Background: an optimization exercise with open tools, aiming at small area and a short achievable clock period. Do not read the settings as production practice. RTL that was checked went through simulation tests only; none was proved equivalent to the original. The series may have gaps, and a smaller design here may also do less where the tests do not look. No functional check of the RTL was part of runs 4 and 7. No activity file was given, so power comes from the tool's default toggle rates.

**Run 1: PDN straps and rails**

Pins as bars on the die edge. Tap cells in grey.
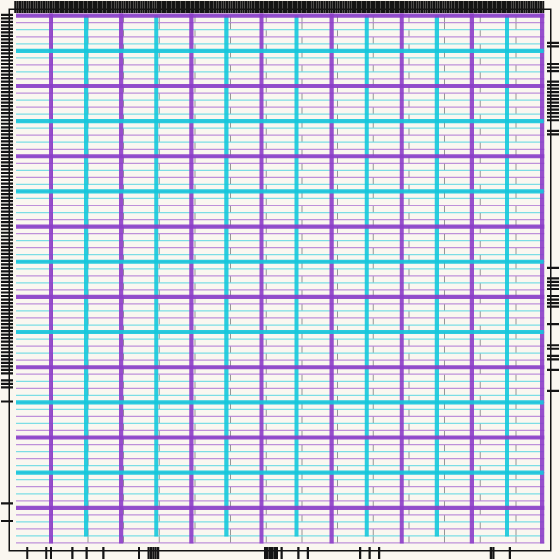
**Run 1: routed metal, one colour a layer**

Scale bar: 50 µm. Two of the layers only.
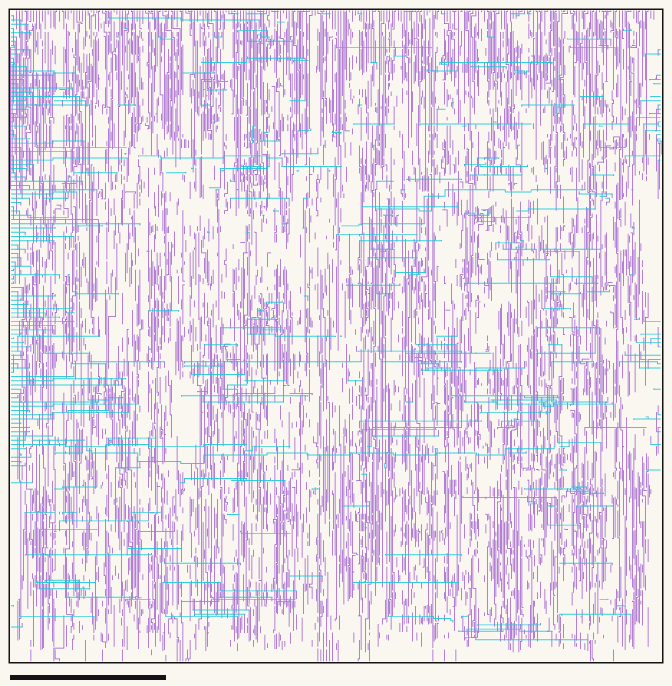
**Run 1: placed cells, one colour a class**

Scale bar: 50 µm. Fill, decap, tap and diode cells in grey.
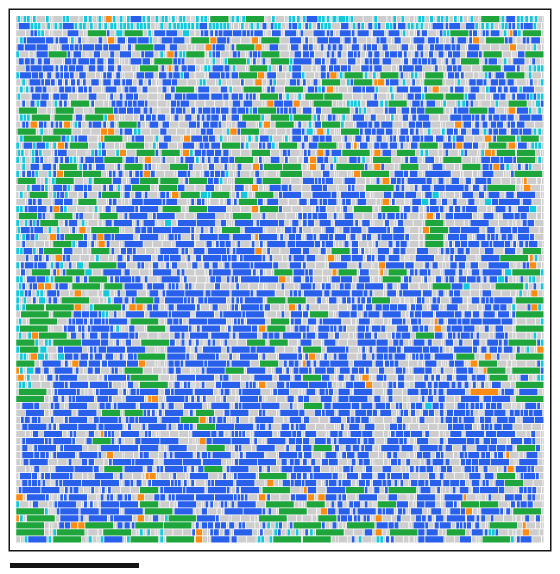
$ cat design.v
package general_defines;
    parameter INT_DATA_W = 32;
    parameter POSIT_DATA_W = 8;
    parameter ROB_LENGTH = 16;
    parameter IQ_LENGTH = 8;
    parameter BYPASS_LENGTH = 3;
    parameter PHYS_REG_LENGTH = 64;
    parameter ARCH_REG_LENGTH = 32;
    parameter INSTR_MEM_LENGTH = 256;
    parameter DATA_MEM_LENGTH = 256;
    parameter FETCH_BUFFER_LENGTH = 8;
    parameter PHT_LENGTH = 256; 
    parameter BTB_LENGTH = 64;
    localparam ROB_IDX_W = (ROB_LENGTH > 1) ? $clog2(ROB_LENGTH) : 1;
    localparam IQ_IDX_W = (IQ_LENGTH > 1) ? $clog2(IQ_LENGTH) : 1;
    localparam BYPASS_IDX_W = (BYPASS_LENGTH > 1) ? $clog2(BYPASS_LENGTH) : 1;
    localparam PHYS_REG_IDX_W = (PHYS_REG_LENGTH > 1) ? $clog2(PHYS_REG_LENGTH) : 1;
    localparam ARCH_REG_IDX_W = (ARCH_REG_LENGTH > 1) ? $clog2(ARCH_REG_LENGTH) : 1;
    localparam INSTR_MEM_IDX_W = (INSTR_MEM_LENGTH > 1) ? $clog2(INSTR_MEM_LENGTH) : 1;
    localparam DATA_MEM_IDX_W = (DATA_MEM_LENGTH > 1) ? $clog2(DATA_MEM_LENGTH) : 1;
    localparam FETCH_BUFFER_IDX_W = (FETCH_BUFFER_LENGTH > 1) ? $clog2(FETCH_BUFFER_LENGTH) : 1;
    localparam PHT_IDX_W = (PHT_LENGTH> 1) ? $clog2(PHT_LENGTH) : 1;
    localparam BTB_IDX_W = (BTB_LENGTH > 1) ? $clog2(BTB_LENGTH) : 1;
    typedef struct packed{
        logic valid;
        logic [INSTR_MEM_IDX_W-1:0] pc;
        logic [ARCH_REG_IDX_W-1:0] logical_rd;
        logic [PHYS_REG_IDX_W-1:0] phys_rd;
        logic [PHYS_REG_IDX_W-1:0] old_phys_rd;   
        logic [INT_DATA_W-1:0] result;
        logic done;
        logic is_store;
        logic is_load;
        logic [6:0] opcode;
        logic [2:0] funct3;
        logic [6:0] funct7;
        logic is_branch;
        logic pred_taken;
        logic [INSTR_MEM_IDX_W-1:0] pred_target;
        logic branch_taken;                      
        logic [INSTR_MEM_IDX_W-1:0] branch_target;   
    } rob_entry_t;
    typedef struct packed {
        logic [6:0] opcode;
        logic [INSTR_MEM_IDX_W-1:0] pc;
        logic [PHYS_REG_IDX_W-1:0] phys_rd;
        logic [PHYS_REG_IDX_W-1:0] phys_rs1;
        logic [PHYS_REG_IDX_W-1:0] phys_rs2;
        logic [INT_DATA_W-1:0] imm;
        logic [2:0] fu_type;  
        logic rs1_ready;
        logic rs2_ready;
        logic [INT_DATA_W-1:0] rs1_value;  
        logic [INT_DATA_W-1:0] rs2_value;
        logic valid;
        logic [2:0] funct3;
        logic [6:0] funct7;
        logic [ROB_IDX_W-1:0] rob_idx;
    } iq_entry_t;
    typedef struct packed {
        logic valid;
        logic [PHYS_REG_IDX_W-1:0] phys_rd;
        logic [INT_DATA_W-1:0] result;
    } bypass_entry_t;
endpackage
/*verilator lint_off MULTITOP*/
import general_defines::*;
module adder(
    input clk,
    input rst,
    input logic [INT_DATA_W-1:0] a,
    input logic [INT_DATA_W-1:0] b,
    input logic valid_i,
    output logic [INT_DATA_W-1:0] result,
    output logic valid_o
);
always_ff @(posedge clk) begin
    if(rst) begin
        result <= 'b0;
        valid_o <= 1'b0;
    end
    else begin
        valid_o <= valid_i;
        if(valid_i) begin
            result <= a+b;
        end
    end
end
endmodule
module subtractor(
    input clk,
    input rst,
    input logic [INT_DATA_W-1:0] a,
    input logic [INT_DATA_W-1:0] b,
    input logic valid_i,
    output logic [INT_DATA_W-1:0] result,
    output logic valid_o
);
always_ff @(posedge clk) begin
    if(rst) begin
        result <= 'b0;
        valid_o <= 1'b0;
    end
    else begin
        valid_o <= valid_i;
        if(valid_i) begin
            result <= a-b;
        end
    end
end
endmodule
module multiplier(
    input clk,
    input rst,
    input logic [INT_DATA_W-1:0] a,
    input logic [INT_DATA_W-1:0] b,
    input logic valid_i,
    output logic [INT_DATA_W-1:0] result,
    output logic busy
);
logic [1:0]  count_mul;
logic [31:0] a_store;
logic [23:0] hi;
logic [31:0] t;
logic        cprev;
mul_step step (.a(a_store), .c(result[7:0]), .cprev(cprev), .hi(hi), .t(t));
always_ff @(posedge clk) begin
    if (!busy) a_store <= a;
    hi <= busy ? t[31:8] : 24'b0;
    cprev <= busy & result[7];
    count_mul <= busy ? count_mul + 2'd1 : 2'd0;
end
always_ff @(posedge clk) begin
    if(rst) begin
        result <= 'b0;
        busy <= 'b0;
    end
    else if (!busy) begin
        if (valid_i) begin
            result <= b;
            busy <= 1'b1;
        end
    end
    else begin
        result <= {t[7:0], result[31:8]};
        if (count_mul == 2'b11) busy <= 1'b0;
    end
end
endmodule
module divider(
    input clk,
    input rst,
    input logic [INT_DATA_W-1:0] a,
    input logic [INT_DATA_W-1:0] b,
    input logic valid_i,
    output logic [INT_DATA_W-1:0] result,
    output logic busy
);
logic [2:0]  count_div;
logic [31:0] nd;         
logic [31:0] rem;
logic        dnz;
logic [31:0] r [0:4];
logic [31:0] q [0:4];
assign dnz = ~&nd;
function automatic logic [32:0] div_step(input logic [32:0] s, input logic [31:0] nd);
    logic [31:0] g, p, pp, diff;
    logic ge;
    p = s[31:0] ^ nd;
    g = s[31:0] & nd;
    g[0] = s[0] | nd[0];       
    pp = p;
    for (int l = 1; l <= 5; l++) begin
        for (int i = (1 << l) - 1; i < 32; i += (1 << l)) begin
            g[i] = g[i] | (pp[i] & g[i - (1 << (l - 1))]);
            pp[i] = pp[i] & pp[i - (1 << (l - 1))];
        end
    end
    for (int l = 4; l >= 1; l--) begin
        for (int i = (1 << l) + (1 << (l - 1)) - 1; i < 32; i += (1 << l)) begin
            g[i] = g[i] | (pp[i] & g[i - (1 << (l - 1))]);
            pp[i] = pp[i] & pp[i - (1 << (l - 1))];
        end
    end
    diff = p ^ {g[30:0], 1'b1};
    ge = s[32] | g[31];
    div_step = {ge, ge ? diff : s[31:0]};
endfunction
always_comb begin
    r[0] = rem;
    q[0] = result;
    for (int j = 0; j < 4; j++) begin
        logic [32:0] st;
        logic ge;
        st = div_step({r[j], q[j][31]}, nd);
        ge = st[32] & dnz;
        r[j+1] = ge ? st[31:0] : {r[j][30:0], q[j][31]};
        q[j+1] = {q[j][30:0], ge};
    end
end
always_ff @(posedge clk) begin
    if (!busy) nd <= ~b;
    rem <= busy ? r[4] : 32'b0;
    count_div <= busy ? count_div + 3'd1 : 3'd0;
end
always_ff @(posedge clk) begin
    if(rst) begin
        result <= 'b0;
        busy <= 'b0;
    end
    else if (!busy) begin
        if (valid_i) begin
            result <= a;
            busy <= 1'b1;
        end
    end
    else begin
        result <= q[4];
        if (count_div == 3'b111) busy <= 1'b0;
    end
end
endmodule
module mul_step (
    input  logic [31:0] a,
    input  logic [7:0]  c,
    input  logic        cprev,
    input  logic [23:0] hi,
    output logic [31:0] t
);
logic pp1, pp2, pp3, pp4, pp5, pp6, pp7, pp8, pp9, pp10, pp11, pp12;
logic pp13, pp14, pp15, pp16, pp17, pp18, pp19, pp20, pp21, pp22, pp23, pp24;
logic pp25, pp26, pp27, pp28, pp29, pp30, pp31, pp32, pp33, pp34, pp35, pp36;
logic pp37, pp38, pp39, pp40, pp41, pp42, pp43, pp44, pp45, pp46, pp47, pp48;
logic pp49, pp50, pp51, pp52, pp53, pp54, pp55, pp56, pp57, pp58, pp59, pp60;
logic pp61, pp62, pp63, pp64, pp65, pp66, pp67, pp68, pp69, pp70, pp71, pp72;
logic pp73, pp74, pp75, pp76, pp77, pp78, pp79, pp80, pp81, pp82, pp83, pp84;
logic pp85, pp86, pp87, pp88, pp89, pp90, pp91, pp92, pp93, pp94, pp95, pp96;
logic pp97, pp98, pp99, pp100, pp101, pp102, pp103, pp104, pp105, pp106, pp107, pp108;
logic pp109, pp110, pp111, pp112, pp113, pp114, pp115, pp116, pp117, pp118, pp119, pp120;
logic pp121, pp122, pp123, pp124, pp125, pp126, pp127, pp128, pp129, pp130, pp131, pp132;
logic pp133, pp134, pp135, pp136, pp137, pp138, pp139, pp140, pp141, pp142, pp143, pp144;
logic pp145, pp146, pp147, pp148, pp149, pp150, pp151, pp152, pp153, pp154, pp155, pp156;
logic pp157, pp158, pp159, pp160, pp161, pp162, pp163, pp164, pp165, pp166, pp167, pp168;
logic pp169, pp170, pp171, pp172, pp173, pp174, pp175, pp176, pp177, pp178, pp179, pp180;
logic pp181, pp182, pp183, pp184, pp185, pp186, pp187, pp188, pp189, pp190, pp191, pp192;
logic pp193, pp194, pp195, pp196, pp197, pp198, pp199, pp200, pp201, pp202, pp203, pp204;
logic pp205, pp206, pp207, pp208, pp209, pp210, pp211, pp212, pp213, pp214, pp215, pp216;
logic pp217, pp218, pp219, pp220, pp221, pp222, pp223, pp224, pp225, pp226, pp227, pp228;
logic s229, c230, s231, c232, s233, c234, s235, c236, s237, c238, s239, c240;
logic s241, c242, s243, c244, s245, c246, s247, c248, s249, c250, s251, c252;
logic s253, c254, s255, c256, s257, c258, s259, c260, s261, c262, s263, c264;
logic s265, c266, s267, c268, s269, c270, s271, c272, s273, c274, s275, c276;
logic s277, c278, s279, c280, s281, c282, s283, c284, s285, c286, s287, c288;
logic s289, c290, s291, c292, s293, c294, s295, c296, s297, c298, s299, c300;
logic s301, c302, s303, c304, s305, c306, s307, c308, s309, c310, s311, c312;
logic s313, c314, s315, c316, s317, c318, s319, c320, s321, c322, s323, c324;
logic s325, c326, s327, c328, s329, c330, s331, c332, s333, c334, s335, c336;
logic s337, c338, s339, c340, s341, c342, s343, c344, s345, c346, s347, c348;
logic s349, c350, s351, c352, s353, c354, s355, c356, s357, c358, s359, c360;
logic s361, c362, s363, c364, s365, c366, s367, c368, s369, c370, s371, c372;
logic s373, c374, s375, c376, s377, c378, s379, s380, s381, s382, c383, s384;
logic c385, s386, c387, s388, c389, s390, c391, s392, c393, s394, c395, s396;
logic c397, s398, c399, s400, c401, s402, c403, s404, c405, s406, c407, s408;
logic c409, s410, c411, s412, c413, s414, c415, s416, c417, s418, c419, s420;
logic c421, s422, c423, s424, c425, s426, c427, s428, c429, s430, c431, s432;
logic c433, s434, c435, s436, c437, s438, c439, s440, c441, s442, c443, s444;
logic c445, s446, c447, s448, c449, s450, c451, s452, c453, s454, c455, s456;
logic c457, s458, c459, s460, c461, s462, c463, s464, c465, s466, c467, s468;
logic c469, s470, c471, s472, c473, s474, c475, s476, c477, s478, c479, s480;
logic c481, s482, c483, s484, c485, s486, c487, s488, c489, s490, c491, s492;
logic s493, s494, c495, s496, c497, s498, c499, s500, c501, s502, c503, s504;
logic c505, s506, c507, s508, c509, s510, c511, s512, c513, s514, c515, s516;
logic c517, s518, c519, s520, c521, s522, c523, s524, c525, s526, c527, s528;
logic c529, s530, c531, s532, c533, s534, c535, s536, c537, s538, c539, s540;
logic c541, s542, c543, s544, c545, s546, c547, s548, c549, s550, c551, s552;
logic s553, c554, s555, c556, s557, c558, s559, c560, s561, c562, s563, c564;
logic s565, c566, s567, c568, s569, c570, s571, c572, s573, c574, s575, c576;
logic s577, c578, s579, c580, s581, c582, s583, c584, s585, c586, s587, c588;
logic s589, c590, s591, c592, s593, c594, s595, c596, s597, c598, s599, c600;
logic s601, c602, s603, c604, s605, c606, s607, c608, s609, c610, s611, c612;
logic s613, s614, c615, s616, c617, s618, c619, s620, c621, s622, c623, s624;
logic c625, s626, c627, s628, c629, s630, c631, s632, c633, s634, c635, s636;
logic c637, s638, c639, s640, c641, s642, c643, s644, c645, s646, c647, s648;
logic c649, s650, c651, s652, c653, s654, c655, s656, c657, s658, c659, s660;
logic c661, s662, c663, s664, c665, s666, c667, s668, c669, s670, c671, s672;
logic c673, s674, c675, s676;
assign pp1 = a[0] & c[0];
assign pp2 = a[1] & c[0];
assign pp3 = a[2] & c[0];
assign pp4 = a[3] & c[0];
assign pp5 = a[4] & c[0];
assign pp6 = a[5] & c[0];
assign pp7 = a[6] & c[0];
assign pp8 = a[7] & c[0];
assign pp9 = a[8] & c[0];
assign pp10 = a[9] & c[0];
assign pp11 = a[10] & c[0];
assign pp12 = a[11] & c[0];
assign pp13 = a[12] & c[0];
assign pp14 = a[13] & c[0];
assign pp15 = a[14] & c[0];
assign pp16 = a[15] & c[0];
assign pp17 = a[16] & c[0];
assign pp18 = a[17] & c[0];
assign pp19 = a[18] & c[0];
assign pp20 = a[19] & c[0];
assign pp21 = a[20] & c[0];
assign pp22 = a[21] & c[0];
assign pp23 = a[22] & c[0];
assign pp24 = a[23] & c[0];
assign pp25 = a[24] & c[0];
assign pp26 = a[25] & c[0];
assign pp27 = a[26] & c[0];
assign pp28 = a[27] & c[0];
assign pp29 = a[28] & c[0];
assign pp30 = a[29] & c[0];
assign pp31 = a[30] & c[0];
assign pp32 = a[31] & c[0];
assign pp33 = a[0] & c[1];
assign pp34 = a[1] & c[1];
assign pp35 = a[2] & c[1];
assign pp36 = a[3] & c[1];
assign pp37 = a[4] & c[1];
assign pp38 = a[5] & c[1];
assign pp39 = a[6] & c[1];
assign pp40 = a[7] & c[1];
assign pp41 = a[8] & c[1];
assign pp42 = a[9] & c[1];
assign pp43 = a[10] & c[1];
assign pp44 = a[11] & c[1];
assign pp45 = a[12] & c[1];
assign pp46 = a[13] & c[1];
assign pp47 = a[14] & c[1];
assign pp48 = a[15] & c[1];
assign pp49 = a[16] & c[1];
assign pp50 = a[17] & c[1];
assign pp51 = a[18] & c[1];
assign pp52 = a[19] & c[1];
assign pp53 = a[20] & c[1];
assign pp54 = a[21] & c[1];
assign pp55 = a[22] & c[1];
assign pp56 = a[23] & c[1];
assign pp57 = a[24] & c[1];
assign pp58 = a[25] & c[1];
assign pp59 = a[26] & c[1];
assign pp60 = a[27] & c[1];
assign pp61 = a[28] & c[1];
assign pp62 = a[29] & c[1];
assign pp63 = a[30] & c[1];
assign pp64 = a[0] & c[2];
assign pp65 = a[1] & c[2];
assign pp66 = a[2] & c[2];
assign pp67 = a[3] & c[2];
assign pp68 = a[4] & c[2];
assign pp69 = a[5] & c[2];
assign pp70 = a[6] & c[2];
assign pp71 = a[7] & c[2];
assign pp72 = a[8] & c[2];
assign pp73 = a[9] & c[2];
assign pp74 = a[10] & c[2];
assign pp75 = a[11] & c[2];
assign pp76 = a[12] & c[2];
assign pp77 = a[13] & c[2];
assign pp78 = a[14] & c[2];
assign pp79 = a[15] & c[2];
assign pp80 = a[16] & c[2];
assign pp81 = a[17] & c[2];
assign pp82 = a[18] & c[2];
assign pp83 = a[19] & c[2];
assign pp84 = a[20] & c[2];
assign pp85 = a[21] & c[2];
assign pp86 = a[22] & c[2];
assign pp87 = a[23] & c[2];
assign pp88 = a[24] & c[2];
assign pp89 = a[25] & c[2];
assign pp90 = a[26] & c[2];
assign pp91 = a[27] & c[2];
assign pp92 = a[28] & c[2];
assign pp93 = a[29] & c[2];
assign pp94 = a[0] & c[3];
assign pp95 = a[1] & c[3];
assign pp96 = a[2] & c[3];
assign pp97 = a[3] & c[3];
assign pp98 = a[4] & c[3];
assign pp99 = a[5] & c[3];
assign pp100 = a[6] & c[3];
assign pp101 = a[7] & c[3];
assign pp102 = a[8] & c[3];
assign pp103 = a[9] & c[3];
assign pp104 = a[10] & c[3];
assign pp105 = a[11] & c[3];
assign pp106 = a[12] & c[3];
assign pp107 = a[13] & c[3];
assign pp108 = a[14] & c[3];
assign pp109 = a[15] & c[3];
assign pp110 = a[16] & c[3];
assign pp111 = a[17] & c[3];
assign pp112 = a[18] & c[3];
assign pp113 = a[19] & c[3];
assign pp114 = a[20] & c[3];
assign pp115 = a[21] & c[3];
assign pp116 = a[22] & c[3];
assign pp117 = a[23] & c[3];
assign pp118 = a[24] & c[3];
assign pp119 = a[25] & c[3];
assign pp120 = a[26] & c[3];
assign pp121 = a[27] & c[3];
assign pp122 = a[28] & c[3];
assign pp123 = a[0] & c[4];
assign pp124 = a[1] & c[4];
assign pp125 = a[2] & c[4];
assign pp126 = a[3] & c[4];
assign pp127 = a[4] & c[4];
assign pp128 = a[5] & c[4];
assign pp129 = a[6] & c[4];
assign pp130 = a[7] & c[4];
assign pp131 = a[8] & c[4];
assign pp132 = a[9] & c[4];
assign pp133 = a[10] & c[4];
assign pp134 = a[11] & c[4];
assign pp135 = a[12] & c[4];
assign pp136 = a[13] & c[4];
assign pp137 = a[14] & c[4];
assign pp138 = a[15] & c[4];
assign pp139 = a[16] & c[4];
assign pp140 = a[17] & c[4];
assign pp141 = a[18] & c[4];
assign pp142 = a[19] & c[4];
assign pp143 = a[20] & c[4];
assign pp144 = a[21] & c[4];
assign pp145 = a[22] & c[4];
assign pp146 = a[23] & c[4];
assign pp147 = a[24] & c[4];
assign pp148 = a[25] & c[4];
assign pp149 = a[26] & c[4];
assign pp150 = a[27] & c[4];
assign pp151 = a[0] & c[5];
assign pp152 = a[1] & c[5];
assign pp153 = a[2] & c[5];
assign pp154 = a[3] & c[5];
assign pp155 = a[4] & c[5];
assign pp156 = a[5] & c[5];
assign pp157 = a[6] & c[5];
assign pp158 = a[7] & c[5];
assign pp159 = a[8] & c[5];
assign pp160 = a[9] & c[5];
assign pp161 = a[10] & c[5];
assign pp162 = a[11] & c[5];
assign pp163 = a[12] & c[5];
assign pp164 = a[13] & c[5];
assign pp165 = a[14] & c[5];
assign pp166 = a[15] & c[5];
assign pp167 = a[16] & c[5];
assign pp168 = a[17] & c[5];
assign pp169 = a[18] & c[5];
assign pp170 = a[19] & c[5];
assign pp171 = a[20] & c[5];
assign pp172 = a[21] & c[5];
assign pp173 = a[22] & c[5];
assign pp174 = a[23] & c[5];
assign pp175 = a[24] & c[5];
assign pp176 = a[25] & c[5];
assign pp177 = a[26] & c[5];
assign pp178 = a[0] & c[6];
assign pp179 = a[1] & c[6];
assign pp180 = a[2] & c[6];
assign pp181 = a[3] & c[6];
assign pp182 = a[4] & c[6];
assign pp183 = a[5] & c[6];
assign pp184 = a[6] & c[6];
assign pp185 = a[7] & c[6];
assign pp186 = a[8] & c[6];
assign pp187 = a[9] & c[6];
assign pp188 = a[10] & c[6];
assign pp189 = a[11] & c[6];
assign pp190 = a[12] & c[6];
assign pp191 = a[13] & c[6];
assign pp192 = a[14] & c[6];
assign pp193 = a[15] & c[6];
assign pp194 = a[16] & c[6];
assign pp195 = a[17] & c[6];
assign pp196 = a[18] & c[6];
assign pp197 = a[19] & c[6];
assign pp198 = a[20] & c[6];
assign pp199 = a[21] & c[6];
assign pp200 = a[22] & c[6];
assign pp201 = a[23] & c[6];
assign pp202 = a[24] & c[6];
assign pp203 = a[25] & c[6];
assign pp204 = a[0] & c[7];
assign pp205 = a[1] & c[7];
assign pp206 = a[2] & c[7];
assign pp207 = a[3] & c[7];
assign pp208 = a[4] & c[7];
assign pp209 = a[5] & c[7];
assign pp210 = a[6] & c[7];
assign pp211 = a[7] & c[7];
assign pp212 = a[8] & c[7];
assign pp213 = a[9] & c[7];
assign pp214 = a[10] & c[7];
assign pp215 = a[11] & c[7];
assign pp216 = a[12] & c[7];
assign pp217 = a[13] & c[7];
assign pp218 = a[14] & c[7];
assign pp219 = a[15] & c[7];
assign pp220 = a[16] & c[7];
assign pp221 = a[17] & c[7];
assign pp222 = a[18] & c[7];
assign pp223 = a[19] & c[7];
assign pp224 = a[20] & c[7];
assign pp225 = a[21] & c[7];
assign pp226 = a[22] & c[7];
assign pp227 = a[23] & c[7];
assign pp228 = a[24] & c[7];
assign s229 = pp6 ^ pp37;
assign c230 = pp6 & pp37;
assign s231 = pp7 ^ pp38 ^ pp68;
assign c232 = (pp7 & pp38) | (pp7 & pp68) | (pp38 & pp68);
assign s233 = pp97 ^ pp125;
assign c234 = pp97 & pp125;
assign s235 = pp8 ^ pp39 ^ pp69;
assign c236 = (pp8 & pp39) | (pp8 & pp69) | (pp39 & pp69);
assign s237 = pp98 ^ pp126 ^ pp153;
assign c238 = (pp98 & pp126) | (pp98 & pp153) | (pp126 & pp153);
assign s239 = pp179 ^ pp204;
assign c240 = pp179 & pp204;
assign s241 = pp9 ^ pp40 ^ pp70;
assign c242 = (pp9 & pp40) | (pp9 & pp70) | (pp40 & pp70);
assign s243 = pp99 ^ pp127 ^ pp154;
assign c244 = (pp99 & pp127) | (pp99 & pp154) | (pp127 & pp154);
assign s245 = pp180 ^ pp205 ^ hi[8];
assign c246 = (pp180 & pp205) | (pp180 & hi[8]) | (pp205 & hi[8]);
assign s247 = pp10 ^ pp41 ^ pp71;
assign c248 = (pp10 & pp41) | (pp10 & pp71) | (pp41 & pp71);
assign s249 = pp100 ^ pp128 ^ pp155;
assign c250 = (pp100 & pp128) | (pp100 & pp155) | (pp128 & pp155);
assign s251 = pp181 ^ pp206 ^ hi[9];
assign c252 = (pp181 & pp206) | (pp181 & hi[9]) | (pp206 & hi[9]);
assign s253 = pp11 ^ pp42 ^ pp72;
assign c254 = (pp11 & pp42) | (pp11 & pp72) | (pp42 & pp72);
assign s255 = pp101 ^ pp129 ^ pp156;
assign c256 = (pp101 & pp129) | (pp101 & pp156) | (pp129 & pp156);
assign s257 = pp182 ^ pp207 ^ hi[10];
assign c258 = (pp182 & pp207) | (pp182 & hi[10]) | (pp207 & hi[10]);
assign s259 = pp12 ^ pp43 ^ pp73;
assign c260 = (pp12 & pp43) | (pp12 & pp73) | (pp43 & pp73);
assign s261 = pp102 ^ pp130 ^ pp157;
assign c262 = (pp102 & pp130) | (pp102 & pp157) | (pp130 & pp157);
assign s263 = pp183 ^ pp208 ^ hi[11];
assign c264 = (pp183 & pp208) | (pp183 & hi[11]) | (pp208 & hi[11]);
assign s265 = pp13 ^ pp44 ^ pp74;
assign c266 = (pp13 & pp44) | (pp13 & pp74) | (pp44 & pp74);
assign s267 = pp103 ^ pp131 ^ pp158;
assign c268 = (pp103 & pp131) | (pp103 & pp158) | (pp131 & pp158);
assign s269 = pp184 ^ pp209 ^ hi[12];
assign c270 = (pp184 & pp209) | (pp184 & hi[12]) | (pp209 & hi[12]);
assign s271 = pp14 ^ pp45 ^ pp75;
assign c272 = (pp14 & pp45) | (pp14 & pp75) | (pp45 & pp75);
assign s273 = pp104 ^ pp132 ^ pp159;
assign c274 = (pp104 & pp132) | (pp104 & pp159) | (pp132 & pp159);
assign s275 = pp185 ^ pp210 ^ hi[13];
assign c276 = (pp185 & pp210) | (pp185 & hi[13]) | (pp210 & hi[13]);
assign s277 = pp15 ^ pp46 ^ pp76;
assign c278 = (pp15 & pp46) | (pp15 & pp76) | (pp46 & pp76);
assign s279 = pp105 ^ pp133 ^ pp160;
assign c280 = (pp105 & pp133) | (pp105 & pp160) | (pp133 & pp160);
assign s281 = pp186 ^ pp211 ^ hi[14];
assign c282 = (pp186 & pp211) | (pp186 & hi[14]) | (pp211 & hi[14]);
assign s283 = pp16 ^ pp47 ^ pp77;
assign c284 = (pp16 & pp47) | (pp16 & pp77) | (pp47 & pp77);
assign s285 = pp106 ^ pp134 ^ pp161;
assign c286 = (pp106 & pp134) | (pp106 & pp161) | (pp134 & pp161);
assign s287 = pp187 ^ pp212 ^ hi[15];
assign c288 = (pp187 & pp212) | (pp187 & hi[15]) | (pp212 & hi[15]);
assign s289 = pp17 ^ pp48 ^ pp78;
assign c290 = (pp17 & pp48) | (pp17 & pp78) | (pp48 & pp78);
assign s291 = pp107 ^ pp135 ^ pp162;
assign c292 = (pp107 & pp135) | (pp107 & pp162) | (pp135 & pp162);
assign s293 = pp188 ^ pp213 ^ hi[16];
assign c294 = (pp188 & pp213) | (pp188 & hi[16]) | (pp213 & hi[16]);
assign s295 = pp18 ^ pp49 ^ pp79;
assign c296 = (pp18 & pp49) | (pp18 & pp79) | (pp49 & pp79);
assign s297 = pp108 ^ pp136 ^ pp163;
assign c298 = (pp108 & pp136) | (pp108 & pp163) | (pp136 & pp163);
assign s299 = pp189 ^ pp214 ^ hi[17];
assign c300 = (pp189 & pp214) | (pp189 & hi[17]) | (pp214 & hi[17]);
assign s301 = pp19 ^ pp50 ^ pp80;
assign c302 = (pp19 & pp50) | (pp19 & pp80) | (pp50 & pp80);
assign s303 = pp109 ^ pp137 ^ pp164;
assign c304 = (pp109 & pp137) | (pp109 & pp164) | (pp137 & pp164);
assign s305 = pp190 ^ pp215 ^ hi[18];
assign c306 = (pp190 & pp215) | (pp190 & hi[18]) | (pp215 & hi[18]);
assign s307 = pp20 ^ pp51 ^ pp81;
assign c308 = (pp20 & pp51) | (pp20 & pp81) | (pp51 & pp81);
assign s309 = pp110 ^ pp138 ^ pp165;
assign c310 = (pp110 & pp138) | (pp110 & pp165) | (pp138 & pp165);
assign s311 = pp191 ^ pp216 ^ hi[19];
assign c312 = (pp191 & pp216) | (pp191 & hi[19]) | (pp216 & hi[19]);
assign s313 = pp21 ^ pp52 ^ pp82;
assign c314 = (pp21 & pp52) | (pp21 & pp82) | (pp52 & pp82);
assign s315 = pp111 ^ pp139 ^ pp166;
assign c316 = (pp111 & pp139) | (pp111 & pp166) | (pp139 & pp166);
assign s317 = pp192 ^ pp217 ^ hi[20];
assign c318 = (pp192 & pp217) | (pp192 & hi[20]) | (pp217 & hi[20]);
assign s319 = pp22 ^ pp53 ^ pp83;
assign c320 = (pp22 & pp53) | (pp22 & pp83) | (pp53 & pp83);
assign s321 = pp112 ^ pp140 ^ pp167;
assign c322 = (pp112 & pp140) | (pp112 & pp167) | (pp140 & pp167);
assign s323 = pp193 ^ pp218 ^ hi[21];
assign c324 = (pp193 & pp218) | (pp193 & hi[21]) | (pp218 & hi[21]);
assign s325 = pp23 ^ pp54 ^ pp84;
assign c326 = (pp23 & pp54) | (pp23 & pp84) | (pp54 & pp84);
assign s327 = pp113 ^ pp141 ^ pp168;
assign c328 = (pp113 & pp141) | (pp113 & pp168) | (pp141 & pp168);
assign s329 = pp194 ^ pp219 ^ hi[22];
assign c330 = (pp194 & pp219) | (pp194 & hi[22]) | (pp219 & hi[22]);
assign s331 = pp24 ^ pp55 ^ pp85;
assign c332 = (pp24 & pp55) | (pp24 & pp85) | (pp55 & pp85);
assign s333 = pp114 ^ pp142 ^ pp169;
assign c334 = (pp114 & pp142) | (pp114 & pp169) | (pp142 & pp169);
assign s335 = pp195 ^ pp220 ^ hi[23];
assign c336 = (pp195 & pp220) | (pp195 & hi[23]) | (pp220 & hi[23]);
assign s337 = pp25 ^ pp56 ^ pp86;
assign c338 = (pp25 & pp56) | (pp25 & pp86) | (pp56 & pp86);
assign s339 = pp115 ^ pp143 ^ pp170;
assign c340 = (pp115 & pp143) | (pp115 & pp170) | (pp143 & pp170);
assign s341 = pp196 ^ pp221;
assign c342 = pp196 & pp221;
assign s343 = pp26 ^ pp57 ^ pp87;
assign c344 = (pp26 & pp57) | (pp26 & pp87) | (pp57 & pp87);
assign s345 = pp116 ^ pp144 ^ pp171;
assign c346 = (pp116 & pp144) | (pp116 & pp171) | (pp144 & pp171);
assign s347 = pp197 ^ pp222;
assign c348 = pp197 & pp222;
assign s349 = pp27 ^ pp58 ^ pp88;
assign c350 = (pp27 & pp58) | (pp27 & pp88) | (pp58 & pp88);
assign s351 = pp117 ^ pp145 ^ pp172;
assign c352 = (pp117 & pp145) | (pp117 & pp172) | (pp145 & pp172);
assign s353 = pp198 ^ pp223;
assign c354 = pp198 & pp223;
assign s355 = pp28 ^ pp59 ^ pp89;
assign c356 = (pp28 & pp59) | (pp28 & pp89) | (pp59 & pp89);
assign s357 = pp118 ^ pp146 ^ pp173;
assign c358 = (pp118 & pp146) | (pp118 & pp173) | (pp146 & pp173);
assign s359 = pp199 ^ pp224;
assign c360 = pp199 & pp224;
assign s361 = pp29 ^ pp60 ^ pp90;
assign c362 = (pp29 & pp60) | (pp29 & pp90) | (pp60 & pp90);
assign s363 = pp119 ^ pp147 ^ pp174;
assign c364 = (pp119 & pp147) | (pp119 & pp174) | (pp147 & pp174);
assign s365 = pp200 ^ pp225;
assign c366 = pp200 & pp225;
assign s367 = pp30 ^ pp61 ^ pp91;
assign c368 = (pp30 & pp61) | (pp30 & pp91) | (pp61 & pp91);
assign s369 = pp120 ^ pp148 ^ pp175;
assign c370 = (pp120 & pp148) | (pp120 & pp175) | (pp148 & pp175);
assign s371 = pp201 ^ pp226;
assign c372 = pp201 & pp226;
assign s373 = pp31 ^ pp62 ^ pp92;
assign c374 = (pp31 & pp62) | (pp31 & pp92) | (pp62 & pp92);
assign s375 = pp121 ^ pp149 ^ pp176;
assign c376 = (pp121 & pp149) | (pp121 & pp176) | (pp149 & pp176);
assign s377 = pp202 ^ pp227;
assign c378 = pp202 & pp227;
assign s379 = pp32 ^ pp63 ^ pp93;
assign s380 = pp122 ^ pp150 ^ pp177;
assign s381 = pp203 ^ pp228;
assign s382 = pp4 ^ pp35;
assign c383 = pp4 & pp35;
assign s384 = pp5 ^ pp36 ^ pp66;
assign c385 = (pp5 & pp36) | (pp5 & pp66) | (pp36 & pp66);
assign s386 = pp95 ^ pp123;
assign c387 = pp95 & pp123;
assign s388 = pp67 ^ pp96 ^ pp124;
assign c389 = (pp67 & pp96) | (pp67 & pp124) | (pp96 & pp124);
assign s390 = pp151 ^ hi[5] ^ s229;
assign c391 = (pp151 & hi[5]) | (pp151 & s229) | (hi[5] & s229);
assign s392 = pp152 ^ pp178 ^ hi[6];
assign c393 = (pp152 & pp178) | (pp152 & hi[6]) | (pp178 & hi[6]);
assign s394 = s231 ^ s233 ^ c230;
assign c395 = (s231 & s233) | (s231 & c230) | (s233 & c230);
assign s396 = hi[7] ^ s235 ^ s237;
assign c397 = (hi[7] & s235) | (hi[7] & s237) | (s235 & s237);
assign s398 = s239 ^ c232 ^ c234;
assign c399 = (s239 & c232) | (s239 & c234) | (c232 & c234);
assign s400 = s241 ^ s243 ^ s245;
assign c401 = (s241 & s243) | (s241 & s245) | (s243 & s245);
assign s402 = c236 ^ c238 ^ c240;
assign c403 = (c236 & c238) | (c236 & c240) | (c238 & c240);
assign s404 = s247 ^ s249 ^ s251;
assign c405 = (s247 & s249) | (s247 & s251) | (s249 & s251);
assign s406 = c242 ^ c244 ^ c246;
assign c407 = (c242 & c244) | (c242 & c246) | (c244 & c246);
assign s408 = s253 ^ s255 ^ s257;
assign c409 = (s253 & s255) | (s253 & s257) | (s255 & s257);
assign s410 = c248 ^ c250 ^ c252;
assign c411 = (c248 & c250) | (c248 & c252) | (c250 & c252);
assign s412 = s259 ^ s261 ^ s263;
assign c413 = (s259 & s261) | (s259 & s263) | (s261 & s263);
assign s414 = c254 ^ c256 ^ c258;
assign c415 = (c254 & c256) | (c254 & c258) | (c256 & c258);
assign s416 = s265 ^ s267 ^ s269;
assign c417 = (s265 & s267) | (s265 & s269) | (s267 & s269);
assign s418 = c260 ^ c262 ^ c264;
assign c419 = (c260 & c262) | (c260 & c264) | (c262 & c264);
assign s420 = s271 ^ s273 ^ s275;
assign c421 = (s271 & s273) | (s271 & s275) | (s273 & s275);
assign s422 = c266 ^ c268 ^ c270;
assign c423 = (c266 & c268) | (c266 & c270) | (c268 & c270);
assign s424 = s277 ^ s279 ^ s281;
assign c425 = (s277 & s279) | (s277 & s281) | (s279 & s281);
assign s426 = c272 ^ c274 ^ c276;
assign c427 = (c272 & c274) | (c272 & c276) | (c274 & c276);
assign s428 = s283 ^ s285 ^ s287;
assign c429 = (s283 & s285) | (s283 & s287) | (s285 & s287);
assign s430 = c278 ^ c280 ^ c282;
assign c431 = (c278 & c280) | (c278 & c282) | (c280 & c282);
assign s432 = s289 ^ s291 ^ s293;
assign c433 = (s289 & s291) | (s289 & s293) | (s291 & s293);
assign s434 = c284 ^ c286 ^ c288;
assign c435 = (c284 & c286) | (c284 & c288) | (c286 & c288);
assign s436 = s295 ^ s297 ^ s299;
assign c437 = (s295 & s297) | (s295 & s299) | (s297 & s299);
assign s438 = c290 ^ c292 ^ c294;
assign c439 = (c290 & c292) | (c290 & c294) | (c292 & c294);
assign s440 = s301 ^ s303 ^ s305;
assign c441 = (s301 & s303) | (s301 & s305) | (s303 & s305);
assign s442 = c296 ^ c298 ^ c300;
assign c443 = (c296 & c298) | (c296 & c300) | (c298 & c300);
assign s444 = s307 ^ s309 ^ s311;
assign c445 = (s307 & s309) | (s307 & s311) | (s309 & s311);
assign s446 = c302 ^ c304 ^ c306;
assign c447 = (c302 & c304) | (c302 & c306) | (c304 & c306);
assign s448 = s313 ^ s315 ^ s317;
assign c449 = (s313 & s315) | (s313 & s317) | (s315 & s317);
assign s450 = c308 ^ c310 ^ c312;
assign c451 = (c308 & c310) | (c308 & c312) | (c310 & c312);
assign s452 = s319 ^ s321 ^ s323;
assign c453 = (s319 & s321) | (s319 & s323) | (s321 & s323);
assign s454 = c314 ^ c316 ^ c318;
assign c455 = (c314 & c316) | (c314 & c318) | (c316 & c318);
assign s456 = s325 ^ s327 ^ s329;
assign c457 = (s325 & s327) | (s325 & s329) | (s327 & s329);
assign s458 = c320 ^ c322 ^ c324;
assign c459 = (c320 & c322) | (c320 & c324) | (c322 & c324);
assign s460 = s331 ^ s333 ^ s335;
assign c461 = (s331 & s333) | (s331 & s335) | (s333 & s335);
assign s462 = c326 ^ c328 ^ c330;
assign c463 = (c326 & c328) | (c326 & c330) | (c328 & c330);
assign s464 = s337 ^ s339 ^ s341;
assign c465 = (s337 & s339) | (s337 & s341) | (s339 & s341);
assign s466 = c332 ^ c334 ^ c336;
assign c467 = (c332 & c334) | (c332 & c336) | (c334 & c336);
assign s468 = s343 ^ s345 ^ s347;
assign c469 = (s343 & s345) | (s343 & s347) | (s345 & s347);
assign s470 = c338 ^ c340 ^ c342;
assign c471 = (c338 & c340) | (c338 & c342) | (c340 & c342);
assign s472 = s349 ^ s351 ^ s353;
assign c473 = (s349 & s351) | (s349 & s353) | (s351 & s353);
assign s474 = c344 ^ c346 ^ c348;
assign c475 = (c344 & c346) | (c344 & c348) | (c346 & c348);
assign s476 = s355 ^ s357 ^ s359;
assign c477 = (s355 & s357) | (s355 & s359) | (s357 & s359);
assign s478 = c350 ^ c352 ^ c354;
assign c479 = (c350 & c352) | (c350 & c354) | (c352 & c354);
assign s480 = s361 ^ s363 ^ s365;
assign c481 = (s361 & s363) | (s361 & s365) | (s363 & s365);
assign s482 = c356 ^ c358 ^ c360;
assign c483 = (c356 & c358) | (c356 & c360) | (c358 & c360);
assign s484 = s367 ^ s369 ^ s371;
assign c485 = (s367 & s369) | (s367 & s371) | (s369 & s371);
assign s486 = c362 ^ c364 ^ c366;
assign c487 = (c362 & c364) | (c362 & c366) | (c364 & c366);
assign s488 = s373 ^ s375 ^ s377;
assign c489 = (s373 & s375) | (s373 & s377) | (s375 & s377);
assign s490 = c368 ^ c370 ^ c372;
assign c491 = (c368 & c370) | (c368 & c372) | (c370 & c372);
assign s492 = s379 ^ s380 ^ s381;
assign s493 = c374 ^ c376 ^ c378;
assign s494 = pp3 ^ pp34;
assign c495 = pp3 & pp34;
assign s496 = pp65 ^ pp94 ^ hi[3];
assign c497 = (pp65 & pp94) | (pp65 & hi[3]) | (pp94 & hi[3]);
assign s498 = hi[4] ^ s384 ^ s386;
assign c499 = (hi[4] & s384) | (hi[4] & s386) | (s384 & s386);
assign s500 = s388 ^ s390 ^ c385;
assign c501 = (s388 & s390) | (s388 & c385) | (s390 & c385);
assign s502 = s392 ^ s394 ^ c389;
assign c503 = (s392 & s394) | (s392 & c389) | (s394 & c389);
assign s504 = s396 ^ s398 ^ c393;
assign c505 = (s396 & s398) | (s396 & c393) | (s398 & c393);
assign s506 = s400 ^ s402 ^ c397;
assign c507 = (s400 & s402) | (s400 & c397) | (s402 & c397);
assign s508 = s404 ^ s406 ^ c401;
assign c509 = (s404 & s406) | (s404 & c401) | (s406 & c401);
assign s510 = s408 ^ s410 ^ c405;
assign c511 = (s408 & s410) | (s408 & c405) | (s410 & c405);
assign s512 = s412 ^ s414 ^ c409;
assign c513 = (s412 & s414) | (s412 & c409) | (s414 & c409);
assign s514 = s416 ^ s418 ^ c413;
assign c515 = (s416 & s418) | (s416 & c413) | (s418 & c413);
assign s516 = s420 ^ s422 ^ c417;
assign c517 = (s420 & s422) | (s420 & c417) | (s422 & c417);
assign s518 = s424 ^ s426 ^ c421;
assign c519 = (s424 & s426) | (s424 & c421) | (s426 & c421);
assign s520 = s428 ^ s430 ^ c425;
assign c521 = (s428 & s430) | (s428 & c425) | (s430 & c425);
assign s522 = s432 ^ s434 ^ c429;
assign c523 = (s432 & s434) | (s432 & c429) | (s434 & c429);
assign s524 = s436 ^ s438 ^ c433;
assign c525 = (s436 & s438) | (s436 & c433) | (s438 & c433);
assign s526 = s440 ^ s442 ^ c437;
assign c527 = (s440 & s442) | (s440 & c437) | (s442 & c437);
assign s528 = s444 ^ s446 ^ c441;
assign c529 = (s444 & s446) | (s444 & c441) | (s446 & c441);
assign s530 = s448 ^ s450 ^ c445;
assign c531 = (s448 & s450) | (s448 & c445) | (s450 & c445);
assign s532 = s452 ^ s454 ^ c449;
assign c533 = (s452 & s454) | (s452 & c449) | (s454 & c449);
assign s534 = s456 ^ s458 ^ c453;
assign c535 = (s456 & s458) | (s456 & c453) | (s458 & c453);
assign s536 = s460 ^ s462 ^ c457;
assign c537 = (s460 & s462) | (s460 & c457) | (s462 & c457);
assign s538 = s464 ^ s466 ^ c461;
assign c539 = (s464 & s466) | (s464 & c461) | (s466 & c461);
assign s540 = s468 ^ s470 ^ c465;
assign c541 = (s468 & s470) | (s468 & c465) | (s470 & c465);
assign s542 = s472 ^ s474 ^ c469;
assign c543 = (s472 & s474) | (s472 & c469) | (s474 & c469);
assign s544 = s476 ^ s478 ^ c473;
assign c545 = (s476 & s478) | (s476 & c473) | (s478 & c473);
assign s546 = s480 ^ s482 ^ c477;
assign c547 = (s480 & s482) | (s480 & c477) | (s482 & c477);
assign s548 = s484 ^ s486 ^ c481;
assign c549 = (s484 & s486) | (s484 & c481) | (s486 & c481);
assign s550 = s488 ^ s490 ^ c485;
assign c551 = (s488 & s490) | (s488 & c485) | (s490 & c485);
assign s552 = s492 ^ s493 ^ c489;
assign s553 = pp2 ^ pp33;
assign c554 = pp2 & pp33;
assign s555 = pp64 ^ hi[2] ^ s494;
assign c556 = (pp64 & hi[2]) | (pp64 & s494) | (hi[2] & s494);
assign s557 = s382 ^ s496 ^ c495;
assign c558 = (s382 & s496) | (s382 & c495) | (s496 & c495);
assign s559 = c383 ^ s498 ^ c497;
assign c560 = (c383 & s498) | (c383 & c497) | (s498 & c497);
assign s561 = c387 ^ s500 ^ c499;
assign c562 = (c387 & s500) | (c387 & c499) | (s500 & c499);
assign s563 = c391 ^ s502 ^ c501;
assign c564 = (c391 & s502) | (c391 & c501) | (s502 & c501);
assign s565 = c395 ^ s504 ^ c503;
assign c566 = (c395 & s504) | (c395 & c503) | (s504 & c503);
assign s567 = c399 ^ s506 ^ c505;
assign c568 = (c399 & s506) | (c399 & c505) | (s506 & c505);
assign s569 = c403 ^ s508 ^ c507;
assign c570 = (c403 & s508) | (c403 & c507) | (s508 & c507);
assign s571 = c407 ^ s510 ^ c509;
assign c572 = (c407 & s510) | (c407 & c509) | (s510 & c509);
assign s573 = c411 ^ s512 ^ c511;
assign c574 = (c411 & s512) | (c411 & c511) | (s512 & c511);
assign s575 = c415 ^ s514 ^ c513;
assign c576 = (c415 & s514) | (c415 & c513) | (s514 & c513);
assign s577 = c419 ^ s516 ^ c515;
assign c578 = (c419 & s516) | (c419 & c515) | (s516 & c515);
assign s579 = c423 ^ s518 ^ c517;
assign c580 = (c423 & s518) | (c423 & c517) | (s518 & c517);
assign s581 = c427 ^ s520 ^ c519;
assign c582 = (c427 & s520) | (c427 & c519) | (s520 & c519);
assign s583 = c431 ^ s522 ^ c521;
assign c584 = (c431 & s522) | (c431 & c521) | (s522 & c521);
assign s585 = c435 ^ s524 ^ c523;
assign c586 = (c435 & s524) | (c435 & c523) | (s524 & c523);
assign s587 = c439 ^ s526 ^ c525;
assign c588 = (c439 & s526) | (c439 & c525) | (s526 & c525);
assign s589 = c443 ^ s528 ^ c527;
assign c590 = (c443 & s528) | (c443 & c527) | (s528 & c527);
assign s591 = c447 ^ s530 ^ c529;
assign c592 = (c447 & s530) | (c447 & c529) | (s530 & c529);
assign s593 = c451 ^ s532 ^ c531;
assign c594 = (c451 & s532) | (c451 & c531) | (s532 & c531);
assign s595 = c455 ^ s534 ^ c533;
assign c596 = (c455 & s534) | (c455 & c533) | (s534 & c533);
assign s597 = c459 ^ s536 ^ c535;
assign c598 = (c459 & s536) | (c459 & c535) | (s536 & c535);
assign s599 = c463 ^ s538 ^ c537;
assign c600 = (c463 & s538) | (c463 & c537) | (s538 & c537);
assign s601 = c467 ^ s540 ^ c539;
assign c602 = (c467 & s540) | (c467 & c539) | (s540 & c539);
assign s603 = c471 ^ s542 ^ c541;
assign c604 = (c471 & s542) | (c471 & c541) | (s542 & c541);
assign s605 = c475 ^ s544 ^ c543;
assign c606 = (c475 & s544) | (c475 & c543) | (s544 & c543);
assign s607 = c479 ^ s546 ^ c545;
assign c608 = (c479 & s546) | (c479 & c545) | (s546 & c545);
assign s609 = c483 ^ s548 ^ c547;
assign c610 = (c483 & s548) | (c483 & c547) | (s548 & c547);
assign s611 = c487 ^ s550 ^ c549;
assign c612 = (c487 & s550) | (c487 & c549) | (s550 & c549);
assign s613 = c491 ^ s552 ^ c551;
assign s614 = pp1 ^ hi[0];
assign c615 = pp1 & hi[0];
assign s616 = hi[1] ^ s553 ^ c615;
assign c617 = (hi[1] & s553) | (hi[1] & c615) | (s553 & c615);
assign s618 = s555 ^ c554 ^ c617;
assign c619 = (s555 & c554) | (s555 & c617) | (c554 & c617);
assign s620 = s557 ^ c556 ^ c619;
assign c621 = (s557 & c556) | (s557 & c619) | (c556 & c619);
assign s622 = s559 ^ c558 ^ c621;
assign c623 = (s559 & c558) | (s559 & c621) | (c558 & c621);
assign s624 = s561 ^ c560 ^ c623;
assign c625 = (s561 & c560) | (s561 & c623) | (c560 & c623);
assign s626 = s563 ^ c562 ^ c625;
assign c627 = (s563 & c562) | (s563 & c625) | (c562 & c625);
assign s628 = s565 ^ c564 ^ c627;
assign c629 = (s565 & c564) | (s565 & c627) | (c564 & c627);
assign s630 = s567 ^ c566 ^ c629;
assign c631 = (s567 & c566) | (s567 & c629) | (c566 & c629);
assign s632 = s569 ^ c568 ^ c631;
assign c633 = (s569 & c568) | (s569 & c631) | (c568 & c631);
assign s634 = s571 ^ c570 ^ c633;
assign c635 = (s571 & c570) | (s571 & c633) | (c570 & c633);
assign s636 = s573 ^ c572 ^ c635;
assign c637 = (s573 & c572) | (s573 & c635) | (c572 & c635);
assign s638 = s575 ^ c574 ^ c637;
assign c639 = (s575 & c574) | (s575 & c637) | (c574 & c637);
assign s640 = s577 ^ c576 ^ c639;
assign c641 = (s577 & c576) | (s577 & c639) | (c576 & c639);
assign s642 = s579 ^ c578 ^ c641;
assign c643 = (s579 & c578) | (s579 & c641) | (c578 & c641);
assign s644 = s581 ^ c580 ^ c643;
assign c645 = (s581 & c580) | (s581 & c643) | (c580 & c643);
assign s646 = s583 ^ c582 ^ c645;
assign c647 = (s583 & c582) | (s583 & c645) | (c582 & c645);
assign s648 = s585 ^ c584 ^ c647;
assign c649 = (s585 & c584) | (s585 & c647) | (c584 & c647);
assign s650 = s587 ^ c586 ^ c649;
assign c651 = (s587 & c586) | (s587 & c649) | (c586 & c649);
assign s652 = s589 ^ c588 ^ c651;
assign c653 = (s589 & c588) | (s589 & c651) | (c588 & c651);
assign s654 = s591 ^ c590 ^ c653;
assign c655 = (s591 & c590) | (s591 & c653) | (c590 & c653);
assign s656 = s593 ^ c592 ^ c655;
assign c657 = (s593 & c592) | (s593 & c655) | (c592 & c655);
assign s658 = s595 ^ c594 ^ c657;
assign c659 = (s595 & c594) | (s595 & c657) | (c594 & c657);
assign s660 = s597 ^ c596 ^ c659;
assign c661 = (s597 & c596) | (s597 & c659) | (c596 & c659);
assign s662 = s599 ^ c598 ^ c661;
assign c663 = (s599 & c598) | (s599 & c661) | (c598 & c661);
assign s664 = s601 ^ c600 ^ c663;
assign c665 = (s601 & c600) | (s601 & c663) | (c600 & c663);
assign s666 = s603 ^ c602 ^ c665;
assign c667 = (s603 & c602) | (s603 & c665) | (c602 & c665);
assign s668 = s605 ^ c604 ^ c667;
assign c669 = (s605 & c604) | (s605 & c667) | (c604 & c667);
assign s670 = s607 ^ c606 ^ c669;
assign c671 = (s607 & c606) | (s607 & c669) | (c606 & c669);
assign s672 = s609 ^ c608 ^ c671;
assign c673 = (s609 & c608) | (s609 & c671) | (c608 & c671);
assign s674 = s611 ^ c610 ^ c673;
assign c675 = (s611 & c610) | (s611 & c673) | (c610 & c673);
assign s676 = s613 ^ c612 ^ c675;
assign t = {s676, s674, s672, s670, s668, s666, s664, s662, s660, s658, s656, s654, s652, s650, s648, s646, s644, s642, s640, s638, s636, s634, s632, s630, s628, s626, s624, s622, s620, s618, s616, s614};
endmodule
/*verilator lint_on MULTITOP*/
import general_defines::*;
module int_fu (
    input  logic                  clk,
    input  logic                  rst,
    input  logic [INT_DATA_W-1:0] add_a,
    input  logic [INT_DATA_W-1:0] add_b,
    input  logic                  add_valid_i,
    output logic [INT_DATA_W-1:0] add_result,
    output logic                  add_valid_o,
    input  logic [INT_DATA_W-1:0] sub_a,
    input  logic [INT_DATA_W-1:0] sub_b,
    input  logic                  sub_valid_i,
    output logic [INT_DATA_W-1:0] sub_result,
    output logic                  sub_valid_o,
    input  logic [INT_DATA_W-1:0] mul_a,
    input  logic [INT_DATA_W-1:0] mul_b,
    input  logic                  mul_valid_i,
    output logic [INT_DATA_W-1:0] mul_result,
    output logic                  mul_busy,
    input  logic [INT_DATA_W-1:0] div_a,
    input  logic [INT_DATA_W-1:0] div_b,
    input  logic                  div_valid_i,
    output logic [INT_DATA_W-1:0] div_result,
    output logic                  div_busy
);
    adder int_adder (
        .clk(clk), .rst(rst), .a(add_a), .b(add_b), .valid_i(add_valid_i),
        .result(add_result), .valid_o(add_valid_o)
    );
    subtractor int_subtractor (
        .clk(clk), .rst(rst), .a(sub_a), .b(sub_b), .valid_i(sub_valid_i),
        .result(sub_result), .valid_o(sub_valid_o)
    );
    multiplier int_multiplier (
        .clk(clk), .rst(rst), .a(mul_a), .b(mul_b), .valid_i(mul_valid_i),
        .result(mul_result), .busy(mul_busy)
    );
    divider int_divider (
        .clk(clk), .rst(rst), .a(div_a), .b(div_b), .valid_i(div_valid_i),
        .result(div_result), .busy(div_busy)
    );
endmodule
$ cat flow/run.sh
#!/bin/bash
# The standard layout, with the smallest buffer cell on the ports in place of
# the one buffer_ports picks by default.
set -euo pipefail
export BUFFER_PORTS_ARGS="-buffer_cell sky130_fd_sc_hd__buf_1"
bash standard.sh > standard.log 2>&1
$ cat standard.sh
#!/bin/bash
# synth_recipe.tcl (not shown) runs the flow's synth.tcl, then flattens the netlist and writes it again
# the make line also repeats each setting of config.mk as NAME=value (left out here)
make -C /OpenROAD-flow-scripts/flow DESIGN_CONFIG=/design/flow/config.mk WORK_HOME=/design/flow/orfs CLKGATE_MAP_FILE= SYNTH_SCRIPT=/design/flow/synth_recipe.tcl "${@:-finish}"
$ cat config.mk
export PLATFORM = sky130hd
export DESIGN_NAME = int_fu
export DESIGN_NICKNAME = int_fu
export VERILOG_FILES = /design/flow/design.v
export SDC_FILE = /design/flow/constraint.sdc
export NUM_CORES = 4
export LEC_CHECK = 0
export CAP_MARGIN = 20
export CORE_MARGIN = 2
export CORE_UTILIZATION = 60
export CTS_BUF_LIST = sky130_fd_sc_hd__clkbuf_4
export SLEW_MARGIN = 20
$ cat constraint.sdc
create_clock -name core_clock -period 85.0 [get_ports {clk}]
set_input_delay 17.0000 -clock core_clock [delete_from_list [all_inputs] [get_ports {clk}]]
set_output_delay 17.0000 -clock core_clock [all_outputs]
set_load 0.01 [all_outputs]
==> flow_summary_export.csv, run 1 <==
group,metric,value,unit
synthesis,ys_ff_latch,257,
synthesis,ys_seq_area_share,22.96,%
floorplan,ios,394,
finish,syn_to_final_growth,11.47,%
route,routed.top_layer,"met4",
critical_path,required,85.66,ns
global_route,grtUsageTotal,33.18,%
clocking,hold_buffers,0,
sta,worst_slack,64.89,ns
placement,dp_hpwl,53840,µm
global_route,grtUsageMet2,55.64,%
synthesis,synth_simple_gate_area_share,14.74,%
power_and_ir_drop,comb-power,1090,µW
power_and_ir_drop,vdd_drop_max,77.67,µV
route,postRouteAntennaNets,0,
critical_path,cp-end-kind,"flip-flop",
synthesis,synth_compound_area_share,12.96,%
route,via_per_inst,5.642,
synthesis,synth_top_area_share,21.53,%
power_and_ir_drop,power_density,48.92,nW/µm²
sta,setup-violations-final,0,
power_and_ir_drop,p_clk,121,µW
floorplan,initial_core_util,60.47,%
finish,clkbuf_count,109,
synthesis,synth.most_common_cell,"inv_1",
finish,seqAreaFraction,20.62,%
placement,io_buffers,393,
global_route,grt.busiest_layer,"met2",
finish,clock_cell_area_share,3.373,%
clocking,cts_tree,"built",
clocking,cts.sinks,257,
power_and_ir_drop,maxPowerGroup,"combinational logic",
sta,fin_tns_setup,0,ns
route,drcViolationCount,0,
global_route,grt_pass1_wl,114200,µm
sta,drv_slew,0,
finish,drive_gt1_share,5.715,%
finish,inverters,339,
critical_path,r2r_setup_slack,70.81,ns
finish,num-multi-input-gates,2056,
finish,multi_input_area,17730,µm²
floorplan,rows,75,
floorplan,design.core.area,41670,µm²
route,drt-wirelength-per-cell,19.05,µm
clocking,cts_buffer_depth,3,
route,met2WireLength,34370,µm
synthesis,syn_nets,3492,
sta,slew_headroom,26.12,%
finish,n_fill_cell,3599,
placement,place_ws,64.24,ns
clocking,cts_setup_buffers,0,
synthesis,synth_edf_count,64,
finish,final_area,28080,µm²
synthesis,netlist.top_cell.by_area,"fa_1",
power_and_ir_drop,comb_power_share,79.1,%
synthesis,synth_top_family_by_area,"adder cells",
synthesis,synth.area.top_cells,"fa_1, dfxtp_1, ha_1",
sta,tightest_slew,1.108,ns
global_route,met3_usage,6.342,%
clocking,clock-root-buffer,"clkbuf_4",
global_route,grt_max_degree,93,
sta,skew,0.05843,ns
floorplan,fp.dieH,208.9,µm
finish,fin_cells,3751,
synthesis,synth_flop_cell,"dfxtp_1",
clocking,cts_buffers,75,
synthesis,synthCells,2755,
sta,fmax,0.04972,GHz
synthesis,ys_top_cells_by_count,"inv_1, fa_1, nor2_1",
critical_path,critPathTopFamily,"compound AO/OA/AOI/OAI gates",
flow_run,maxCapViolCount,0,
synthesis,ys_types,72,
sta,holdWs,0.4171,ns
synthesis,yosys_warnings,6,
synthesis,syn_area_per_cell,9.145,µm²
floorplan,die_area,43650,µm²
placement,place_congestion,0.9482,
sta,period_share,23.66,%
critical_path,crit_chain,"buf_1 > inv_1 > ha_1 > nor2b_1 > o31ai_1 > a21oi_1 > o211a_1 > a31oi_1 > o21ai_0 > a2111oi_1 > o31ai_1 > a21oi_1 > nor4b_1 > a211o_1",
power_and_ir_drop,internal-power,680.4,µW
global_route,antenna_found_initial,5,
finish,seq_cells,257,
sta,hold_violations,0,
critical_path,path_buf_inv,2,
synthesis,synth-xor-area-share,4.206,%
finish,fin_util,67.41,%
power_and_ir_drop,switching_share,50.48,%
finish,multi_input_area_share,63.12,%
power_and_ir_drop,pwr-share-clk,8.8,%
run_status,run_status,"finished clean",
clocking,cts_max_level,3,
finish,diodes,10,
finish,nNetsFinal,3881,
placement,dp.cells,3606,
power_and_ir_drop,leakagePower,0.01284,µW
synthesis,syn_area,25190,µm²
route,drt_iter0_drc,1391,
synthesis,synthMuxAreaShare,6.749,%
Notes on 'PDN straps and rails' above:
- cyan: VDD
- purple: VSS
- met1 rails: 76
- rows: 75
- met5 straps: 15

Notes on 'routed metal, one colour a layer' above:
- cyan: metal 3 (wire length 4490 µm)
- purple: metal 2 (wire length 34.4 mm)

Notes on 'placed cells, one colour a class' above:
- blue: combinational and other logic (cells 2395)
- cyan: other buffers and delay cells (cells 415)
- green: flops (cells 257)
- orange: clock drivers and dummy loads (cells 135)

## run 1: layout by cell type, fill, tap and decap left out, types with 5 or more instances in the layout
cell	Yosys	layout
nor2b_1	17	17
fa_1	271	271
nor3b_1	5	5
mux2_2	18	18
o21ai_0	90	90
xor2_1	42	42
edfxtp_1	64	64
o21a_1	34	34
o21bai_1	13	13
a211oi_1	20	20
nand2b_1	38	38
nor2_1	236	235
nor3_1	26	26
nand4_1	25	25
or3_1	14	14
buf_4	2	22
a21o_1	76	76
nand2_1	211	211
buf_1	10	389
xnor2_1	79	79
or2_2	6	6
o211ai_1	20	20
clkinv_1	0	20
a21oi_1	178	178
o31ai_1	13	13
diode_2	0	10
inv_1	339	338
mux2i_1	144	144
a31oi_1	13	13
ha_1	204	204
and3_1	12	12
and2_1	143	143
dfxtp_1	193	191
nand3_1	36	36
clkbuf_4	0	110
## run 1: final timing paths
kind                            start                   endpoint  cells after the start
max                          sub_b[1]  int_subtractor.result[25]                     14
min reg2reg  int_divider.count_div[0]   int_divider.count_div[0]                      1
max reg2reg  int_multiplier.result[0]      int_multiplier.hi[23]                     40
min          int_divider.count_div[0]   int_divider.count_div[0]                      1
**Run 1: wires after detailed routing**

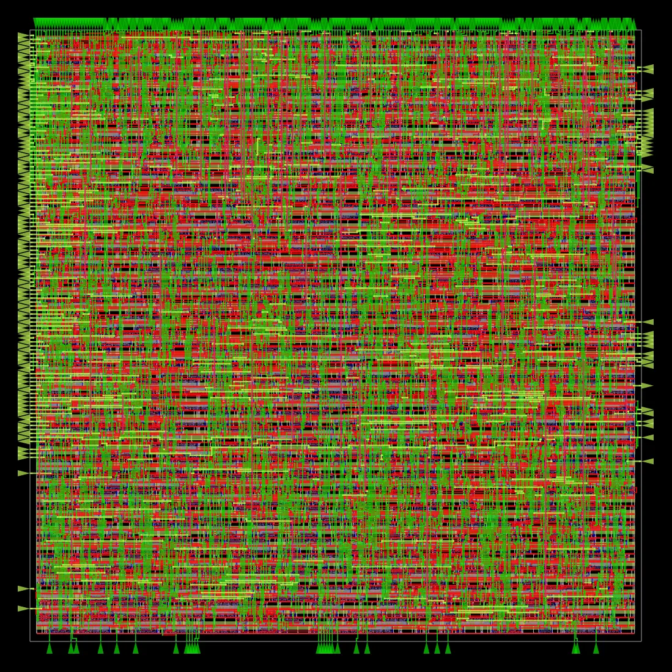

## Run 2: what changed since run 1
==> flow/run.sh (replaced) <==
#!/bin/bash
# The standard layout, with the smallest buffer cell on the ports in place of
# the one buffer_ports picks by default, a clock tree of smaller buffers
# without dummy loads, and timing repair asked to reach a setup slack of
# SETUP_SLACK_MARGIN ns.
set -euo pipefail
export BUFFER_PORTS_ARGS="-buffer_cell sky130_fd_sc_hd__buf_1"
export CTS_ARGS="-sink_clustering_enable -repair_clock_nets -dont_use_dummy_load -buf_list sky130_fd_sc_hd__clkbuf_8 -sink_clustering_size 20 -sink_clustering_max_diameter 60"
bash standard.sh SETUP_SLACK_MARGIN=67.5 > standard.log 2>&1
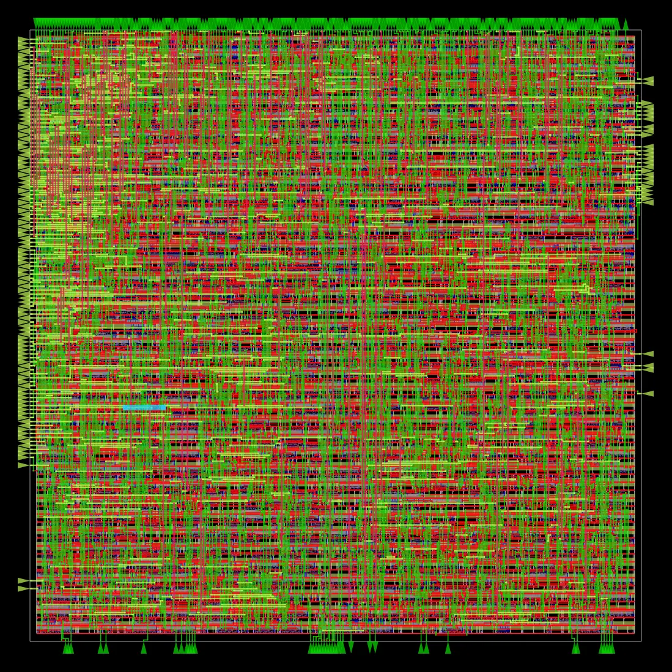
**Above:** run 2 (wires after detailed routing).
routed wire length: 79550 µm
Top Layer Used: met5

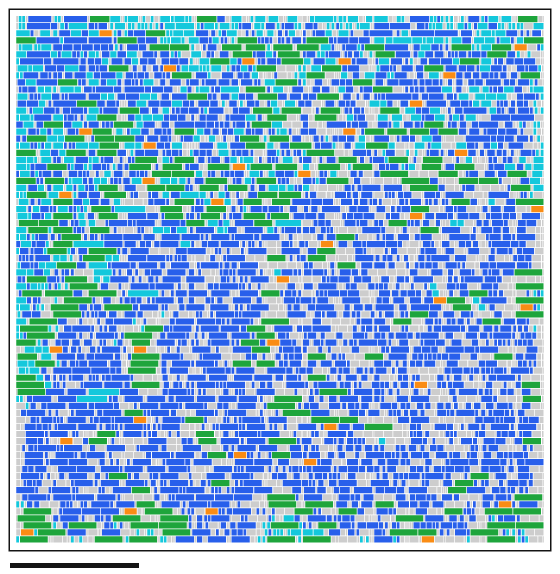
**Above:** run 2 (placed cells, one colour a class).
Scale bar: 50 µm. Fill, decap, tap and diode cells in grey.
- blue: combinational and other logic (cells 2396)
- cyan: other buffers and delay cells (cells 565)
- green: flops (cells 257)
- orange: clock drivers (cells 36)

==> run 2 against run 1 <==
Net effect:
- critical path depth is 1 higher
- count of clock-buffer cells in the layout fell by 73
- cell area rose by 11%
- global-route usage grew 2.4 points
- power increased by 0.61%
- utilization up 7.6 points
- final cell count rose by 1.4%
- flip-flop and latch count is the same
- routed wire length grew 11%
- sequential power about the same
- register-to-register slack worse by 0.10 ns
- maximum frequency grew 5.0%
- critical path type unchanged
- critical endpoint is now int_adder.result[26]
==> flow_summary_export.csv, run 2 <==
group,metric,value,unit
synthesis,synthMuxAreaShare,6.749,%
global_route,grtUsageMet2,59.99,%
finish,final_area,31250,µm²
global_route,grt.busiest_layer,"met2",
clocking,cts.sinks,257,
finish,layout.cells.most_common,"inv_1",
synthesis,synth.area.top_cells,"fa_1, dfxtp_1, ha_1",
floorplan,ios,394,
synthesis,syn_nets,3492,
synthesis,ys_types,72,
critical_path,cp-end-kind,"flip-flop",
route,met1_length,30220,µm
sta,worst_slack,65.85,ns
worst_hold_path,hold_class,"flip-flop to flip-flop",
finish,seqAreaFraction,19.23,%
route,postRouteAntennaNets,0,
run_status,run_status,"finished clean",
finish,n_fill_cell,3012,
sta,fin_tns_setup,0,ns
power_and_ir_drop,power_density,44.24,nW/µm²
route,met2WireLength,38290,µm
global_route,grt_max_degree,74,
route,dr.pass1.iters,8,
critical_path,critical_path_arrival,19.65,ns
critical_path,cp_slowest_cell,"or4_1",
synthesis,ys_seq_area_share,22.96,%
sta,skew,0.07116,ns
finish,diodes,11,
sta,setup-violations-final,0,
global_route,grt_pass1_wl,122000,µm
placement,place_congestion,0.9578,
clocking,hold_buffers,0,
synthesis,synthCells,2755,
sta,holdWs,0.4317,ns
synthesis,synth_simple_gate_area_share,14.74,%
synthesis,synth_edf_count,64,
finish,seq_area,6008,µm²
clocking,cts_buffers,36,
route,drt-wirelength-per-cell,20.91,µm
finish,final_cell_mix,"inv_1, fa_1, buf_1",
synthesis,yosys_warnings,6,
global_route,grt_util_met1,43.57,%
finish,clock_cell_area_share,1.586,%
finish,inverters,340,
clocking,cts_buffer_depth,3,
synthesis,ys_top_cells_by_count,"inv_1, fa_1, nor2_1",
finish,syn_to_final_growth,24.03,%
global_route,grt_pass1_vias,22970,
sta,rsz0062_at_grt,"true",
clocking,clk-insertion-delay-late,0.62,ns
route,via_per_inst,5.861,
synthesis,syn_area,25190,µm²
sta,hold_violations,0,
synthesis,synth.most_common_cell,"inv_1",
placement,dp.cells,3607,
finish,multi_input_area,18530,µm²
synthesis,ys_ff_latch,257,
global_route,met3_usage,6.748,%
route,num_vias,22295,
floorplan,initial_core_util,60.47,%
route,drcViolationCount,0,
finish,num-multi-input-gates,2056,
sta,slew_headroom,37.22,%
global_route,grtUsageTotal,35.60,%
clocking,cts_tree,"built",
sta,drv_slew,0,
synthesis,synth_top_area_share,21.53,%
sta,tightest_slew,0.9318,ns
critical_path,required,85.50,ns
finish,seq_cells,257,
global_route,antenna_found_initial,8,
finish,nonClockBufferCount,565,
finish,multi_input_area_share,59.31,%
global_route,grt_overflow,0,
finish,fin_util,75.00,%
floorplan,rows,75,
synthesis,synth_compound_area_share,12.96,%
synthesis,netlist.top_cell.by_area,"fa_1",
sta,fmax,0.05222,GHz
sta,period_share,22.53,%
clocking,cts_max_level,2,
synthesis,syn_area_per_cell,9.145,µm²
clocking,clock-root-buffer,"clkbuf_8",
flow_run,maxCapViolCount,0,
finish,clkbuf_count,36,
synthesis,synth_top_family_by_area,"adder cells",
placement,place_ws,64.97,ns
synthesis,synth_flop_cell,"dfxtp_1",
floorplan,fp.dieH,208.9,µm
finish,drive_gt1_share,19.91,%
placement,dp_hpwl,54760,µm
power_and_ir_drop,leakagePower,0.01433,µW
floorplan,design.core.area,41670,µm²
critical_path,cp_common_cell,"o21ai_2",
floorplan,die_area,43650,µm²
power_and_ir_drop,vdd_drop_max,66.01,µV
synthesis,synth-xor-area-share,4.206,%
finish,fin_cells,3804,
finish,nNetsFinal,3993,
placement,io_buffers,393,
critical_path,crit_chain,"buf_8 > ha_4 > inv_2 > fa_2 > nor2b_2 > o21a_1 > o21ai_2 > a21oi_2 > o41ai_4 > o21ai_2 > a21boi_2 > o21bai_1 > a21o_1 > a2111oi_2 > or4_1",
placement,place_area,27490,µm²
route,drt_iter0_drc,1500,
==> run 2: cell counts after synthesis <==
Identical to the previous run, type by type.
==> run 2: worst paths after layout <==
check / start / end / slack (ns) / cells past startpoint
setup / recovery: add_b[0] / int_adder.result[26] / 65.85 / 15
hold / removal: int_divider.count_div[0] / int_divider.count_div[0] / 0.43 / 1
setup reg to reg: int_divider.result[31] / int_divider.rem[22] / 70.71 / 51
hold reg to reg: int_divider.count_div[0] / int_divider.count_div[0] / 0.43 / 1
==> run 2: timing repair <==
item                                    4_1_cts  5_1_grt
buffers inserted                            108       36
pin swaps                                    80       78
gates cloned                                  6        0
resized for setup                           549       67
endpoints found under the setup margin      262      198
==> run 2: worst max-delay path: cells and delay by family <==
family | cells | cell delay (ns)
buf+inv | 2 | 0.12
fa+ha+maj | 2 | 0.46
simple gates | 2 | 0.67
compound gates | 9 | 1.40
==> run 2: where the power goes <==
part / internal, µW / leakage, µW / total (µW) / switching (µW)
clock network: 37.6 / 0.000259 / 86.5 / 49.0
logic: 495 / 0.0118 / 1130 / 632
registers: 151 / 0.00229 / 168 / 17.7
total: 684 / 0.0143 / 1380 / 699
**Run 2: routed metal, one colour a layer**

Scale bar: 50 µm. Two of the layers only.
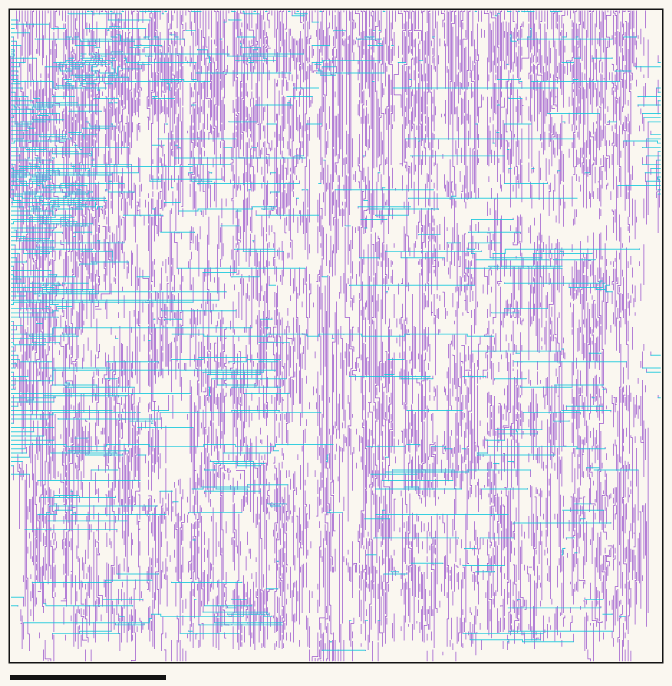

## Run 3: what changed since run 2
--- a/flow/run.sh
+++ b/flow/run.sh
@@ -7,3 +7,3 @@
 export BUFFER_PORTS_ARGS="-buffer_cell sky130_fd_sc_hd__buf_1"
 export CTS_ARGS="-sink_clustering_enable -repair_clock_nets -dont_use_dummy_load -buf_list sky130_fd_sc_hd__clkbuf_8 -sink_clustering_size 20 -sink_clustering_max_diameter 60"
-bash standard.sh SETUP_SLACK_MARGIN=67.5 > standard.log 2>&1
+bash standard.sh SETUP_SLACK_MARGIN=66 > standard.log 2>&1
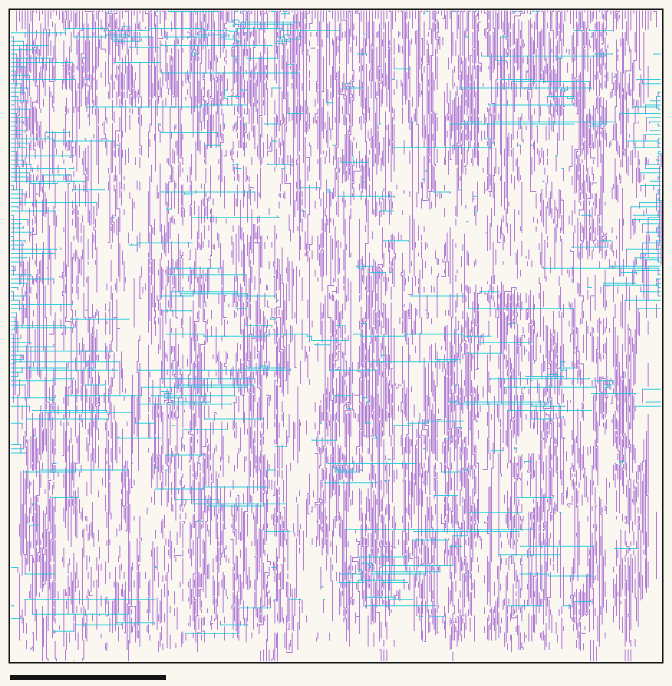
**Above:** run 3 (routed metal, one colour a layer).
Scale bar: 50 µm. Two of the layers only.
- purple: metal 2 (wire length 34.7 mm)
- cyan: metal 3 (wire length 3980 µm)

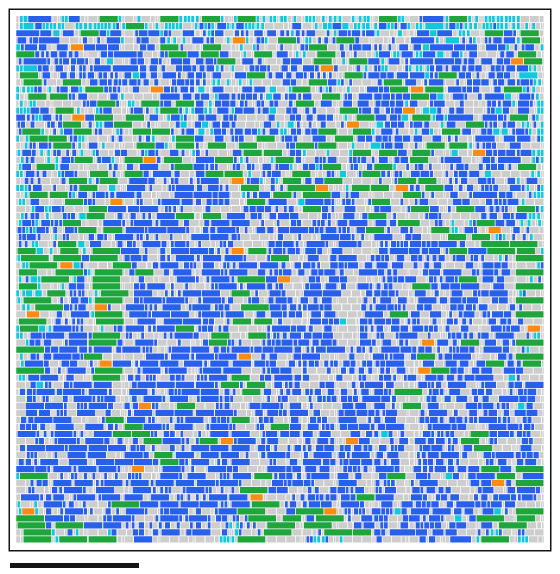
**Above:** run 3 (placed cells, one colour a class).
Scale bar: 50 µm. Fill, decap, tap and diode cells in grey.
- orange: clock drivers (cells 34)
- green: flops (cells 257)
- blue: combinational and other logic (cells 2395)
- cyan: other buffers and delay cells (cells 440)

==> run 3 against run 2 <==
Net effect:
- die area unchanged
- largest cell class unchanged
- critical path type unchanged
- sequential share of layout area increased by 1.3 points
- highest routed layer is now met4
- count of clock-buffer cells in the layout decreased by 2
- routed wire length decreased by 11%
- largest power group unchanged
==> flow_summary_export.csv, run 3 <==
group,metric,value,unit
run_status,run_status,"finished clean",
finish,seq_area,5791,µm²
synthesis,syn_nets,3492,
critical_path,r2r_setup_slack,70.96,ns
critical_path,worstSetupStartpoint,"add_b[0]",
floorplan,ios,394,
synthesis,synth_compound_area_share,12.96,%
finish,layout.cells.most_common,"buf_1",
clocking,cts_buffer_depth,3,
sta,skew,0.06409,ns
synthesis,synth_flop_cell,"dfxtp_1",
synthesis,synth_simple_gate_area_share,14.74,%
finish,n_fill_cell,3473,
clocking,cts.sinks,257,
synthesis,synth_top_area_share,21.53,%
clocking,clock-root-buffer,"clkbuf_8",
critical_path,path_buf_inv,2,
synthesis,synth.area.top_cells,"fa_1, dfxtp_1, ha_1",
finish,clock_cell_area_share,1.656,%
power_and_ir_drop,vdd_drop_max,108.7,µV
sta,layout_min_cycle_time,19.10,ns
finish,seq_cells,257,
critical_path,worstReg2RegEnd,"int_multiplier.hi[23]",
route,finalWirelength,70850,µm
critical_path,crit_end,"int_adder.result[26]",
synthesis,ys_top_cells_by_count,"inv_1, fa_1, nor2_1",
route,drcViolationCount,0,
route,dr.pass1.iters,5,
placement,dp_hpwl,53660,µm
finish,diodes,5,
sta,worst_slack,65.90,ns
sta,tightest_slew,1.068,ns
finish,syn_to_final_growth,12.16,%
synthesis,syn_area,25190,µm²
global_route,grt_pass1_wl,113200,µm
flow_run,maxCapViolCount,0,
synthesis,ys_ff_latch,257,
synthesis,synthMuxAreaShare,6.749,%
critical_path,crit_chain,"buf_8 > ha_4 > inv_2 > fa_2 > nor2b_4 > o21a_1 > o21ai_2 > a21oi_2 > o41ai_4 > o21ai_2 > a21boi_2 > o21bai_1 > a21o_1 > a2111oi_2 > or4_1",
sta,fin_tns_setup,0,ns
sta,period_share,22.47,%
synthesis,synthCells,2755,
floorplan,die_area,43650,µm²
placement,io_buffers,393,
worst_hold_path,hold_class,"flip-flop to flip-flop",
clocking,cts_max_level,2,
floorplan,initial_core_util,60.47,%
route,drt-wirelength-per-cell,19.31,µm
floorplan,fp.dieH,208.9,µm
floorplan,design.core.area,41670,µm²
critical_path,required,85.47,ns
sta,setup-violations-final,0,
critical_path,cp_common_cell,"o21ai_2",
finish,num-multi-input-gates,2056,
sta,hold_violations,0,
synthesis,yosys_warnings,6,
power_and_ir_drop,leakagePower,0.01275,µW
finish,nonClockBufferCount,440,
global_route,grt_pass1_vias,21894,
worst_hold_path,hold_path_startpoint,"int_multiplier.count_mul[0]",
floorplan,rows,75,
finish,multi_input_area,18110,µm²
placement,place_congestion,0.9562,
sta,fmax,0.05235,GHz
critical_path,cp_num_cells,15,
sta,rsz0062_at_grt,"true",
critical_path,r2r_cells,39,
global_route,grtUsageTotal,32.72,%
critical_path,critPathTopFamily,"compound AO/OA/AOI/OAI gates",
route,drt_iter0_drc,1208,
clocking,cts_tree,"built",
synthesis,synth-xor-area-share,4.206,%
power_and_ir_drop,power_density,47.31,nW/µm²
route,num_vias,21062,
finish,drive_gt1_share,6.046,%
finish,multi_input_area_share,64.09,%
worst_hold_path,whs_path_depth,1,
worst_hold_path,timing.hold.worst_endpoint,"int_multiplier.count_mul[0]",
placement,place_ws,64.97,ns
clocking,clk-insertion-delay-late,0.62,ns
finish,clkbuf_count,34,
global_route,antenna_found_initial,3,
finish,inverters,339,
synthesis,synth_top_family_by_area,"adder cells",
finish,nNetsFinal,3865,
critical_path,critical_path_arrival,19.57,ns
synthesis,netlist.top_cell.by_area,"fa_1",
critical_path,timing.rr.start,"int_multiplier.result[0]",
sta,drv_slew,0,
synthesis,ys_seq_area_share,22.96,%
clocking,cts_buffers,34,
critical_path,cp_slowest_cell,"or4_1",
global_route,grt_overflow,0,
finish,seqAreaFraction,20.49,%
sta,slew_headroom,26.98,%
## run 3: changes by cell type in the layout (fill, tap and decap cells not counted), sizes merged
cell	change
clkbuf	-1
buf	-121
inv	+1
bufbuf	-5
diode	-6
clkinvlp	-2
## run 3: power by group
part	internal (µW)	total, µW	switching [µW]	leakage [µW]
clock network	35.6	82.2	46.6	0.000244
logic	471	1090	618	0.0103
registers	150	167	17.1	0.00224
## run 3: routing by layer
layer	wire length [µm]	global-route usage, %	vias to the layer above	part of all wire [%]
met3	3975	5.110	195	5.6
met5	0	0	-	0
li1	-	-	9908	-
met2	34660	55.43	662	49
met1	29250	41.23	10297	41
met4	2964	15.37	0	4.2
## run 3: per-stage QoR
step                      hold WS, ns  utilization, %  instance area, µm²  std cells
after floorplan                0.3992               -               25450       2755
after global placement         0.4084           65.66               27360       3604
after detailed placement       0.4229           65.66               27360       3604
after CTS                      0.4385           67.37               28070       3656
after global routing           0.4589           67.81               28250       3668
final                          0.4344           67.82               28260       3670
## run 3: timing repair
item                                    CTS  global route
buffers inserted                         18             8
pin swaps                                34            25
endpoints found under the setup margin   14            15
hold buffers                              0             0
gates resized for setup                  27            23
**Run 3: wires after detailed routing**

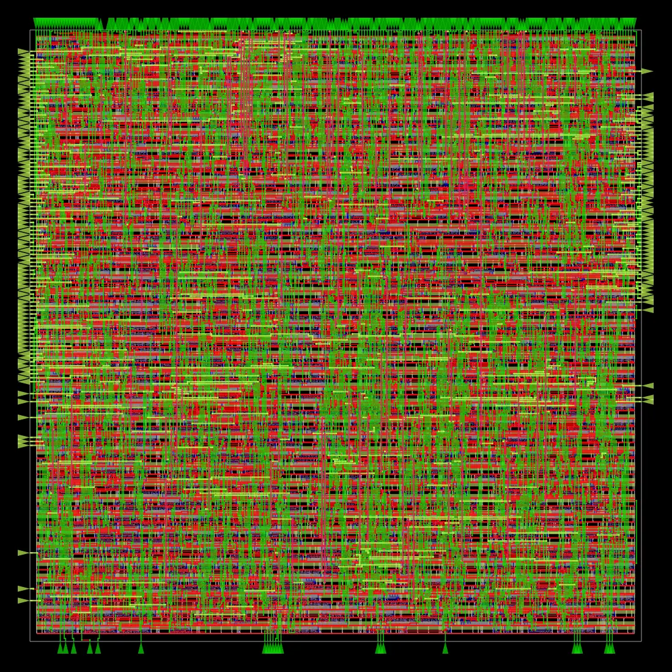

==> run 4: too many edits to list; what changed since run 3 <==
design.v: 1007 -> 992 lines; modules unchanged: 3
  multiplier: edited, 38 -> 771 lines
  divider: edited, 73 -> 67 lines
  removed: mul_step
==> module divider as of run 4 <==
module divider(
    input clk,
    input rst,
    input logic [INT_DATA_W-1:0] a,
    input logic [INT_DATA_W-1:0] b,
    input logic valid_i,
    output logic [INT_DATA_W-1:0] result,
    output logic busy
);
logic [2:0]  count_div;
logic [31:0] nd;         
logic [31:0] rem;
logic        dnz;
logic [31:0] r [0:4];
logic [31:0] q [0:4];
assign dnz = ~&nd;
function automatic logic [32:0] div_step(input logic [32:0] s, input logic [31:0] nd);
    logic [31:0] g, p, pp, diff;
    logic ge;
    p = s[31:0] ^ nd;
    g = s[31:0] & nd;
    g[0] = s[0] | nd[0];       
    pp = p;
    for (int l = 0; l < 5; l++)
        for (int i = 0; i < 32; i++)
            if (i & (1 << l)) begin
                g[i] = g[i] | (pp[i] & g[((i >> l) << l) - 1]);
                pp[i] = pp[i] & pp[((i >> l) << l) - 1];
            end
    diff = p ^ {g[30:0], 1'b1};
    ge = s[32] | g[31];
    div_step = {ge, ge ? diff : s[31:0]};
endfunction
always_comb begin
    r[0] = rem;
    q[0] = result;
    for (int j = 0; j < 4; j++) begin
        logic [32:0] st;
        logic ge;
        st = div_step({r[j], q[j][31]}, nd);
        ge = st[32] & dnz;
        r[j+1] = ge ? st[31:0] : {r[j][30:0], q[j][31]};
        q[j+1] = {q[j][30:0], ge};
    end
end
always_ff @(posedge clk) begin
    if (!busy) nd <= ~b;
    rem <= busy ? r[4] : 32'b0;
    count_div <= busy ? count_div + 3'd1 : 3'd0;
end
always_ff @(posedge clk) begin
    if(rst) begin
        result <= 'b0;
        busy <= 'b0;
    end
    else if (!busy) begin
        if (valid_i) begin
            result <= a;
            busy <= 1'b1;
        end
    end
    else begin
        result <= q[4];
        if (count_div == 3'b111) busy <= 1'b0;
    end
end
endmodule
--- a/flow/run.sh
+++ b/flow/run.sh
@@ -6,4 +6,4 @@
 set -euo pipefail
 export BUFFER_PORTS_ARGS="-buffer_cell sky130_fd_sc_hd__buf_1"
-export CTS_ARGS="-sink_clustering_enable -repair_clock_nets -dont_use_dummy_load -buf_list sky130_fd_sc_hd__clkbuf_8 -sink_clustering_size 20 -sink_clustering_max_diameter 60"
+export CTS_ARGS="-sink_clustering_enable -repair_clock_nets -dont_use_dummy_load -buf_list sky130_fd_sc_hd__clkbuf_8 -sink_clustering_size 16 -sink_clustering_max_diameter 80"
 bash standard.sh SETUP_SLACK_MARGIN=66 > standard.log 2>&1
--- a/config.mk
+++ b/config.mk
@@ -9,4 +9,4 @@
 export CORE_MARGIN = 2
 export CORE_UTILIZATION = 60
-export CTS_BUF_LIST = sky130_fd_sc_hd__clkbuf_4
 export SLEW_MARGIN = 20
+export SYNTH_HIERARCHICAL = 1
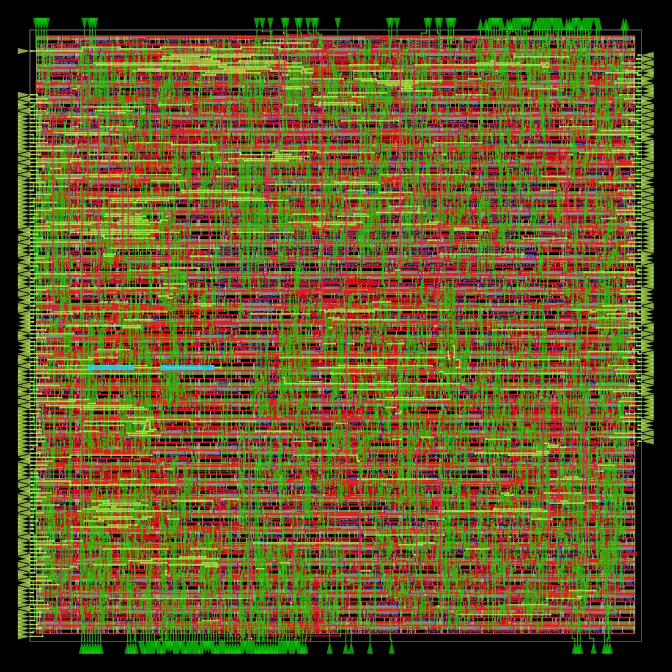
**Above:** run 4 (wires after detailed routing).
DR WL met2: 32990 µm
routed len/inst: 18.71 µm
routed wire length: 69490 µm
metal3 WL: 5121 µm

==> run 4 against run 3 <==
Net effect:
- still clean
- utilization fell by 1.9 points
- sequential share of layout area rose by 0.60 points
- area after synthesis barely moved
- non-clock buffer count fell by 27
- largest power group unchanged
==> flow_summary_export.csv, run 4 <==
group,metric,value,unit
run_status,run_status,"finished clean",
global_route,antenna_found_initial,2,
synthesis,synth_edf_count,64,
power_and_ir_drop,leakagePower,0.01185,µW
clocking,cts_resized,0,
global_route,grtUsageMet2,52.97,%
synthesis,synth_simple_gate_area_share,16.10,%
finish,final_cell_mix,"buf_1, nor2_1, inv_1",
global_route,met3_usage,5.035,%
synthesis,ys_seq_area_share,22.99,%
sta,tightest_slew,1.096,ns
critical_path,required,85.45,ns
finish,layout.cells.most_common,"buf_1",
power_and_ir_drop,comb-power,900,µW
clocking,cts.sinks,257,
floorplan,ios,394,
finish,diodes,0,
clocking,cts_buffers,25,
flow_run,maxCapViolCount,0,
synthesis,netlist.top_cell.by_area,"fa_1",
power_and_ir_drop,p_seq,163,µW
route,drt_iter0_drc,1546,
placement,dp_hpwl,54390,µm
global_route,grt.busiest_layer,"met2",
synthesis,synth_top_area_share,18.06,%
synthesis,ys_ff_latch,257,
power_and_ir_drop,p_clk,70.6,µW
synthesis,synth-xor-area-share,5.100,%
critical_path,cp_slowest_cell,"a221o_1",
critical_path,crit_chain,"buf_1 > ha_1 > a211oi_1 > o21ai_0 > a21oi_2 > nand2b_1 > a221o_1 > a31oi_1 > xor2_1 > o21ai_1",
placement,io_buffers,393,
clocking,cts_buffer_depth,3,
clocking,clk-insertion-delay-late,0.64,ns
finish,nNetsFinal,3870,
route,num_vias,21521,
route,routed.top_layer,"met5",
power_and_ir_drop,pwr-share-clk,6.2,%
finish,fin_cells,3714,
clocking,cts_tree,"built",
worst_hold_path,hold_class,"flip-flop to flip-flop",
global_route,grt_pass1_wl,111800,µm
sta,fin_tns_setup,0,ns
power_and_ir_drop,maxPowerGroup,"combinational logic",
route,met1_length,29540,µm
floorplan,fp.dieH,208.8,µm
synthesis,syn_nets,3529,
synthesis,ys_top_cells_by_count,"nor2_1, inv_1, nand2_1",
clocking,clock-root-buffer,"clkbuf_8",
global_route,grt_max_degree,92,
sta,rsz0062_at_grt,"false",
critical_path,path_buf_inv,1,
floorplan,rows,75,
synthesis,syn_area,25170,µm²
synthesis,synthMuxAreaShare,6.980,%
synthesis,synth.area.top_cells,"fa_1, dfxtp_1, ha_1",
synthesis,yosys_warnings,12,
finish,n_fill_cell,3580,
floorplan,die_area,43600,µm²
critical_path,cp-end-kind,"flip-flop",
critical_path,critical_path_arrival,19.27,ns
power_and_ir_drop,switching_share,49.71,%
power_and_ir_drop,power_density,41.29,nW/µm²
sta,drv_slew,0,
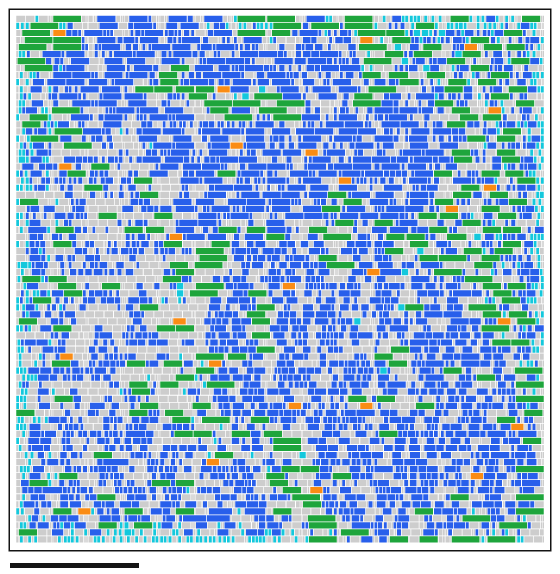
**Above:** run 4 (placed cells, one colour a class).
Scale bar: 50 µm. Fill, decap, tap and diode cells in grey.
- blue: combinational and other logic (cells 2480)
- green: flops (cells 257)
- orange: clock drivers (cells 25)
- cyan: other buffers and delay cells (cells 413)

## run 4: cell count changes after synthesis, moves of 33 or more
cell     previous run  this run
mux2_2             18        53
a21oi_1           178       230
mux2i_1           144       111
nor2_1            236       300
fa_1              271       227
nand2_1           211       247
inv_1             339       297
## run 4: worst paths after layout
| path | to | cells after the start | from | slack (ns) |
|---|---|---|---|---|
| hold / removal | int_divider.count_div[0] | 1 | int_divider.count_div[0] | 0.41 |
| setup reg to reg | int_multiplier.hi[23] | 39 | int_multiplier.result[1] | 68.56 |
| setup / recovery | int_adder.result[23] | 10 | add_a[1] | 66.18 |
| hold reg to reg | int_divider.count_div[0] | 1 | int_divider.count_div[0] | 0.41 |
## run 4: final cells by class
cell class / instances / area share (%)
multi-input combinational: 2181 / 65.17
timing repair buffer: 413 / 5.948
clock buffer: 25 / 1.253
sequential: 257 / 21.09
tap: 539 / 2.457
inverter: 299 / 4.088
## run 4: Yosys stat by module (local to each module, per instance), excerpt
| module | cells inside | copies in the design | cell area, µm² |
|---|---|---|---|
| divider | 1173 | 1 | 9986 |
| multiplier | 915 | 1 | 9384 |
| subtractor | 383 | 1 | 2878 |
| adder | 365 | 1 | 2922 |
**Run 4: PDN straps and rails**

Pins as bars on the die edge. Tap cells in grey.
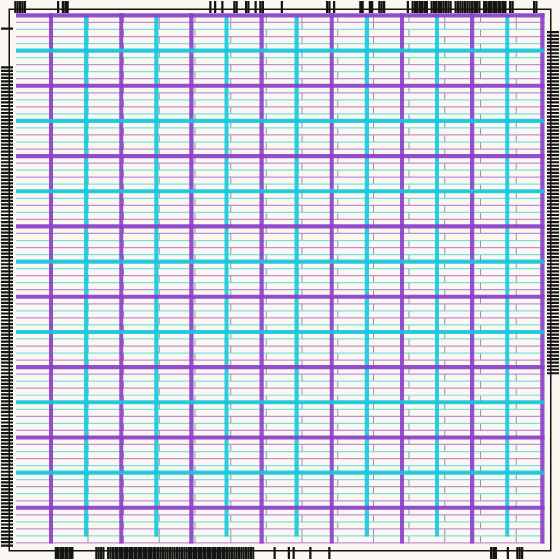

## Run 5: large edit since run 4, in outline
design.v: 992 -> 739 lines; modules unchanged: 1
  adder: edited, 22 -> 22 lines
  subtractor: edited, 22 -> 22 lines
  multiplier: edited, 771 -> 504 lines
  divider: edited, 67 -> 67 lines
==> module divider as of run 5 <==
module divider(
    input clk,
    input rst,
    input logic [INT_DATA_W-1:0] a,
    input logic [INT_DATA_W-1:0] b,
    input logic valid_i,
    output logic [INT_DATA_W-1:0] result,
    output logic busy
);
logic [2:0]  count_div;
logic [31:0] nd;         
logic [31:0] rem;
logic        dnz;
logic [31:0] r [0:4];
logic [31:0] q [0:4];
assign dnz = ~&nd;
function automatic logic [32:0] div_step(input logic [32:0] s, input logic [31:0] nd);
    logic [31:0] g, p, pp, diff;
    logic ge;
    p = s[31:0] ^ nd;
    g = s[31:0] & nd;
    g[0] = s[0] | nd[0];       
    pp = p;
    for (int l = 0; l < 5; l++)
        for (int i = 0; i < 32; i++)
            if (i & (1 << l)) begin
                g[i] = g[i] | (pp[i] & g[((i >> l) << l) - 1]);
                pp[i] = pp[i] & pp[((i >> l) << l) - 1];
            end
    diff = p ^ {g[30:0], 1'b1};
    ge = s[32] | g[31];
    div_step = {ge, diff};
endfunction
always_comb begin
    r[0] = rem;
    q[0] = result;
    for (int j = 0; j < 4; j++) begin
        logic [32:0] st;
        logic ge;
        st = div_step({r[j], q[j][31]}, nd);
        ge = st[32] & dnz;
        r[j+1] = ge ? st[31:0] : {r[j][30:0], q[j][31]};
        q[j+1] = {q[j][30:0], ge};
    end
end
always_ff @(posedge clk) begin
    if (!busy) nd <= ~b;
    rem <= busy ? r[4] : 32'b0;
    count_div <= busy ? count_div + 3'd1 : 3'd0;
end
always_ff @(posedge clk) begin
    if(rst) begin
        result <= 'b0;
        busy <= 'b0;
    end
    else if (!busy) begin
        if (valid_i) begin
            result <= a;
            busy <= 1'b1;
        end
    end
    else begin
        result <= q[4];
        if (count_div == 3'b111) busy <= 1'b0;
    end
end
endmodule
==> module adder as of run 5 <==
module adder(
    input clk,
    input rst,
    input logic [INT_DATA_W-1:0] a,
    input logic [INT_DATA_W-1:0] b,
    input logic valid_i,
    output logic [INT_DATA_W-1:0] result,
    output logic valid_o
);
always_ff @(posedge clk) begin
    if(rst) begin
        result <= 'b0;
        valid_o <= 1'b0;
    end
    else begin
        valid_o <= valid_i;
        if(valid_i) begin
            result <= add32(a, b, 1'b0);
        end
    end
end
endmodule
==> module subtractor as of run 5 <==
module subtractor(
    input clk,
    input rst,
    input logic [INT_DATA_W-1:0] a,
    input logic [INT_DATA_W-1:0] b,
    input logic valid_i,
    output logic [INT_DATA_W-1:0] result,
    output logic valid_o
);
always_ff @(posedge clk) begin
    if(rst) begin
        result <= 'b0;
        valid_o <= 1'b0;
    end
    else begin
        valid_o <= valid_i;
        if(valid_i) begin
            result <= add32(a, ~b, 1'b1);
        end
    end
end
endmodule
==> flow/run.sh (replaced) <==
#!/bin/bash
# The standard layout, with the smallest buffer cell on the ports in place of
# the one buffer_ports picks by default, a clock tree of smaller buffers
# without dummy loads, and timing repair asked to reach a setup slack of
# SETUP_SLACK_MARGIN ns.
set -euo pipefail
export BUFFER_PORTS_ARGS="-buffer_cell sky130_fd_sc_hd__buf_1"
export CTS_ARGS="-sink_clustering_enable -repair_clock_nets -dont_use_dummy_load -buf_list sky130_fd_sc_hd__clkbuf_8 -sink_clustering_size 12 -sink_clustering_max_diameter 60"
bash standard.sh SETUP_SLACK_MARGIN=66.6 > standard.log 2>&1
--- a/config.mk
+++ b/config.mk
@@ -8,5 +8,5 @@
 export CAP_MARGIN = 20
 export CORE_MARGIN = 2
-export CORE_UTILIZATION = 60
+export CORE_UTILIZATION = 70
 export SLEW_MARGIN = 20
 export SYNTH_HIERARCHICAL = 1
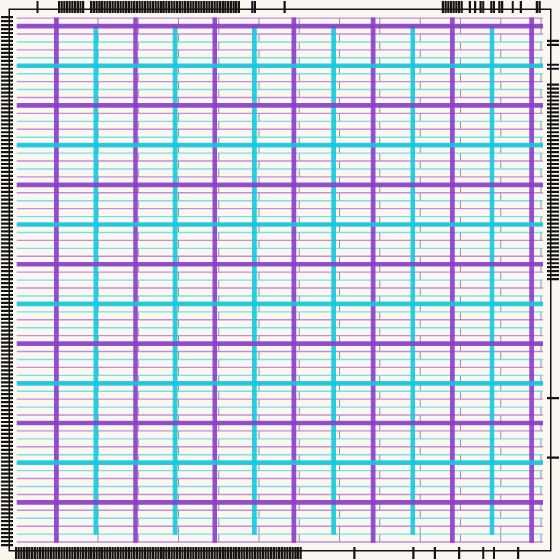
**Above:** run 5 (PDN straps and rails).
Pins as bars on the die edge. Tap cells in grey.
- cyan: VDD
- purple: VSS
- met1 rails: 67
- tap cells: 442
- met5 straps: 13
- met4 straps: 13

==> run 5 against run 4 <==
Net effect:
- still clean on timing, DRC and antenna
- count of clock-buffer cells in the layout up 10
- via count shrank 6.5%
- cell area decreased by 4.9%
- maximum frequency is essentially flat
- largest cell class unchanged
- largest power group unchanged
==> flow_summary_export.csv, run 5 <==
group,metric,value,unit
finish,clock_cell_area_share,1.846,%
clocking,cts_setup_buffers,23,
critical_path,r2r_setup_slack,71.40,ns
placement,io_buffers,393,
finish,syn_to_final_growth,13.76,%
clocking,cts.sinks,264,
finish,diodes,4,
route,dr.pass1.iters,6,
route,num_vias,20112,
synthesis,synth.area.top_cells,"dfxtp_1, fa_1, ha_1",
sta,hold_violations,0,
route,drcViolationCount,0,
synthesis,synth_edf_count,64,
critical_path,worstReg2RegEnd,"int_divider.rem[28]",
finish,nonClkBufAreaFrac,7.489,%
synthesis,ys_ff_latch,264,
synthesis,synthCells,2477,
synthesis,synth_simple_gate_area_share,14.91,%
global_route,met3_usage,7.452,%
finish,inverters,266,
synthesis,synth_flop_cell,"dfxtp_1",
global_route,grt_max_degree,84,
power_and_ir_drop,power_density,38.21,nW/µm²
sta,fin_tns_setup,0,ns
synthesis,syn_nets,3092,
sta,skew,0.06409,ns
synthesis,synth_top_family_by_area,"adder cells",
power_and_ir_drop,switchingPower,494.9,µW
synthesis,ys_seq_area_share,25.83,%
floorplan,ios,394,
power_and_ir_drop,p_seq,164,µW
power_and_ir_drop,p_clk,84.1,µW
power_and_ir_drop,switching_share,49.64,%
finish,seqAreaFraction,22.73,%
power_and_ir_drop,maxPowerGroup,"combinational logic",
synthesis,ys_types,105,
global_route,grt_pass1_vias,19893,
global_route,grt_pass1_wl,101100,µm
floorplan,rows,66,
placement,dp_hpwl,48930,µm
clocking,clock-root-buffer,"clkbuf_8",
clocking,clk-insertion-delay-late,0.60,ns
critical_path,crit_chain,"buf_8 > ha_4 > fa_2 > nand2b_4 > a21oi_4 > o211ai_4 > o311ai_4 > a41oi_4 > nor2b_4 > a311oi_2 > or3b_1 > a21oi_1",
finish,drive_gt1_share,9.557,%
clocking,cts_buffers,35,
critical_path,required,85.53,ns
route,via_per_inst,6.071,
synthesis,syn_area,22940,µm²
sta,worst_slack,66.17,ns
finish,n_fill_cell,2167,
finish,multi_input_area,16160,µm²
route,wl_met3,5203,µm
clocking,cts_resized,58,
critical_path,crit_end,"int_subtractor.result[27]",
flow_run,maxCapViolCount,0,
finish,nNetsFinal,3484,
power_and_ir_drop,leakagePower,0.01136,µW
route,drt_iter0_drc,1585,
finish,final_cell_mix,"buf_1, inv_1, nor2_1, dfxtp_1, ha_1",
finish,num-multi-input-gates,1861,
critical_path,cp_slowest_cell,"or3b_1",
finish,layout.cells.most_common,"buf_1",
floorplan,tap_cells,442,
clocking,cts_max_level,2,
synthesis,synth.most_common_cell,"inv_1",
synthesis,syn_area_per_cell,9.261,µm²
finish,multi_input_area_share,61.92,%
synthesis,netlist.top_cell.by_area,"dfxtp_1",
route,postRouteAntennaNets,0,
synthesis,ys_top_cells_by_count,"inv_1, dfxtp_1, nor2_1",
power_and_ir_drop,internal-power,502.1,µW
synthesis,yosys_warnings,13,
floorplan,initial_core_util,70.86,%
sta,layout_min_cycle_time,18.83,ns
sta,tightest_slew,1.170,ns
finish,nonClockBufferCount,441,
critical_path,cp_num_cells,12,
sta,slew_headroom,21.70,%
worst_hold_path,hold_class,"flip-flop to flip-flop",
global_route,grt.busiest_layer,"met2",
finish,seq_area,5932,µm²
global_route,grt_util_met1,47.22,%
power_and_ir_drop,comb-power,749,µW
power_and_ir_drop,vdd_drop_max,47.55,µV
placement,place_ws,65.31,ns
power_and_ir_drop,p_seq_share,16.4,%
critical_path,timing.rr.start,"int_divider.result[31]",
sta,period_share,22.15,%
global_route,grtUsageMet2,62.92,%
placement,place_congestion,0.9712,
critical_path,critical_path_arrival,19.35,ns
critical_path,worstSetupStartpoint,"sub_b[0]",
clocking,cts_buffer_depth,3,
run_status,run_status,"finished clean",
sta,drv_slew,0,
sta,fmax,0.05312,GHz
finish,seq_cells,264,
route,routed.top_layer,"met4",
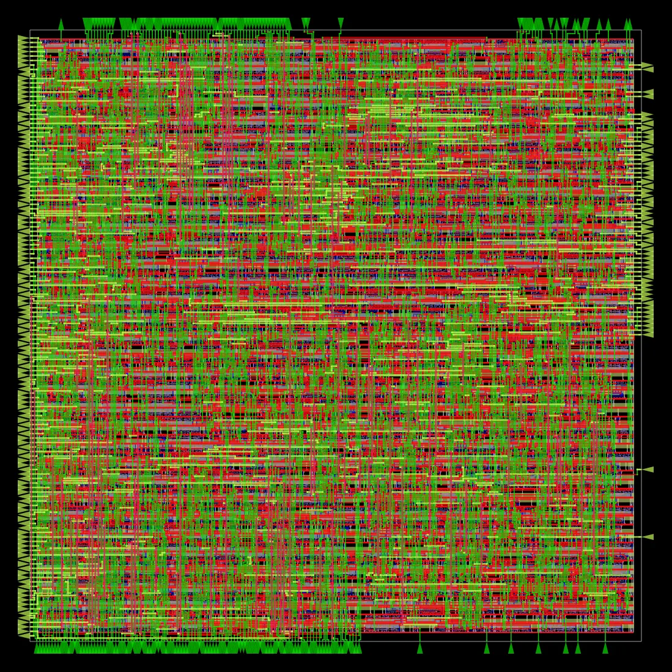
**Above:** run 5 (wires after detailed routing).
DR WL met2: 31400 µm
routed wire length: 65990 µm

-- run 5: how the worst min path moves through the flow --
| stage | endpoint | startpoint | slack [ns] | depth (start not counted) |
|---|---|---|---|---|
| 2_1_floorplan | int_divider.count_div[0] | int_divider.count_div[0] | 0.39 | 1 |
| 3_5_place_dp | int_divider.count_div[0] | int_divider.count_div[0] | 0.40 | 1 |
| 3_3_place_gp | int_multiplier.count_mul[0] | int_multiplier.count_mul[0] | 0.40 | 1 |
| 4_1_cts | int_divider.count_div[0] | int_divider.count_div[0] | 0.42 | 1 |
| 5_1_grt | int_multiplier.count_mul[0] | int_multiplier.count_mul[0] | 0.45 | 1 |
| 6_report | int_multiplier.count_mul[0] | int_multiplier.count_mul[0] | 0.42 | 1 |
-- run 5: metrics by stage --
stage          total power, µW  util, %  cells  hold slack (ns)  cell area [µm²]
6_report                 997.0    80.61   3313           0.4173            26100
5_1_grt                   1081    80.61   3313           0.4480            26100
4_1_cts                  983.2    79.59   3300           0.4183            25760
3_5_place_dp             891.4    76.72   3242           0.4046            24840
3_3_place_gp             859.2    76.72   3242           0.3995            24840
2_1_floorplan            734.9        -   2477           0.3896            23060
**Run 5: sequential cells grouped by signal name**

Other sequential cells in the stronger grey, the rest of the logic in the fainter grey.
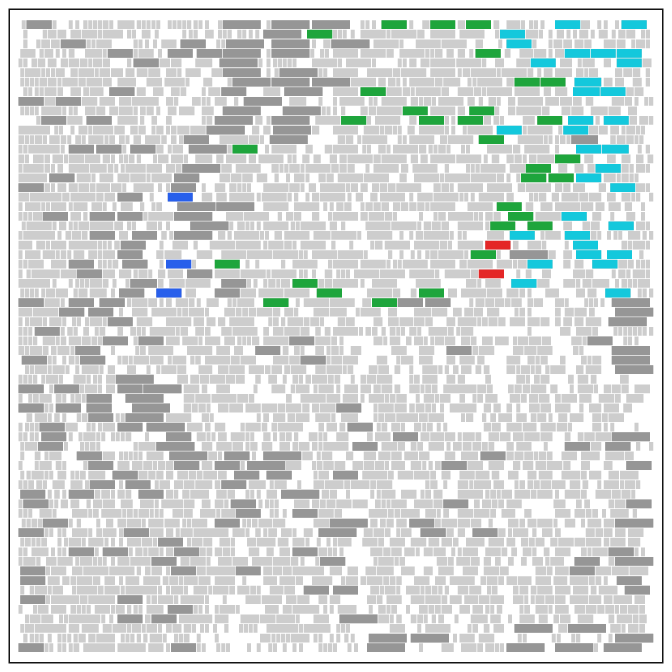

## Run 6: what changed since run 5
==> flow/run.sh (replaced) <==
#!/bin/bash
# The standard layout, with the smallest buffer cell on the ports in place of
# the one buffer_ports picks by default, a clock tree of smaller buffers
# without dummy loads, and timing repair asked to reach a setup slack of
# SETUP_SLACK_MARGIN ns.
set -euo pipefail
export BUFFER_PORTS_ARGS="-buffer_cell sky130_fd_sc_hd__buf_1"
export CTS_ARGS="-sink_clustering_enable -repair_clock_nets -dont_use_dummy_load -buf_list sky130_fd_sc_hd__clkbuf_8 -sink_clustering_size 14 -sink_clustering_max_diameter 70"
bash standard.sh SETUP_SLACK_MARGIN=65.7 > standard.log 2>&1
--- a/config.mk
+++ b/config.mk
@@ -8,5 +8,5 @@
 export CAP_MARGIN = 20
 export CORE_MARGIN = 2
-export CORE_UTILIZATION = 70
+export CORE_UTILIZATION = 60
 export SLEW_MARGIN = 20
 export SYNTH_HIERARCHICAL = 1
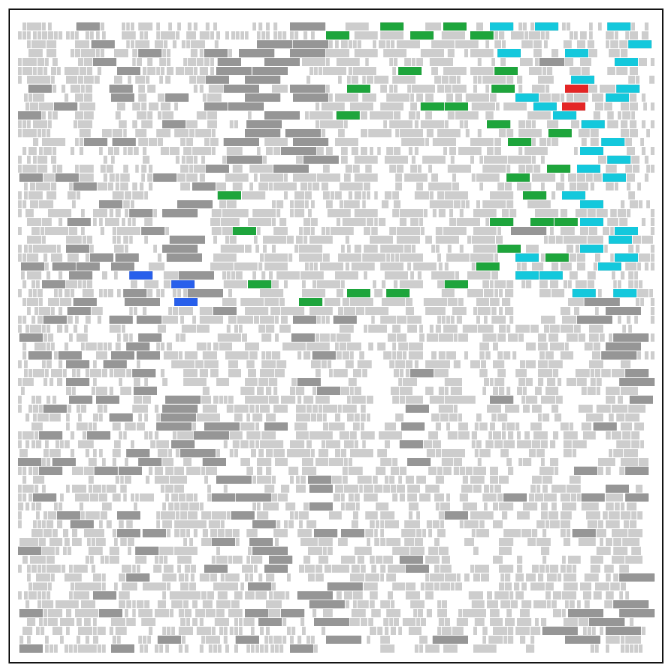
**Above:** run 6 (sequential cells grouped by signal name).
Other sequential cells in the stronger grey, the rest of the logic in the fainter grey.
- green: `int_multiplier.hi` (placed flops 31)
- cyan: `int_multiplier.result` (placed flops 32; where top right)
- blue: `int_divider.count_div` (placed flops 3)
- red: `int_multiplier.count_mul` (placed flops 2)

==> run 6 against run 5 <==
Net effect:
- count of clock-buffer cells in the layout fell by 5
- largest cell class unchanged
- still clean on timing, DRC and antenna
- die area rose by 16%
- maximum frequency fell by 0.87%
==> flow_summary_export.csv, run 6 <==
group,metric,value,unit
run_status,run_status,"finished clean",
power_and_ir_drop,switchingPower,486.1,µW
global_route,grt_max_degree,84,
sta,rsz0062_at_grt,"false",
synthesis,syn_area_per_cell,9.261,µm²
route,dr.pass1.iters,6,
finish,fin_util,67.03,%
route,wl_met3,4638,µm
global_route,met3_usage,6.211,%
synthesis,synth-xor-area-share,5.133,%
floorplan,ios,394,
finish,final_cell_mix,"buf_1, inv_1, nor2_1",
finish,diodes,4,
synthesis,synth_top_area_share,17.45,%
global_route,antenna_found_initial,5,
finish,seqAreaFraction,23.48,%
power_and_ir_drop,power_density,38.68,nW/µm²
route,num_vias,19321,
route,drcViolationCount,0,
sta,slew_headroom,27.36,%
sta,period_share,22.34,%
critical_path,r2r_setup_slack,71.07,ns
synthesis,synth.most_common_cell,"inv_1",
global_route,grtUsageTotal,31.55,%
finish,seq_area,5928,µm²
clocking,clock-root-buffer,"clkbuf_8",
placement,io_buffers,393,
finish,nonClockBufferCount,408,
finish,multi_input_area_share,62.04,%
route,routed.top_layer,"met5",
flow_run,maxCapViolCount,0,
power_and_ir_drop,internal-power,490.4,µW
power_and_ir_drop,vdd_drop_max,28.72,µV
synthesis,yosys_warnings,13,
clocking,cts_tree,"built",
clocking,cts.sinks,264,
sta,fmax,0.05266,GHz
route,drt_iter0_drc,997,
synthesis,ys_ff_latch,264,
critical_path,cp-end-kind,"flip-flop",
finish,largest_cell_class,"multi-input gates",
power_and_ir_drop,pwr-share-clk,7.9,%
global_route,grt_util_met1,42.22,%
clocking,hold_buffers,0,
sta,setup-violations-final,0,
synthesis,ys_types,105,
synthesis,syn_nets,3092,
clocking,cts_buffers,30,
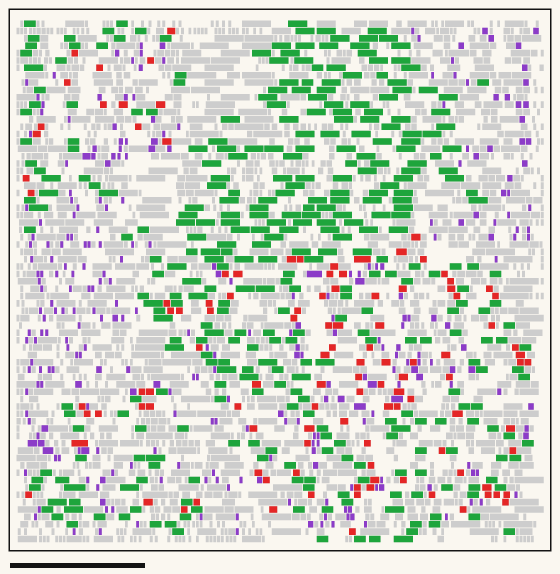
**Above:** run 6 (logic cells by family).
Scale bar: 50 µm.
- green: adder and majority cells (cells 353; most used ha_1; where spread over the die)
- red: AND-OR and OR-AND gates (cells 113; most used a21o_1; where spread over the die)
- purple: NOR gates (cells 290; most used nor2_1; where spread over the die)

## run 6: power groups by stage
stage | clock (µW) | combinational (µW) | sequential, µW
after floorplan | 0 | 571 | 163
after global placement | 0 | 702 | 166
final | 77.3 | 735 | 164
after detailed placement | 0 | 727 | 166
after global routing | 82.5 | 816 | 166
after CTS | 79.0 | 732 | 164
## run 6: path summary, 6_finish.rpt
check / cells past startpoint / endpoint / startpoint
hold / removal: 1 / int_multiplier.count_mul[0] / int_multiplier.count_mul[0]
setup / recovery: 13 / int_subtractor.result[27] / sub_a[0]
setup reg to reg: 42 / int_divider.result[0] / int_divider.nd[16]
hold reg to reg: 1 / int_multiplier.count_mul[0] / int_multiplier.count_mul[0]
## run 6: per-module statistics from Yosys (local to each module, per instance), a selection
module,copies in the design,flops+latches,cells inside
adder,1,33,284
divider,1,100,1190
subtractor,1,33,297
multiplier,1,98,706
## run 6: per-stage QoR
stage,power (µW),std cells,cell area [µm²],setup WS (ns)
3_3_place_gp,868.0,3310,24820,65.43
3_5_place_dp,893.3,3310,24820,65.34
5_1_grt,1064,3343,25240,65.86
4_1_cts,974.8,3340,25240,66.04
6_report,976.6,3344,25250,66.01
2_1_floorplan,734.2,2477,22960,65.69
**Run 6: PDN straps and rails**

Pins as bars on the die edge. Tap cells in grey.
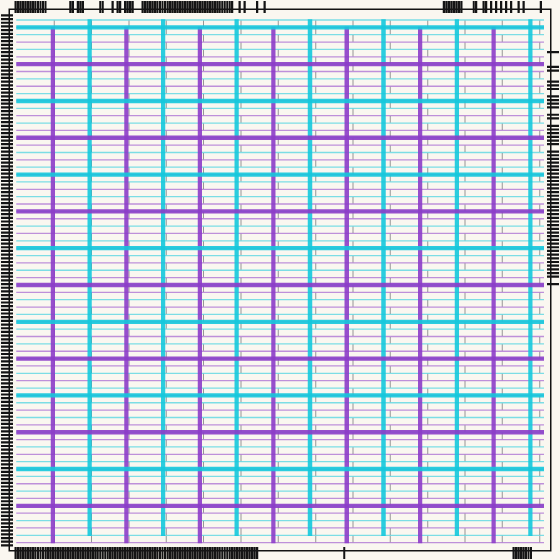

## Run 7: what changed since run 6
--- a/design.v
+++ b/design.v
@@ -67,15 +67,21 @@
 import general_defines::*;
 function automatic logic [31:0] add32(input logic [31:0] a, input logic [31:0] b, input logic cin);
-    logic [31:0] g, p, pp;
+    logic [31:0] g, p, pp, g2, pp2;
     p = a ^ b;
     g = a & b;
     g[0] = g[0] | (p[0] & cin);
     pp = p;
-    for (int l = 0; l < 5; l++)
-        for (int i = 0; i < 32; i++)
+    for (int i = 1; i < 32; i += 2) begin
+        g[i] = g[i] | (pp[i] & g[i - 1]);
+        pp[i] = pp[i] & pp[i - 1];
+    end
+    for (int l = 1; l < 5; l++)
+        for (int i = 1; i < 32; i += 2)
             if (i & (1 << l)) begin
                 g[i] = g[i] | (pp[i] & g[((i >> l) << l) - 1]);
                 pp[i] = pp[i] & pp[((i >> l) << l) - 1];
             end
+    for (int i = 2; i < 32; i += 2)
+        g[i] = g[i] | (pp[i] & g[i - 1]);
     add32 = p ^ {g[30:0], cin};
 endfunction
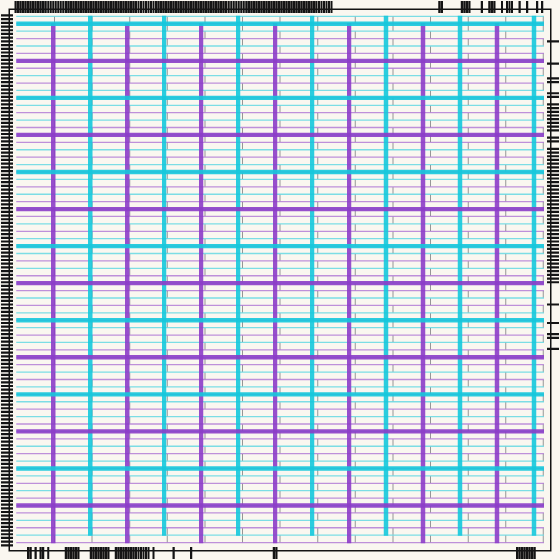
**Above:** run 7 (PDN straps and rails).
Pins as bars on the die edge. Tap cells in grey.
Max IR drop VDD: 55.40 µV
Die W: 198.2 µm
chip height: 198.2 µm

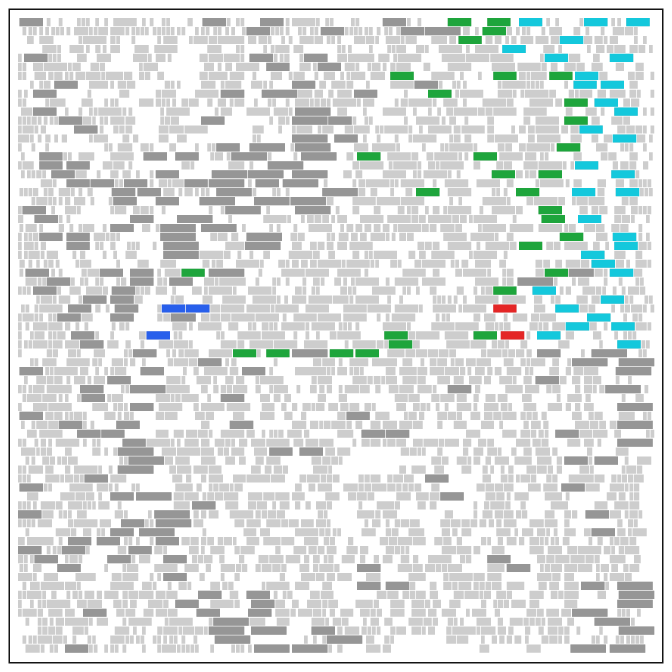
**Above:** run 7 (sequential cells grouped by signal name).
Other sequential cells in the stronger grey, the rest of the logic in the fainter grey.
Finished Core Util: 66.53%
Sequential Area: 5928 µm²
seq pwr: 165 µW
Seq area share: 23.82%

==> run 7 against run 6 <==
Net effect:
- flip-flop and latch count did not move
- clock skew fell by 0.0065 ns
- clock power fell by 6.3%
- first-iteration DRC count rose by 1.2%
- routed wire length fell by 0.37%
- combinational power rose by 11%
- register-to-register slack got worse by 1.2 ns
- count of clock-buffer cells in the layout fell by 3
- power rose by 7.5%
- die area fell by 1.4%
- critical path type unchanged
- largest power group unchanged
- highest routed layer is now met4
==> flow_summary_export.csv, run 7 <==
group,metric,value,unit
run_status,run_status,"finished clean",
route,drcViolationCount,0,
synthesis,ys_ff_latch,264,
finish,fin_cells,3251,
placement,place_ws,65.24,ns
global_route,antenna_found_initial,1,
worst_hold_path,whs_path_depth,1,
synthesis,synth_edf_count,64,
power_and_ir_drop,power,1050,µW
synthesis,yosys_warnings,13,
critical_path,cp-end-kind,"flip-flop",
finish,clkbuf_count,27,
floorplan,die_area,39270,µm²
route,postRouteAntennaNets,0,
placement,place_congestion,0.9679,
synthesis,synthCells,2397,
sta,fmax,0.05220,GHz
sta,period_share,22.54,%
synthesis,syn_nets,3032,
critical_path,cp_slowest_cell,"fa_2",
floorplan,rows,71,
floorplan,initial_core_util,60.49,%
route,finalWirelength,63200,µm
flow_run,maxCapViolCount,0,
finish,nonClockBufferCount,408,
placement,place_area,24500,µm²
clocking,cts_resized,0,
synthesis,ys_seq_area_share,26.19,%
critical_path,crit_end,"int_subtractor.result[31]",
finish,clock_cell_area_share,1.493,%
global_route,grt_util_met1,44.18,%
power_and_ir_drop,internal-power,536.6,µW
critical_path,timing.rr.start,"int_multiplier.a_store[0]",
finish,nonClkBufAreaFrac,6.416,%
finish,n_fill_cell,3187,
clocking,cts_buffer_depth,3,
power_and_ir_drop,switchingPower,513.3,µW
finish,nNetsFinal,3372,
finish,multi_input_area_share,61.69,%
global_route,grt_overflow,0,
sta,rsz0062_at_grt,"false",
power_and_ir_drop,pwr-share-clk,6.9,%
clocking,cts_max_level,1,
synthesis,syn_area_per_cell,9.438,µm²
placement,io_buffers,393,
global_route,grtUsageTotal,32.35,%
worst_hold_path,hold_path_startpoint,"int_multiplier.count_mul[0]",
finish,final_area,24880,µm²
floorplan,ios,394,
route,via_per_inst,5.702,
global_route,grt_pass1_vias,18685,
clocking,cts_buffers,27,
global_route,met3_usage,6.285,%
finish,final_cell_mix,"buf_1, inv_1, nor2_1",
power_and_ir_drop,p_seq_share,15.7,%
global_route,grtUsageMet2,52.50,%
worst_hold_path,hold_class,"flip-flop to flip-flop",
critical_path,r2r_setup_slack,69.85,ns
finish,syn_to_final_growth,9.994,%
finish,drive_gt1_share,6.106,%
global_route,grt_pass1_wl,99440,µm
finish,largest_cell_class,"multi-input gates",
power_and_ir_drop,comb_power_share,77.4,%
route,drt_iter0_drc,1009,
==> run 7: cell count changes in the layout (fill, tap and decap cells not counted), moves of 9 or more <==
cell       change
a211oi_1      +22
a21oi_1       +15
fa_1          +20
mux2_4        +14
nand2_1       -43
nand2b_1      -10
nor3b_1       -10
o21ai_0       -36
o21ai_1       +11
o21bai_1       -9
o2bb2ai_2     -17
xor2_1        -15
==> run 7: kinds of logic (layout without fill, tap and decap cells) <==
group	after synthesis	count (layout)	synth area share, %
simple gates	615	615	13.51
compound gates	501	501	14.88
fa+ha+maj	373	373	26.60
buf+inv	359	697	6.178
flops	264	264	26.19
mux	163	163	7.810
xor+xnor	122	122	4.817
other cells	0	5	0
==> run 7: worst max-delay path, delay by kind of cell <==
kind                       cells  cell delay [ns]
xor gates and xnor gates       2             0.27
muxes                          1             0.14
and+or+nand+nor                2             0.22
buffers and inverters          2             0.11
AOI/OAI and AO/OA              5             1.00
adders and majority gates      3             0.87
==> run 7: power by group through the flow <==
stage | clock network [µW] | logic [µW] | registers (µW)
final | 72.4 | 813 | 165
after global routing | 77.9 | 907 | 167
after CTS | 74.2 | 807 | 165
after detailed placement | 0 | 802 | 167
after global placement | 0 | 780 | 167
after floorplan | 0 | 638 | 163
**Run 7: logic cells by family**

Scale bar: 50 µm.
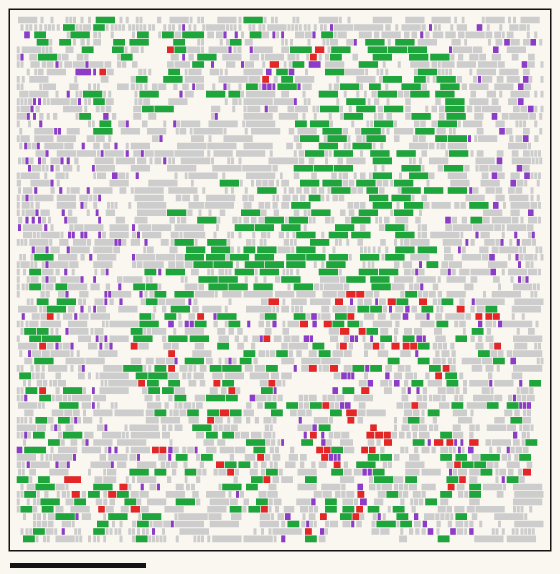

## Run 8: what changed since run 7
--- a/design.v
+++ b/design.v
@@ -72,16 +72,14 @@
     g[0] = g[0] | (p[0] & cin);
     pp = p;
-    for (int i = 1; i < 32; i += 2) begin
-        g[i] = g[i] | (pp[i] & g[i - 1]);
-        pp[i] = pp[i] & pp[i - 1];
-    end
-    for (int l = 1; l < 5; l++)
-        for (int i = 1; i < 32; i += 2)
-            if (i & (1 << l)) begin
-                g[i] = g[i] | (pp[i] & g[((i >> l) << l) - 1]);
-                pp[i] = pp[i] & pp[((i >> l) << l) - 1];
-            end
-    for (int i = 2; i < 32; i += 2)
-        g[i] = g[i] | (pp[i] & g[i - 1]);
+    for (int l = 1; l <= 5; l++)
+        for (int i = (1 << l) - 1; i < 32; i += (1 << l)) begin
+            g[i] = g[i] | (pp[i] & g[i - (1 << (l - 1))]);
+            pp[i] = pp[i] & pp[i - (1 << (l - 1))];
+        end
+    for (int l = 4; l >= 1; l--)
+        for (int i = (1 << l) + (1 << (l - 1)) - 1; i < 32; i += (1 << l)) begin
+            g[i] = g[i] | (pp[i] & g[i - (1 << (l - 1))]);
+            pp[i] = pp[i] & pp[i - (1 << (l - 1))];
+        end
     add32 = p ^ {g[30:0], cin};
 endfunction
--- a/config.mk
+++ b/config.mk
@@ -8,5 +8,5 @@
 export CAP_MARGIN = 20
 export CORE_MARGIN = 2
-export CORE_UTILIZATION = 60
+export CORE_UTILIZATION = 75
 export SLEW_MARGIN = 20
 export SYNTH_HIERARCHICAL = 1
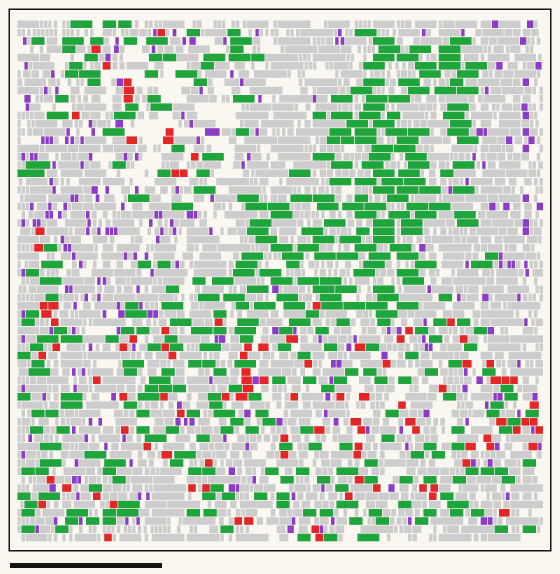
**Above:** run 8 (logic cells by family).
Scale bar: 50 µm.
- red: AND-OR and OR-AND gates (cells 102; most used a21o_1; where spread over the die)
- green: adder and majority cells (cells 373; most used ha_1; where spread over the die)
- purple: NOR gates (cells 253; most used nor2_1; where spread over the die)

==> run 8 against run 7 <==
Net effect:
- still clean
- sequential power barely moved
- utilization grew 17 points
- setup slack got worse by 0.051 ns
- die area is 20% lower
- non-clock buffer count increased by 2
- critical path depth shrank 5
- critical path type unchanged
- largest power group unchanged
- highest routed layer unchanged
==> flow_summary_export.csv, run 8 <==
group,metric,value,unit
power_and_ir_drop,switching_share,49.81,%
placement,dp_hpwl,52280,µm
clocking,clock-root-buffer,"clkbuf_8",
floorplan,initial_core_util,76.12,%
clocking,cts_max_level,1,
synthesis,syn_nets,3031,
finish,nNetsFinal,3371,
synthesis,syn_area,22560,µm²
synthesis,synth_flop_cell,"dfxtp_1",
sta,setup-violations-final,0,
global_route,antenna_found_initial,6,
finish,drive_gt1_share,5.377,%
critical_path,crit_end,"int_adder.result[20]",
route,finalWirelength,67590,µm
route,drcViolationCount,0,
sta,drv_slew,0,
power_and_ir_drop,maxPowerGroup,"combinational logic",
sta,layout_min_cycle_time,19.21,ns
power_and_ir_drop,p_clk,70.9,µW
sta,holdWs,0.4320,ns
placement,place_congestion,0.9856,
sta,slew_headroom,26.97,%
route,via_per_inst,6.364,
global_route,grt_pass1_vias,19922,
finish,fin_util,83.23,%
power_and_ir_drop,p_seq_share,16.4,%
critical_path,r2r_cells,39,
clocking,cts_tree,"built",
route,dr.pass1.iters,5,
sta,fmax,0.05206,GHz
finish,final_area,24670,µm²
floorplan,fp.dieH,177.4,µm
sta,fin_tns_setup,0,ns
clocking,cts.sinks,264,
floorplan,rows,63,
power_and_ir_drop,vdd_drop_max,34.40,µV
critical_path,timing.rr.start,"int_multiplier.a_store[0]",
synthesis,ys_top_cells_by_count,"inv_1, dfxtp_1, ha_1",
power_and_ir_drop,p_seq,165,µW
floorplan,die_w,177.4,µm
synthesis,syn_area_per_cell,9.416,µm²
critical_path,critical_path_arrival,19.72,ns
synthesis,synthCells,2396,
synthesis,synth.area.top_cells,"dfxtp_1, fa_1, ha_1",
power_and_ir_drop,internal-power,505.1,µW
clocking,hold_buffers,0,
clocking,cts_buffer_depth,3,
finish,final_cell_mix,"buf_1, inv_1, dfxtp_1",
placement,place_area,24280,µm²
clocking,cts_resized,0,
route,postRouteAntennaNets,0,
sta,period_share,22.60,%
sta,hold_violations,0,
synthesis,ys_ff_latch,264,
critical_path,worstReg2RegEnd,"int_multiplier.hi[30]",
power_and_ir_drop,pwr-share-clk,7.0,%
critical_path,required,85.51,ns
power_and_ir_drop,power,1006,µW
synthesis,yosys_warnings,13,
route,num_vias,19919,
clocking,cts_setup_buffers,0,
finish,layout.cells.most_common,"buf_1",
worst_hold_path,whs_path_depth,1,
critical_path,cp-end-kind,"flip-flop",
placement,dp.cells,3098,
power_and_ir_drop,comb_power_share,76.6,%
finish,n_fill_cell,1775,
critical_path,worstSetupStartpoint,"add_a[0]",
global_route,grt_max_degree,84,
sta,rsz0062_at_grt,"true",
power_and_ir_drop,leakagePower,0.01089,µW
run_status,run_status,"finished clean",
finish,syn_to_final_growth,9.339,%
global_route,grt_pass1_wl,103600,µm
clocking,cts_buffers,25,
flow_run,maxCapViolCount,0,
floorplan,ios,394,
synthesis,ys_seq_area_share,26.27,%
sta,tightest_slew,1.095,ns
worst_hold_path,hold_path_startpoint,"int_divider.count_div[0]",
finish,fin_cells,3130,
synthesis,synth_top_area_share,17.75,%
synthesis,netlist.top_cell.by_area,"dfxtp_1",
global_route,grtUsageTotal,42.26,%
placement,place_ws,65.22,ns
placement,io_buffers,393,
route,drt_iter0_drc,1743,
floorplan,design.core.area,29640,µm²
worst_hold_path,timing.hold.worst_endpoint,"int_divider.count_div[0]",
route,drt-wirelength-per-cell,21.59,µm
worst_hold_path,hold_class,"flip-flop to flip-flop",
synthesis,synth_edf_count,64,
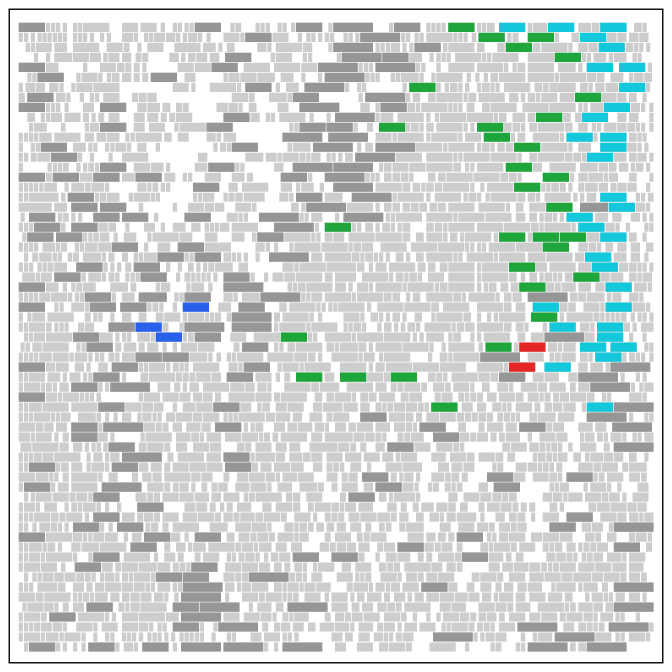
**Above:** run 8 (sequential cells grouped by signal name).
Other sequential cells in the stronger grey, the rest of the logic in the fainter grey.
- red: `int_multiplier.count_mul` (placed flops 2)
- green: `int_multiplier.hi` (placed flops 31)
- cyan: `int_multiplier.result` (placed flops 32)
- blue: `int_divider.count_div` (placed flops 3)
- not coloured: 196

## run 8: logic make-up (layout without fill, tap and decap cells)
group,count (synthesis),after routing,share of synthesized area [%]
AND/OR/NAND/NOR,618,618,13.62
buffers and inverters,356,694,6.106
other,0,6,0
adder cells (fa/ha/maj),373,373,26.68
multiplexers,149,149,6.899
XOR/XNOR,130,130,5.141
AO/OA/AOI/OAI,506,506,15.30
flip-flops,264,264,26.27
## run 8: worst max-delay path, stage by stage
cell,delay (ns)
buf_1,0.10
ha_4,0.16
fa_2,0.38
a211o_1,0.32
a211oi_4,0.37
o22ai_4,0.14
or2_4,0.27
a221oi_2,0.31
fa_1,0.46
a211oi_1,0.19
## run 8: metal layers
metal	track usage, %	wire (µm)	up-vias
met3	9.469	7538	261
met2	68.56	31200	1237
met1	53.34	24940	9543
met5	0	0	-
met4	21.14	3919	0
li1	-	-	8878
## run 8: area by class of cell
cell class / count / area, µm² / share of cell area, %
multi-input cells: 1776 / 15310 / 62.06
repair buffers: 410 / 1612 / 6.533
inverters: 259 / 972.2 / 3.941
diodes: 6 / 15.01 / 0.06087
well taps: 390 / 488.0 / 1.978
clock buffers: 25 / 344.1 / 1.395
flip-flops and latches: 264 / 5928 / 24.03

[port drivers added, routing unchanged]
Ports are ideal in the flow. The routed layouts listed here were re-timed in OpenROAD.
Step 1 (the two cells are an assumption about what drives the block):
set clk [get_ports {clk}]
set_driving_cell -lib_cell sky130_fd_sc_hd__clkbuf_16 $clk
set_driving_cell -lib_cell sky130_fd_sc_hd__buf_2 [delete_from_list [all_inputs] $clk]
Step 2 times the ports against the registers' clock, not the clock port: input delays grow and output delays shrink by t, the midpoint of the rising clock arrivals with the driver on.
Three values: ideal ports, drivers, drivers and shift; two values: the first two.
run	t, ns	setup slack, ns	worst setup path after step 2	worst data-port slew with drivers (ns)	pins driven straight from the clock port
run 1	0.830	64.887 / 64.907 / 64.077	input to register	0.09	1
run 2	0.633	65.851 / 65.830 / 65.197	input to register	0.13	1
run 3	0.653	65.899 / 65.893 / 65.240	input to register	0.14	1
run 4	0.647	66.182 / 66.219 / 65.572	input to register	0.09	1
run 5	0.630	66.173 / 66.183 / 65.553	input to register	0.13	1
run 6	0.668	66.009 / 66.029 / 65.361	input to register	0.16	1
run 7	0.637	65.841 / 65.869 / 65.231	input to register	0.15	1
run 8	0.622	65.790 / 65.822 / 65.200	input to register	0.13	1
After both steps every run listed still meets setup and hold. The setup slack of run 1, which loses most, moves by +0.020 ns with the drivers and by -0.810 ns with both steps.
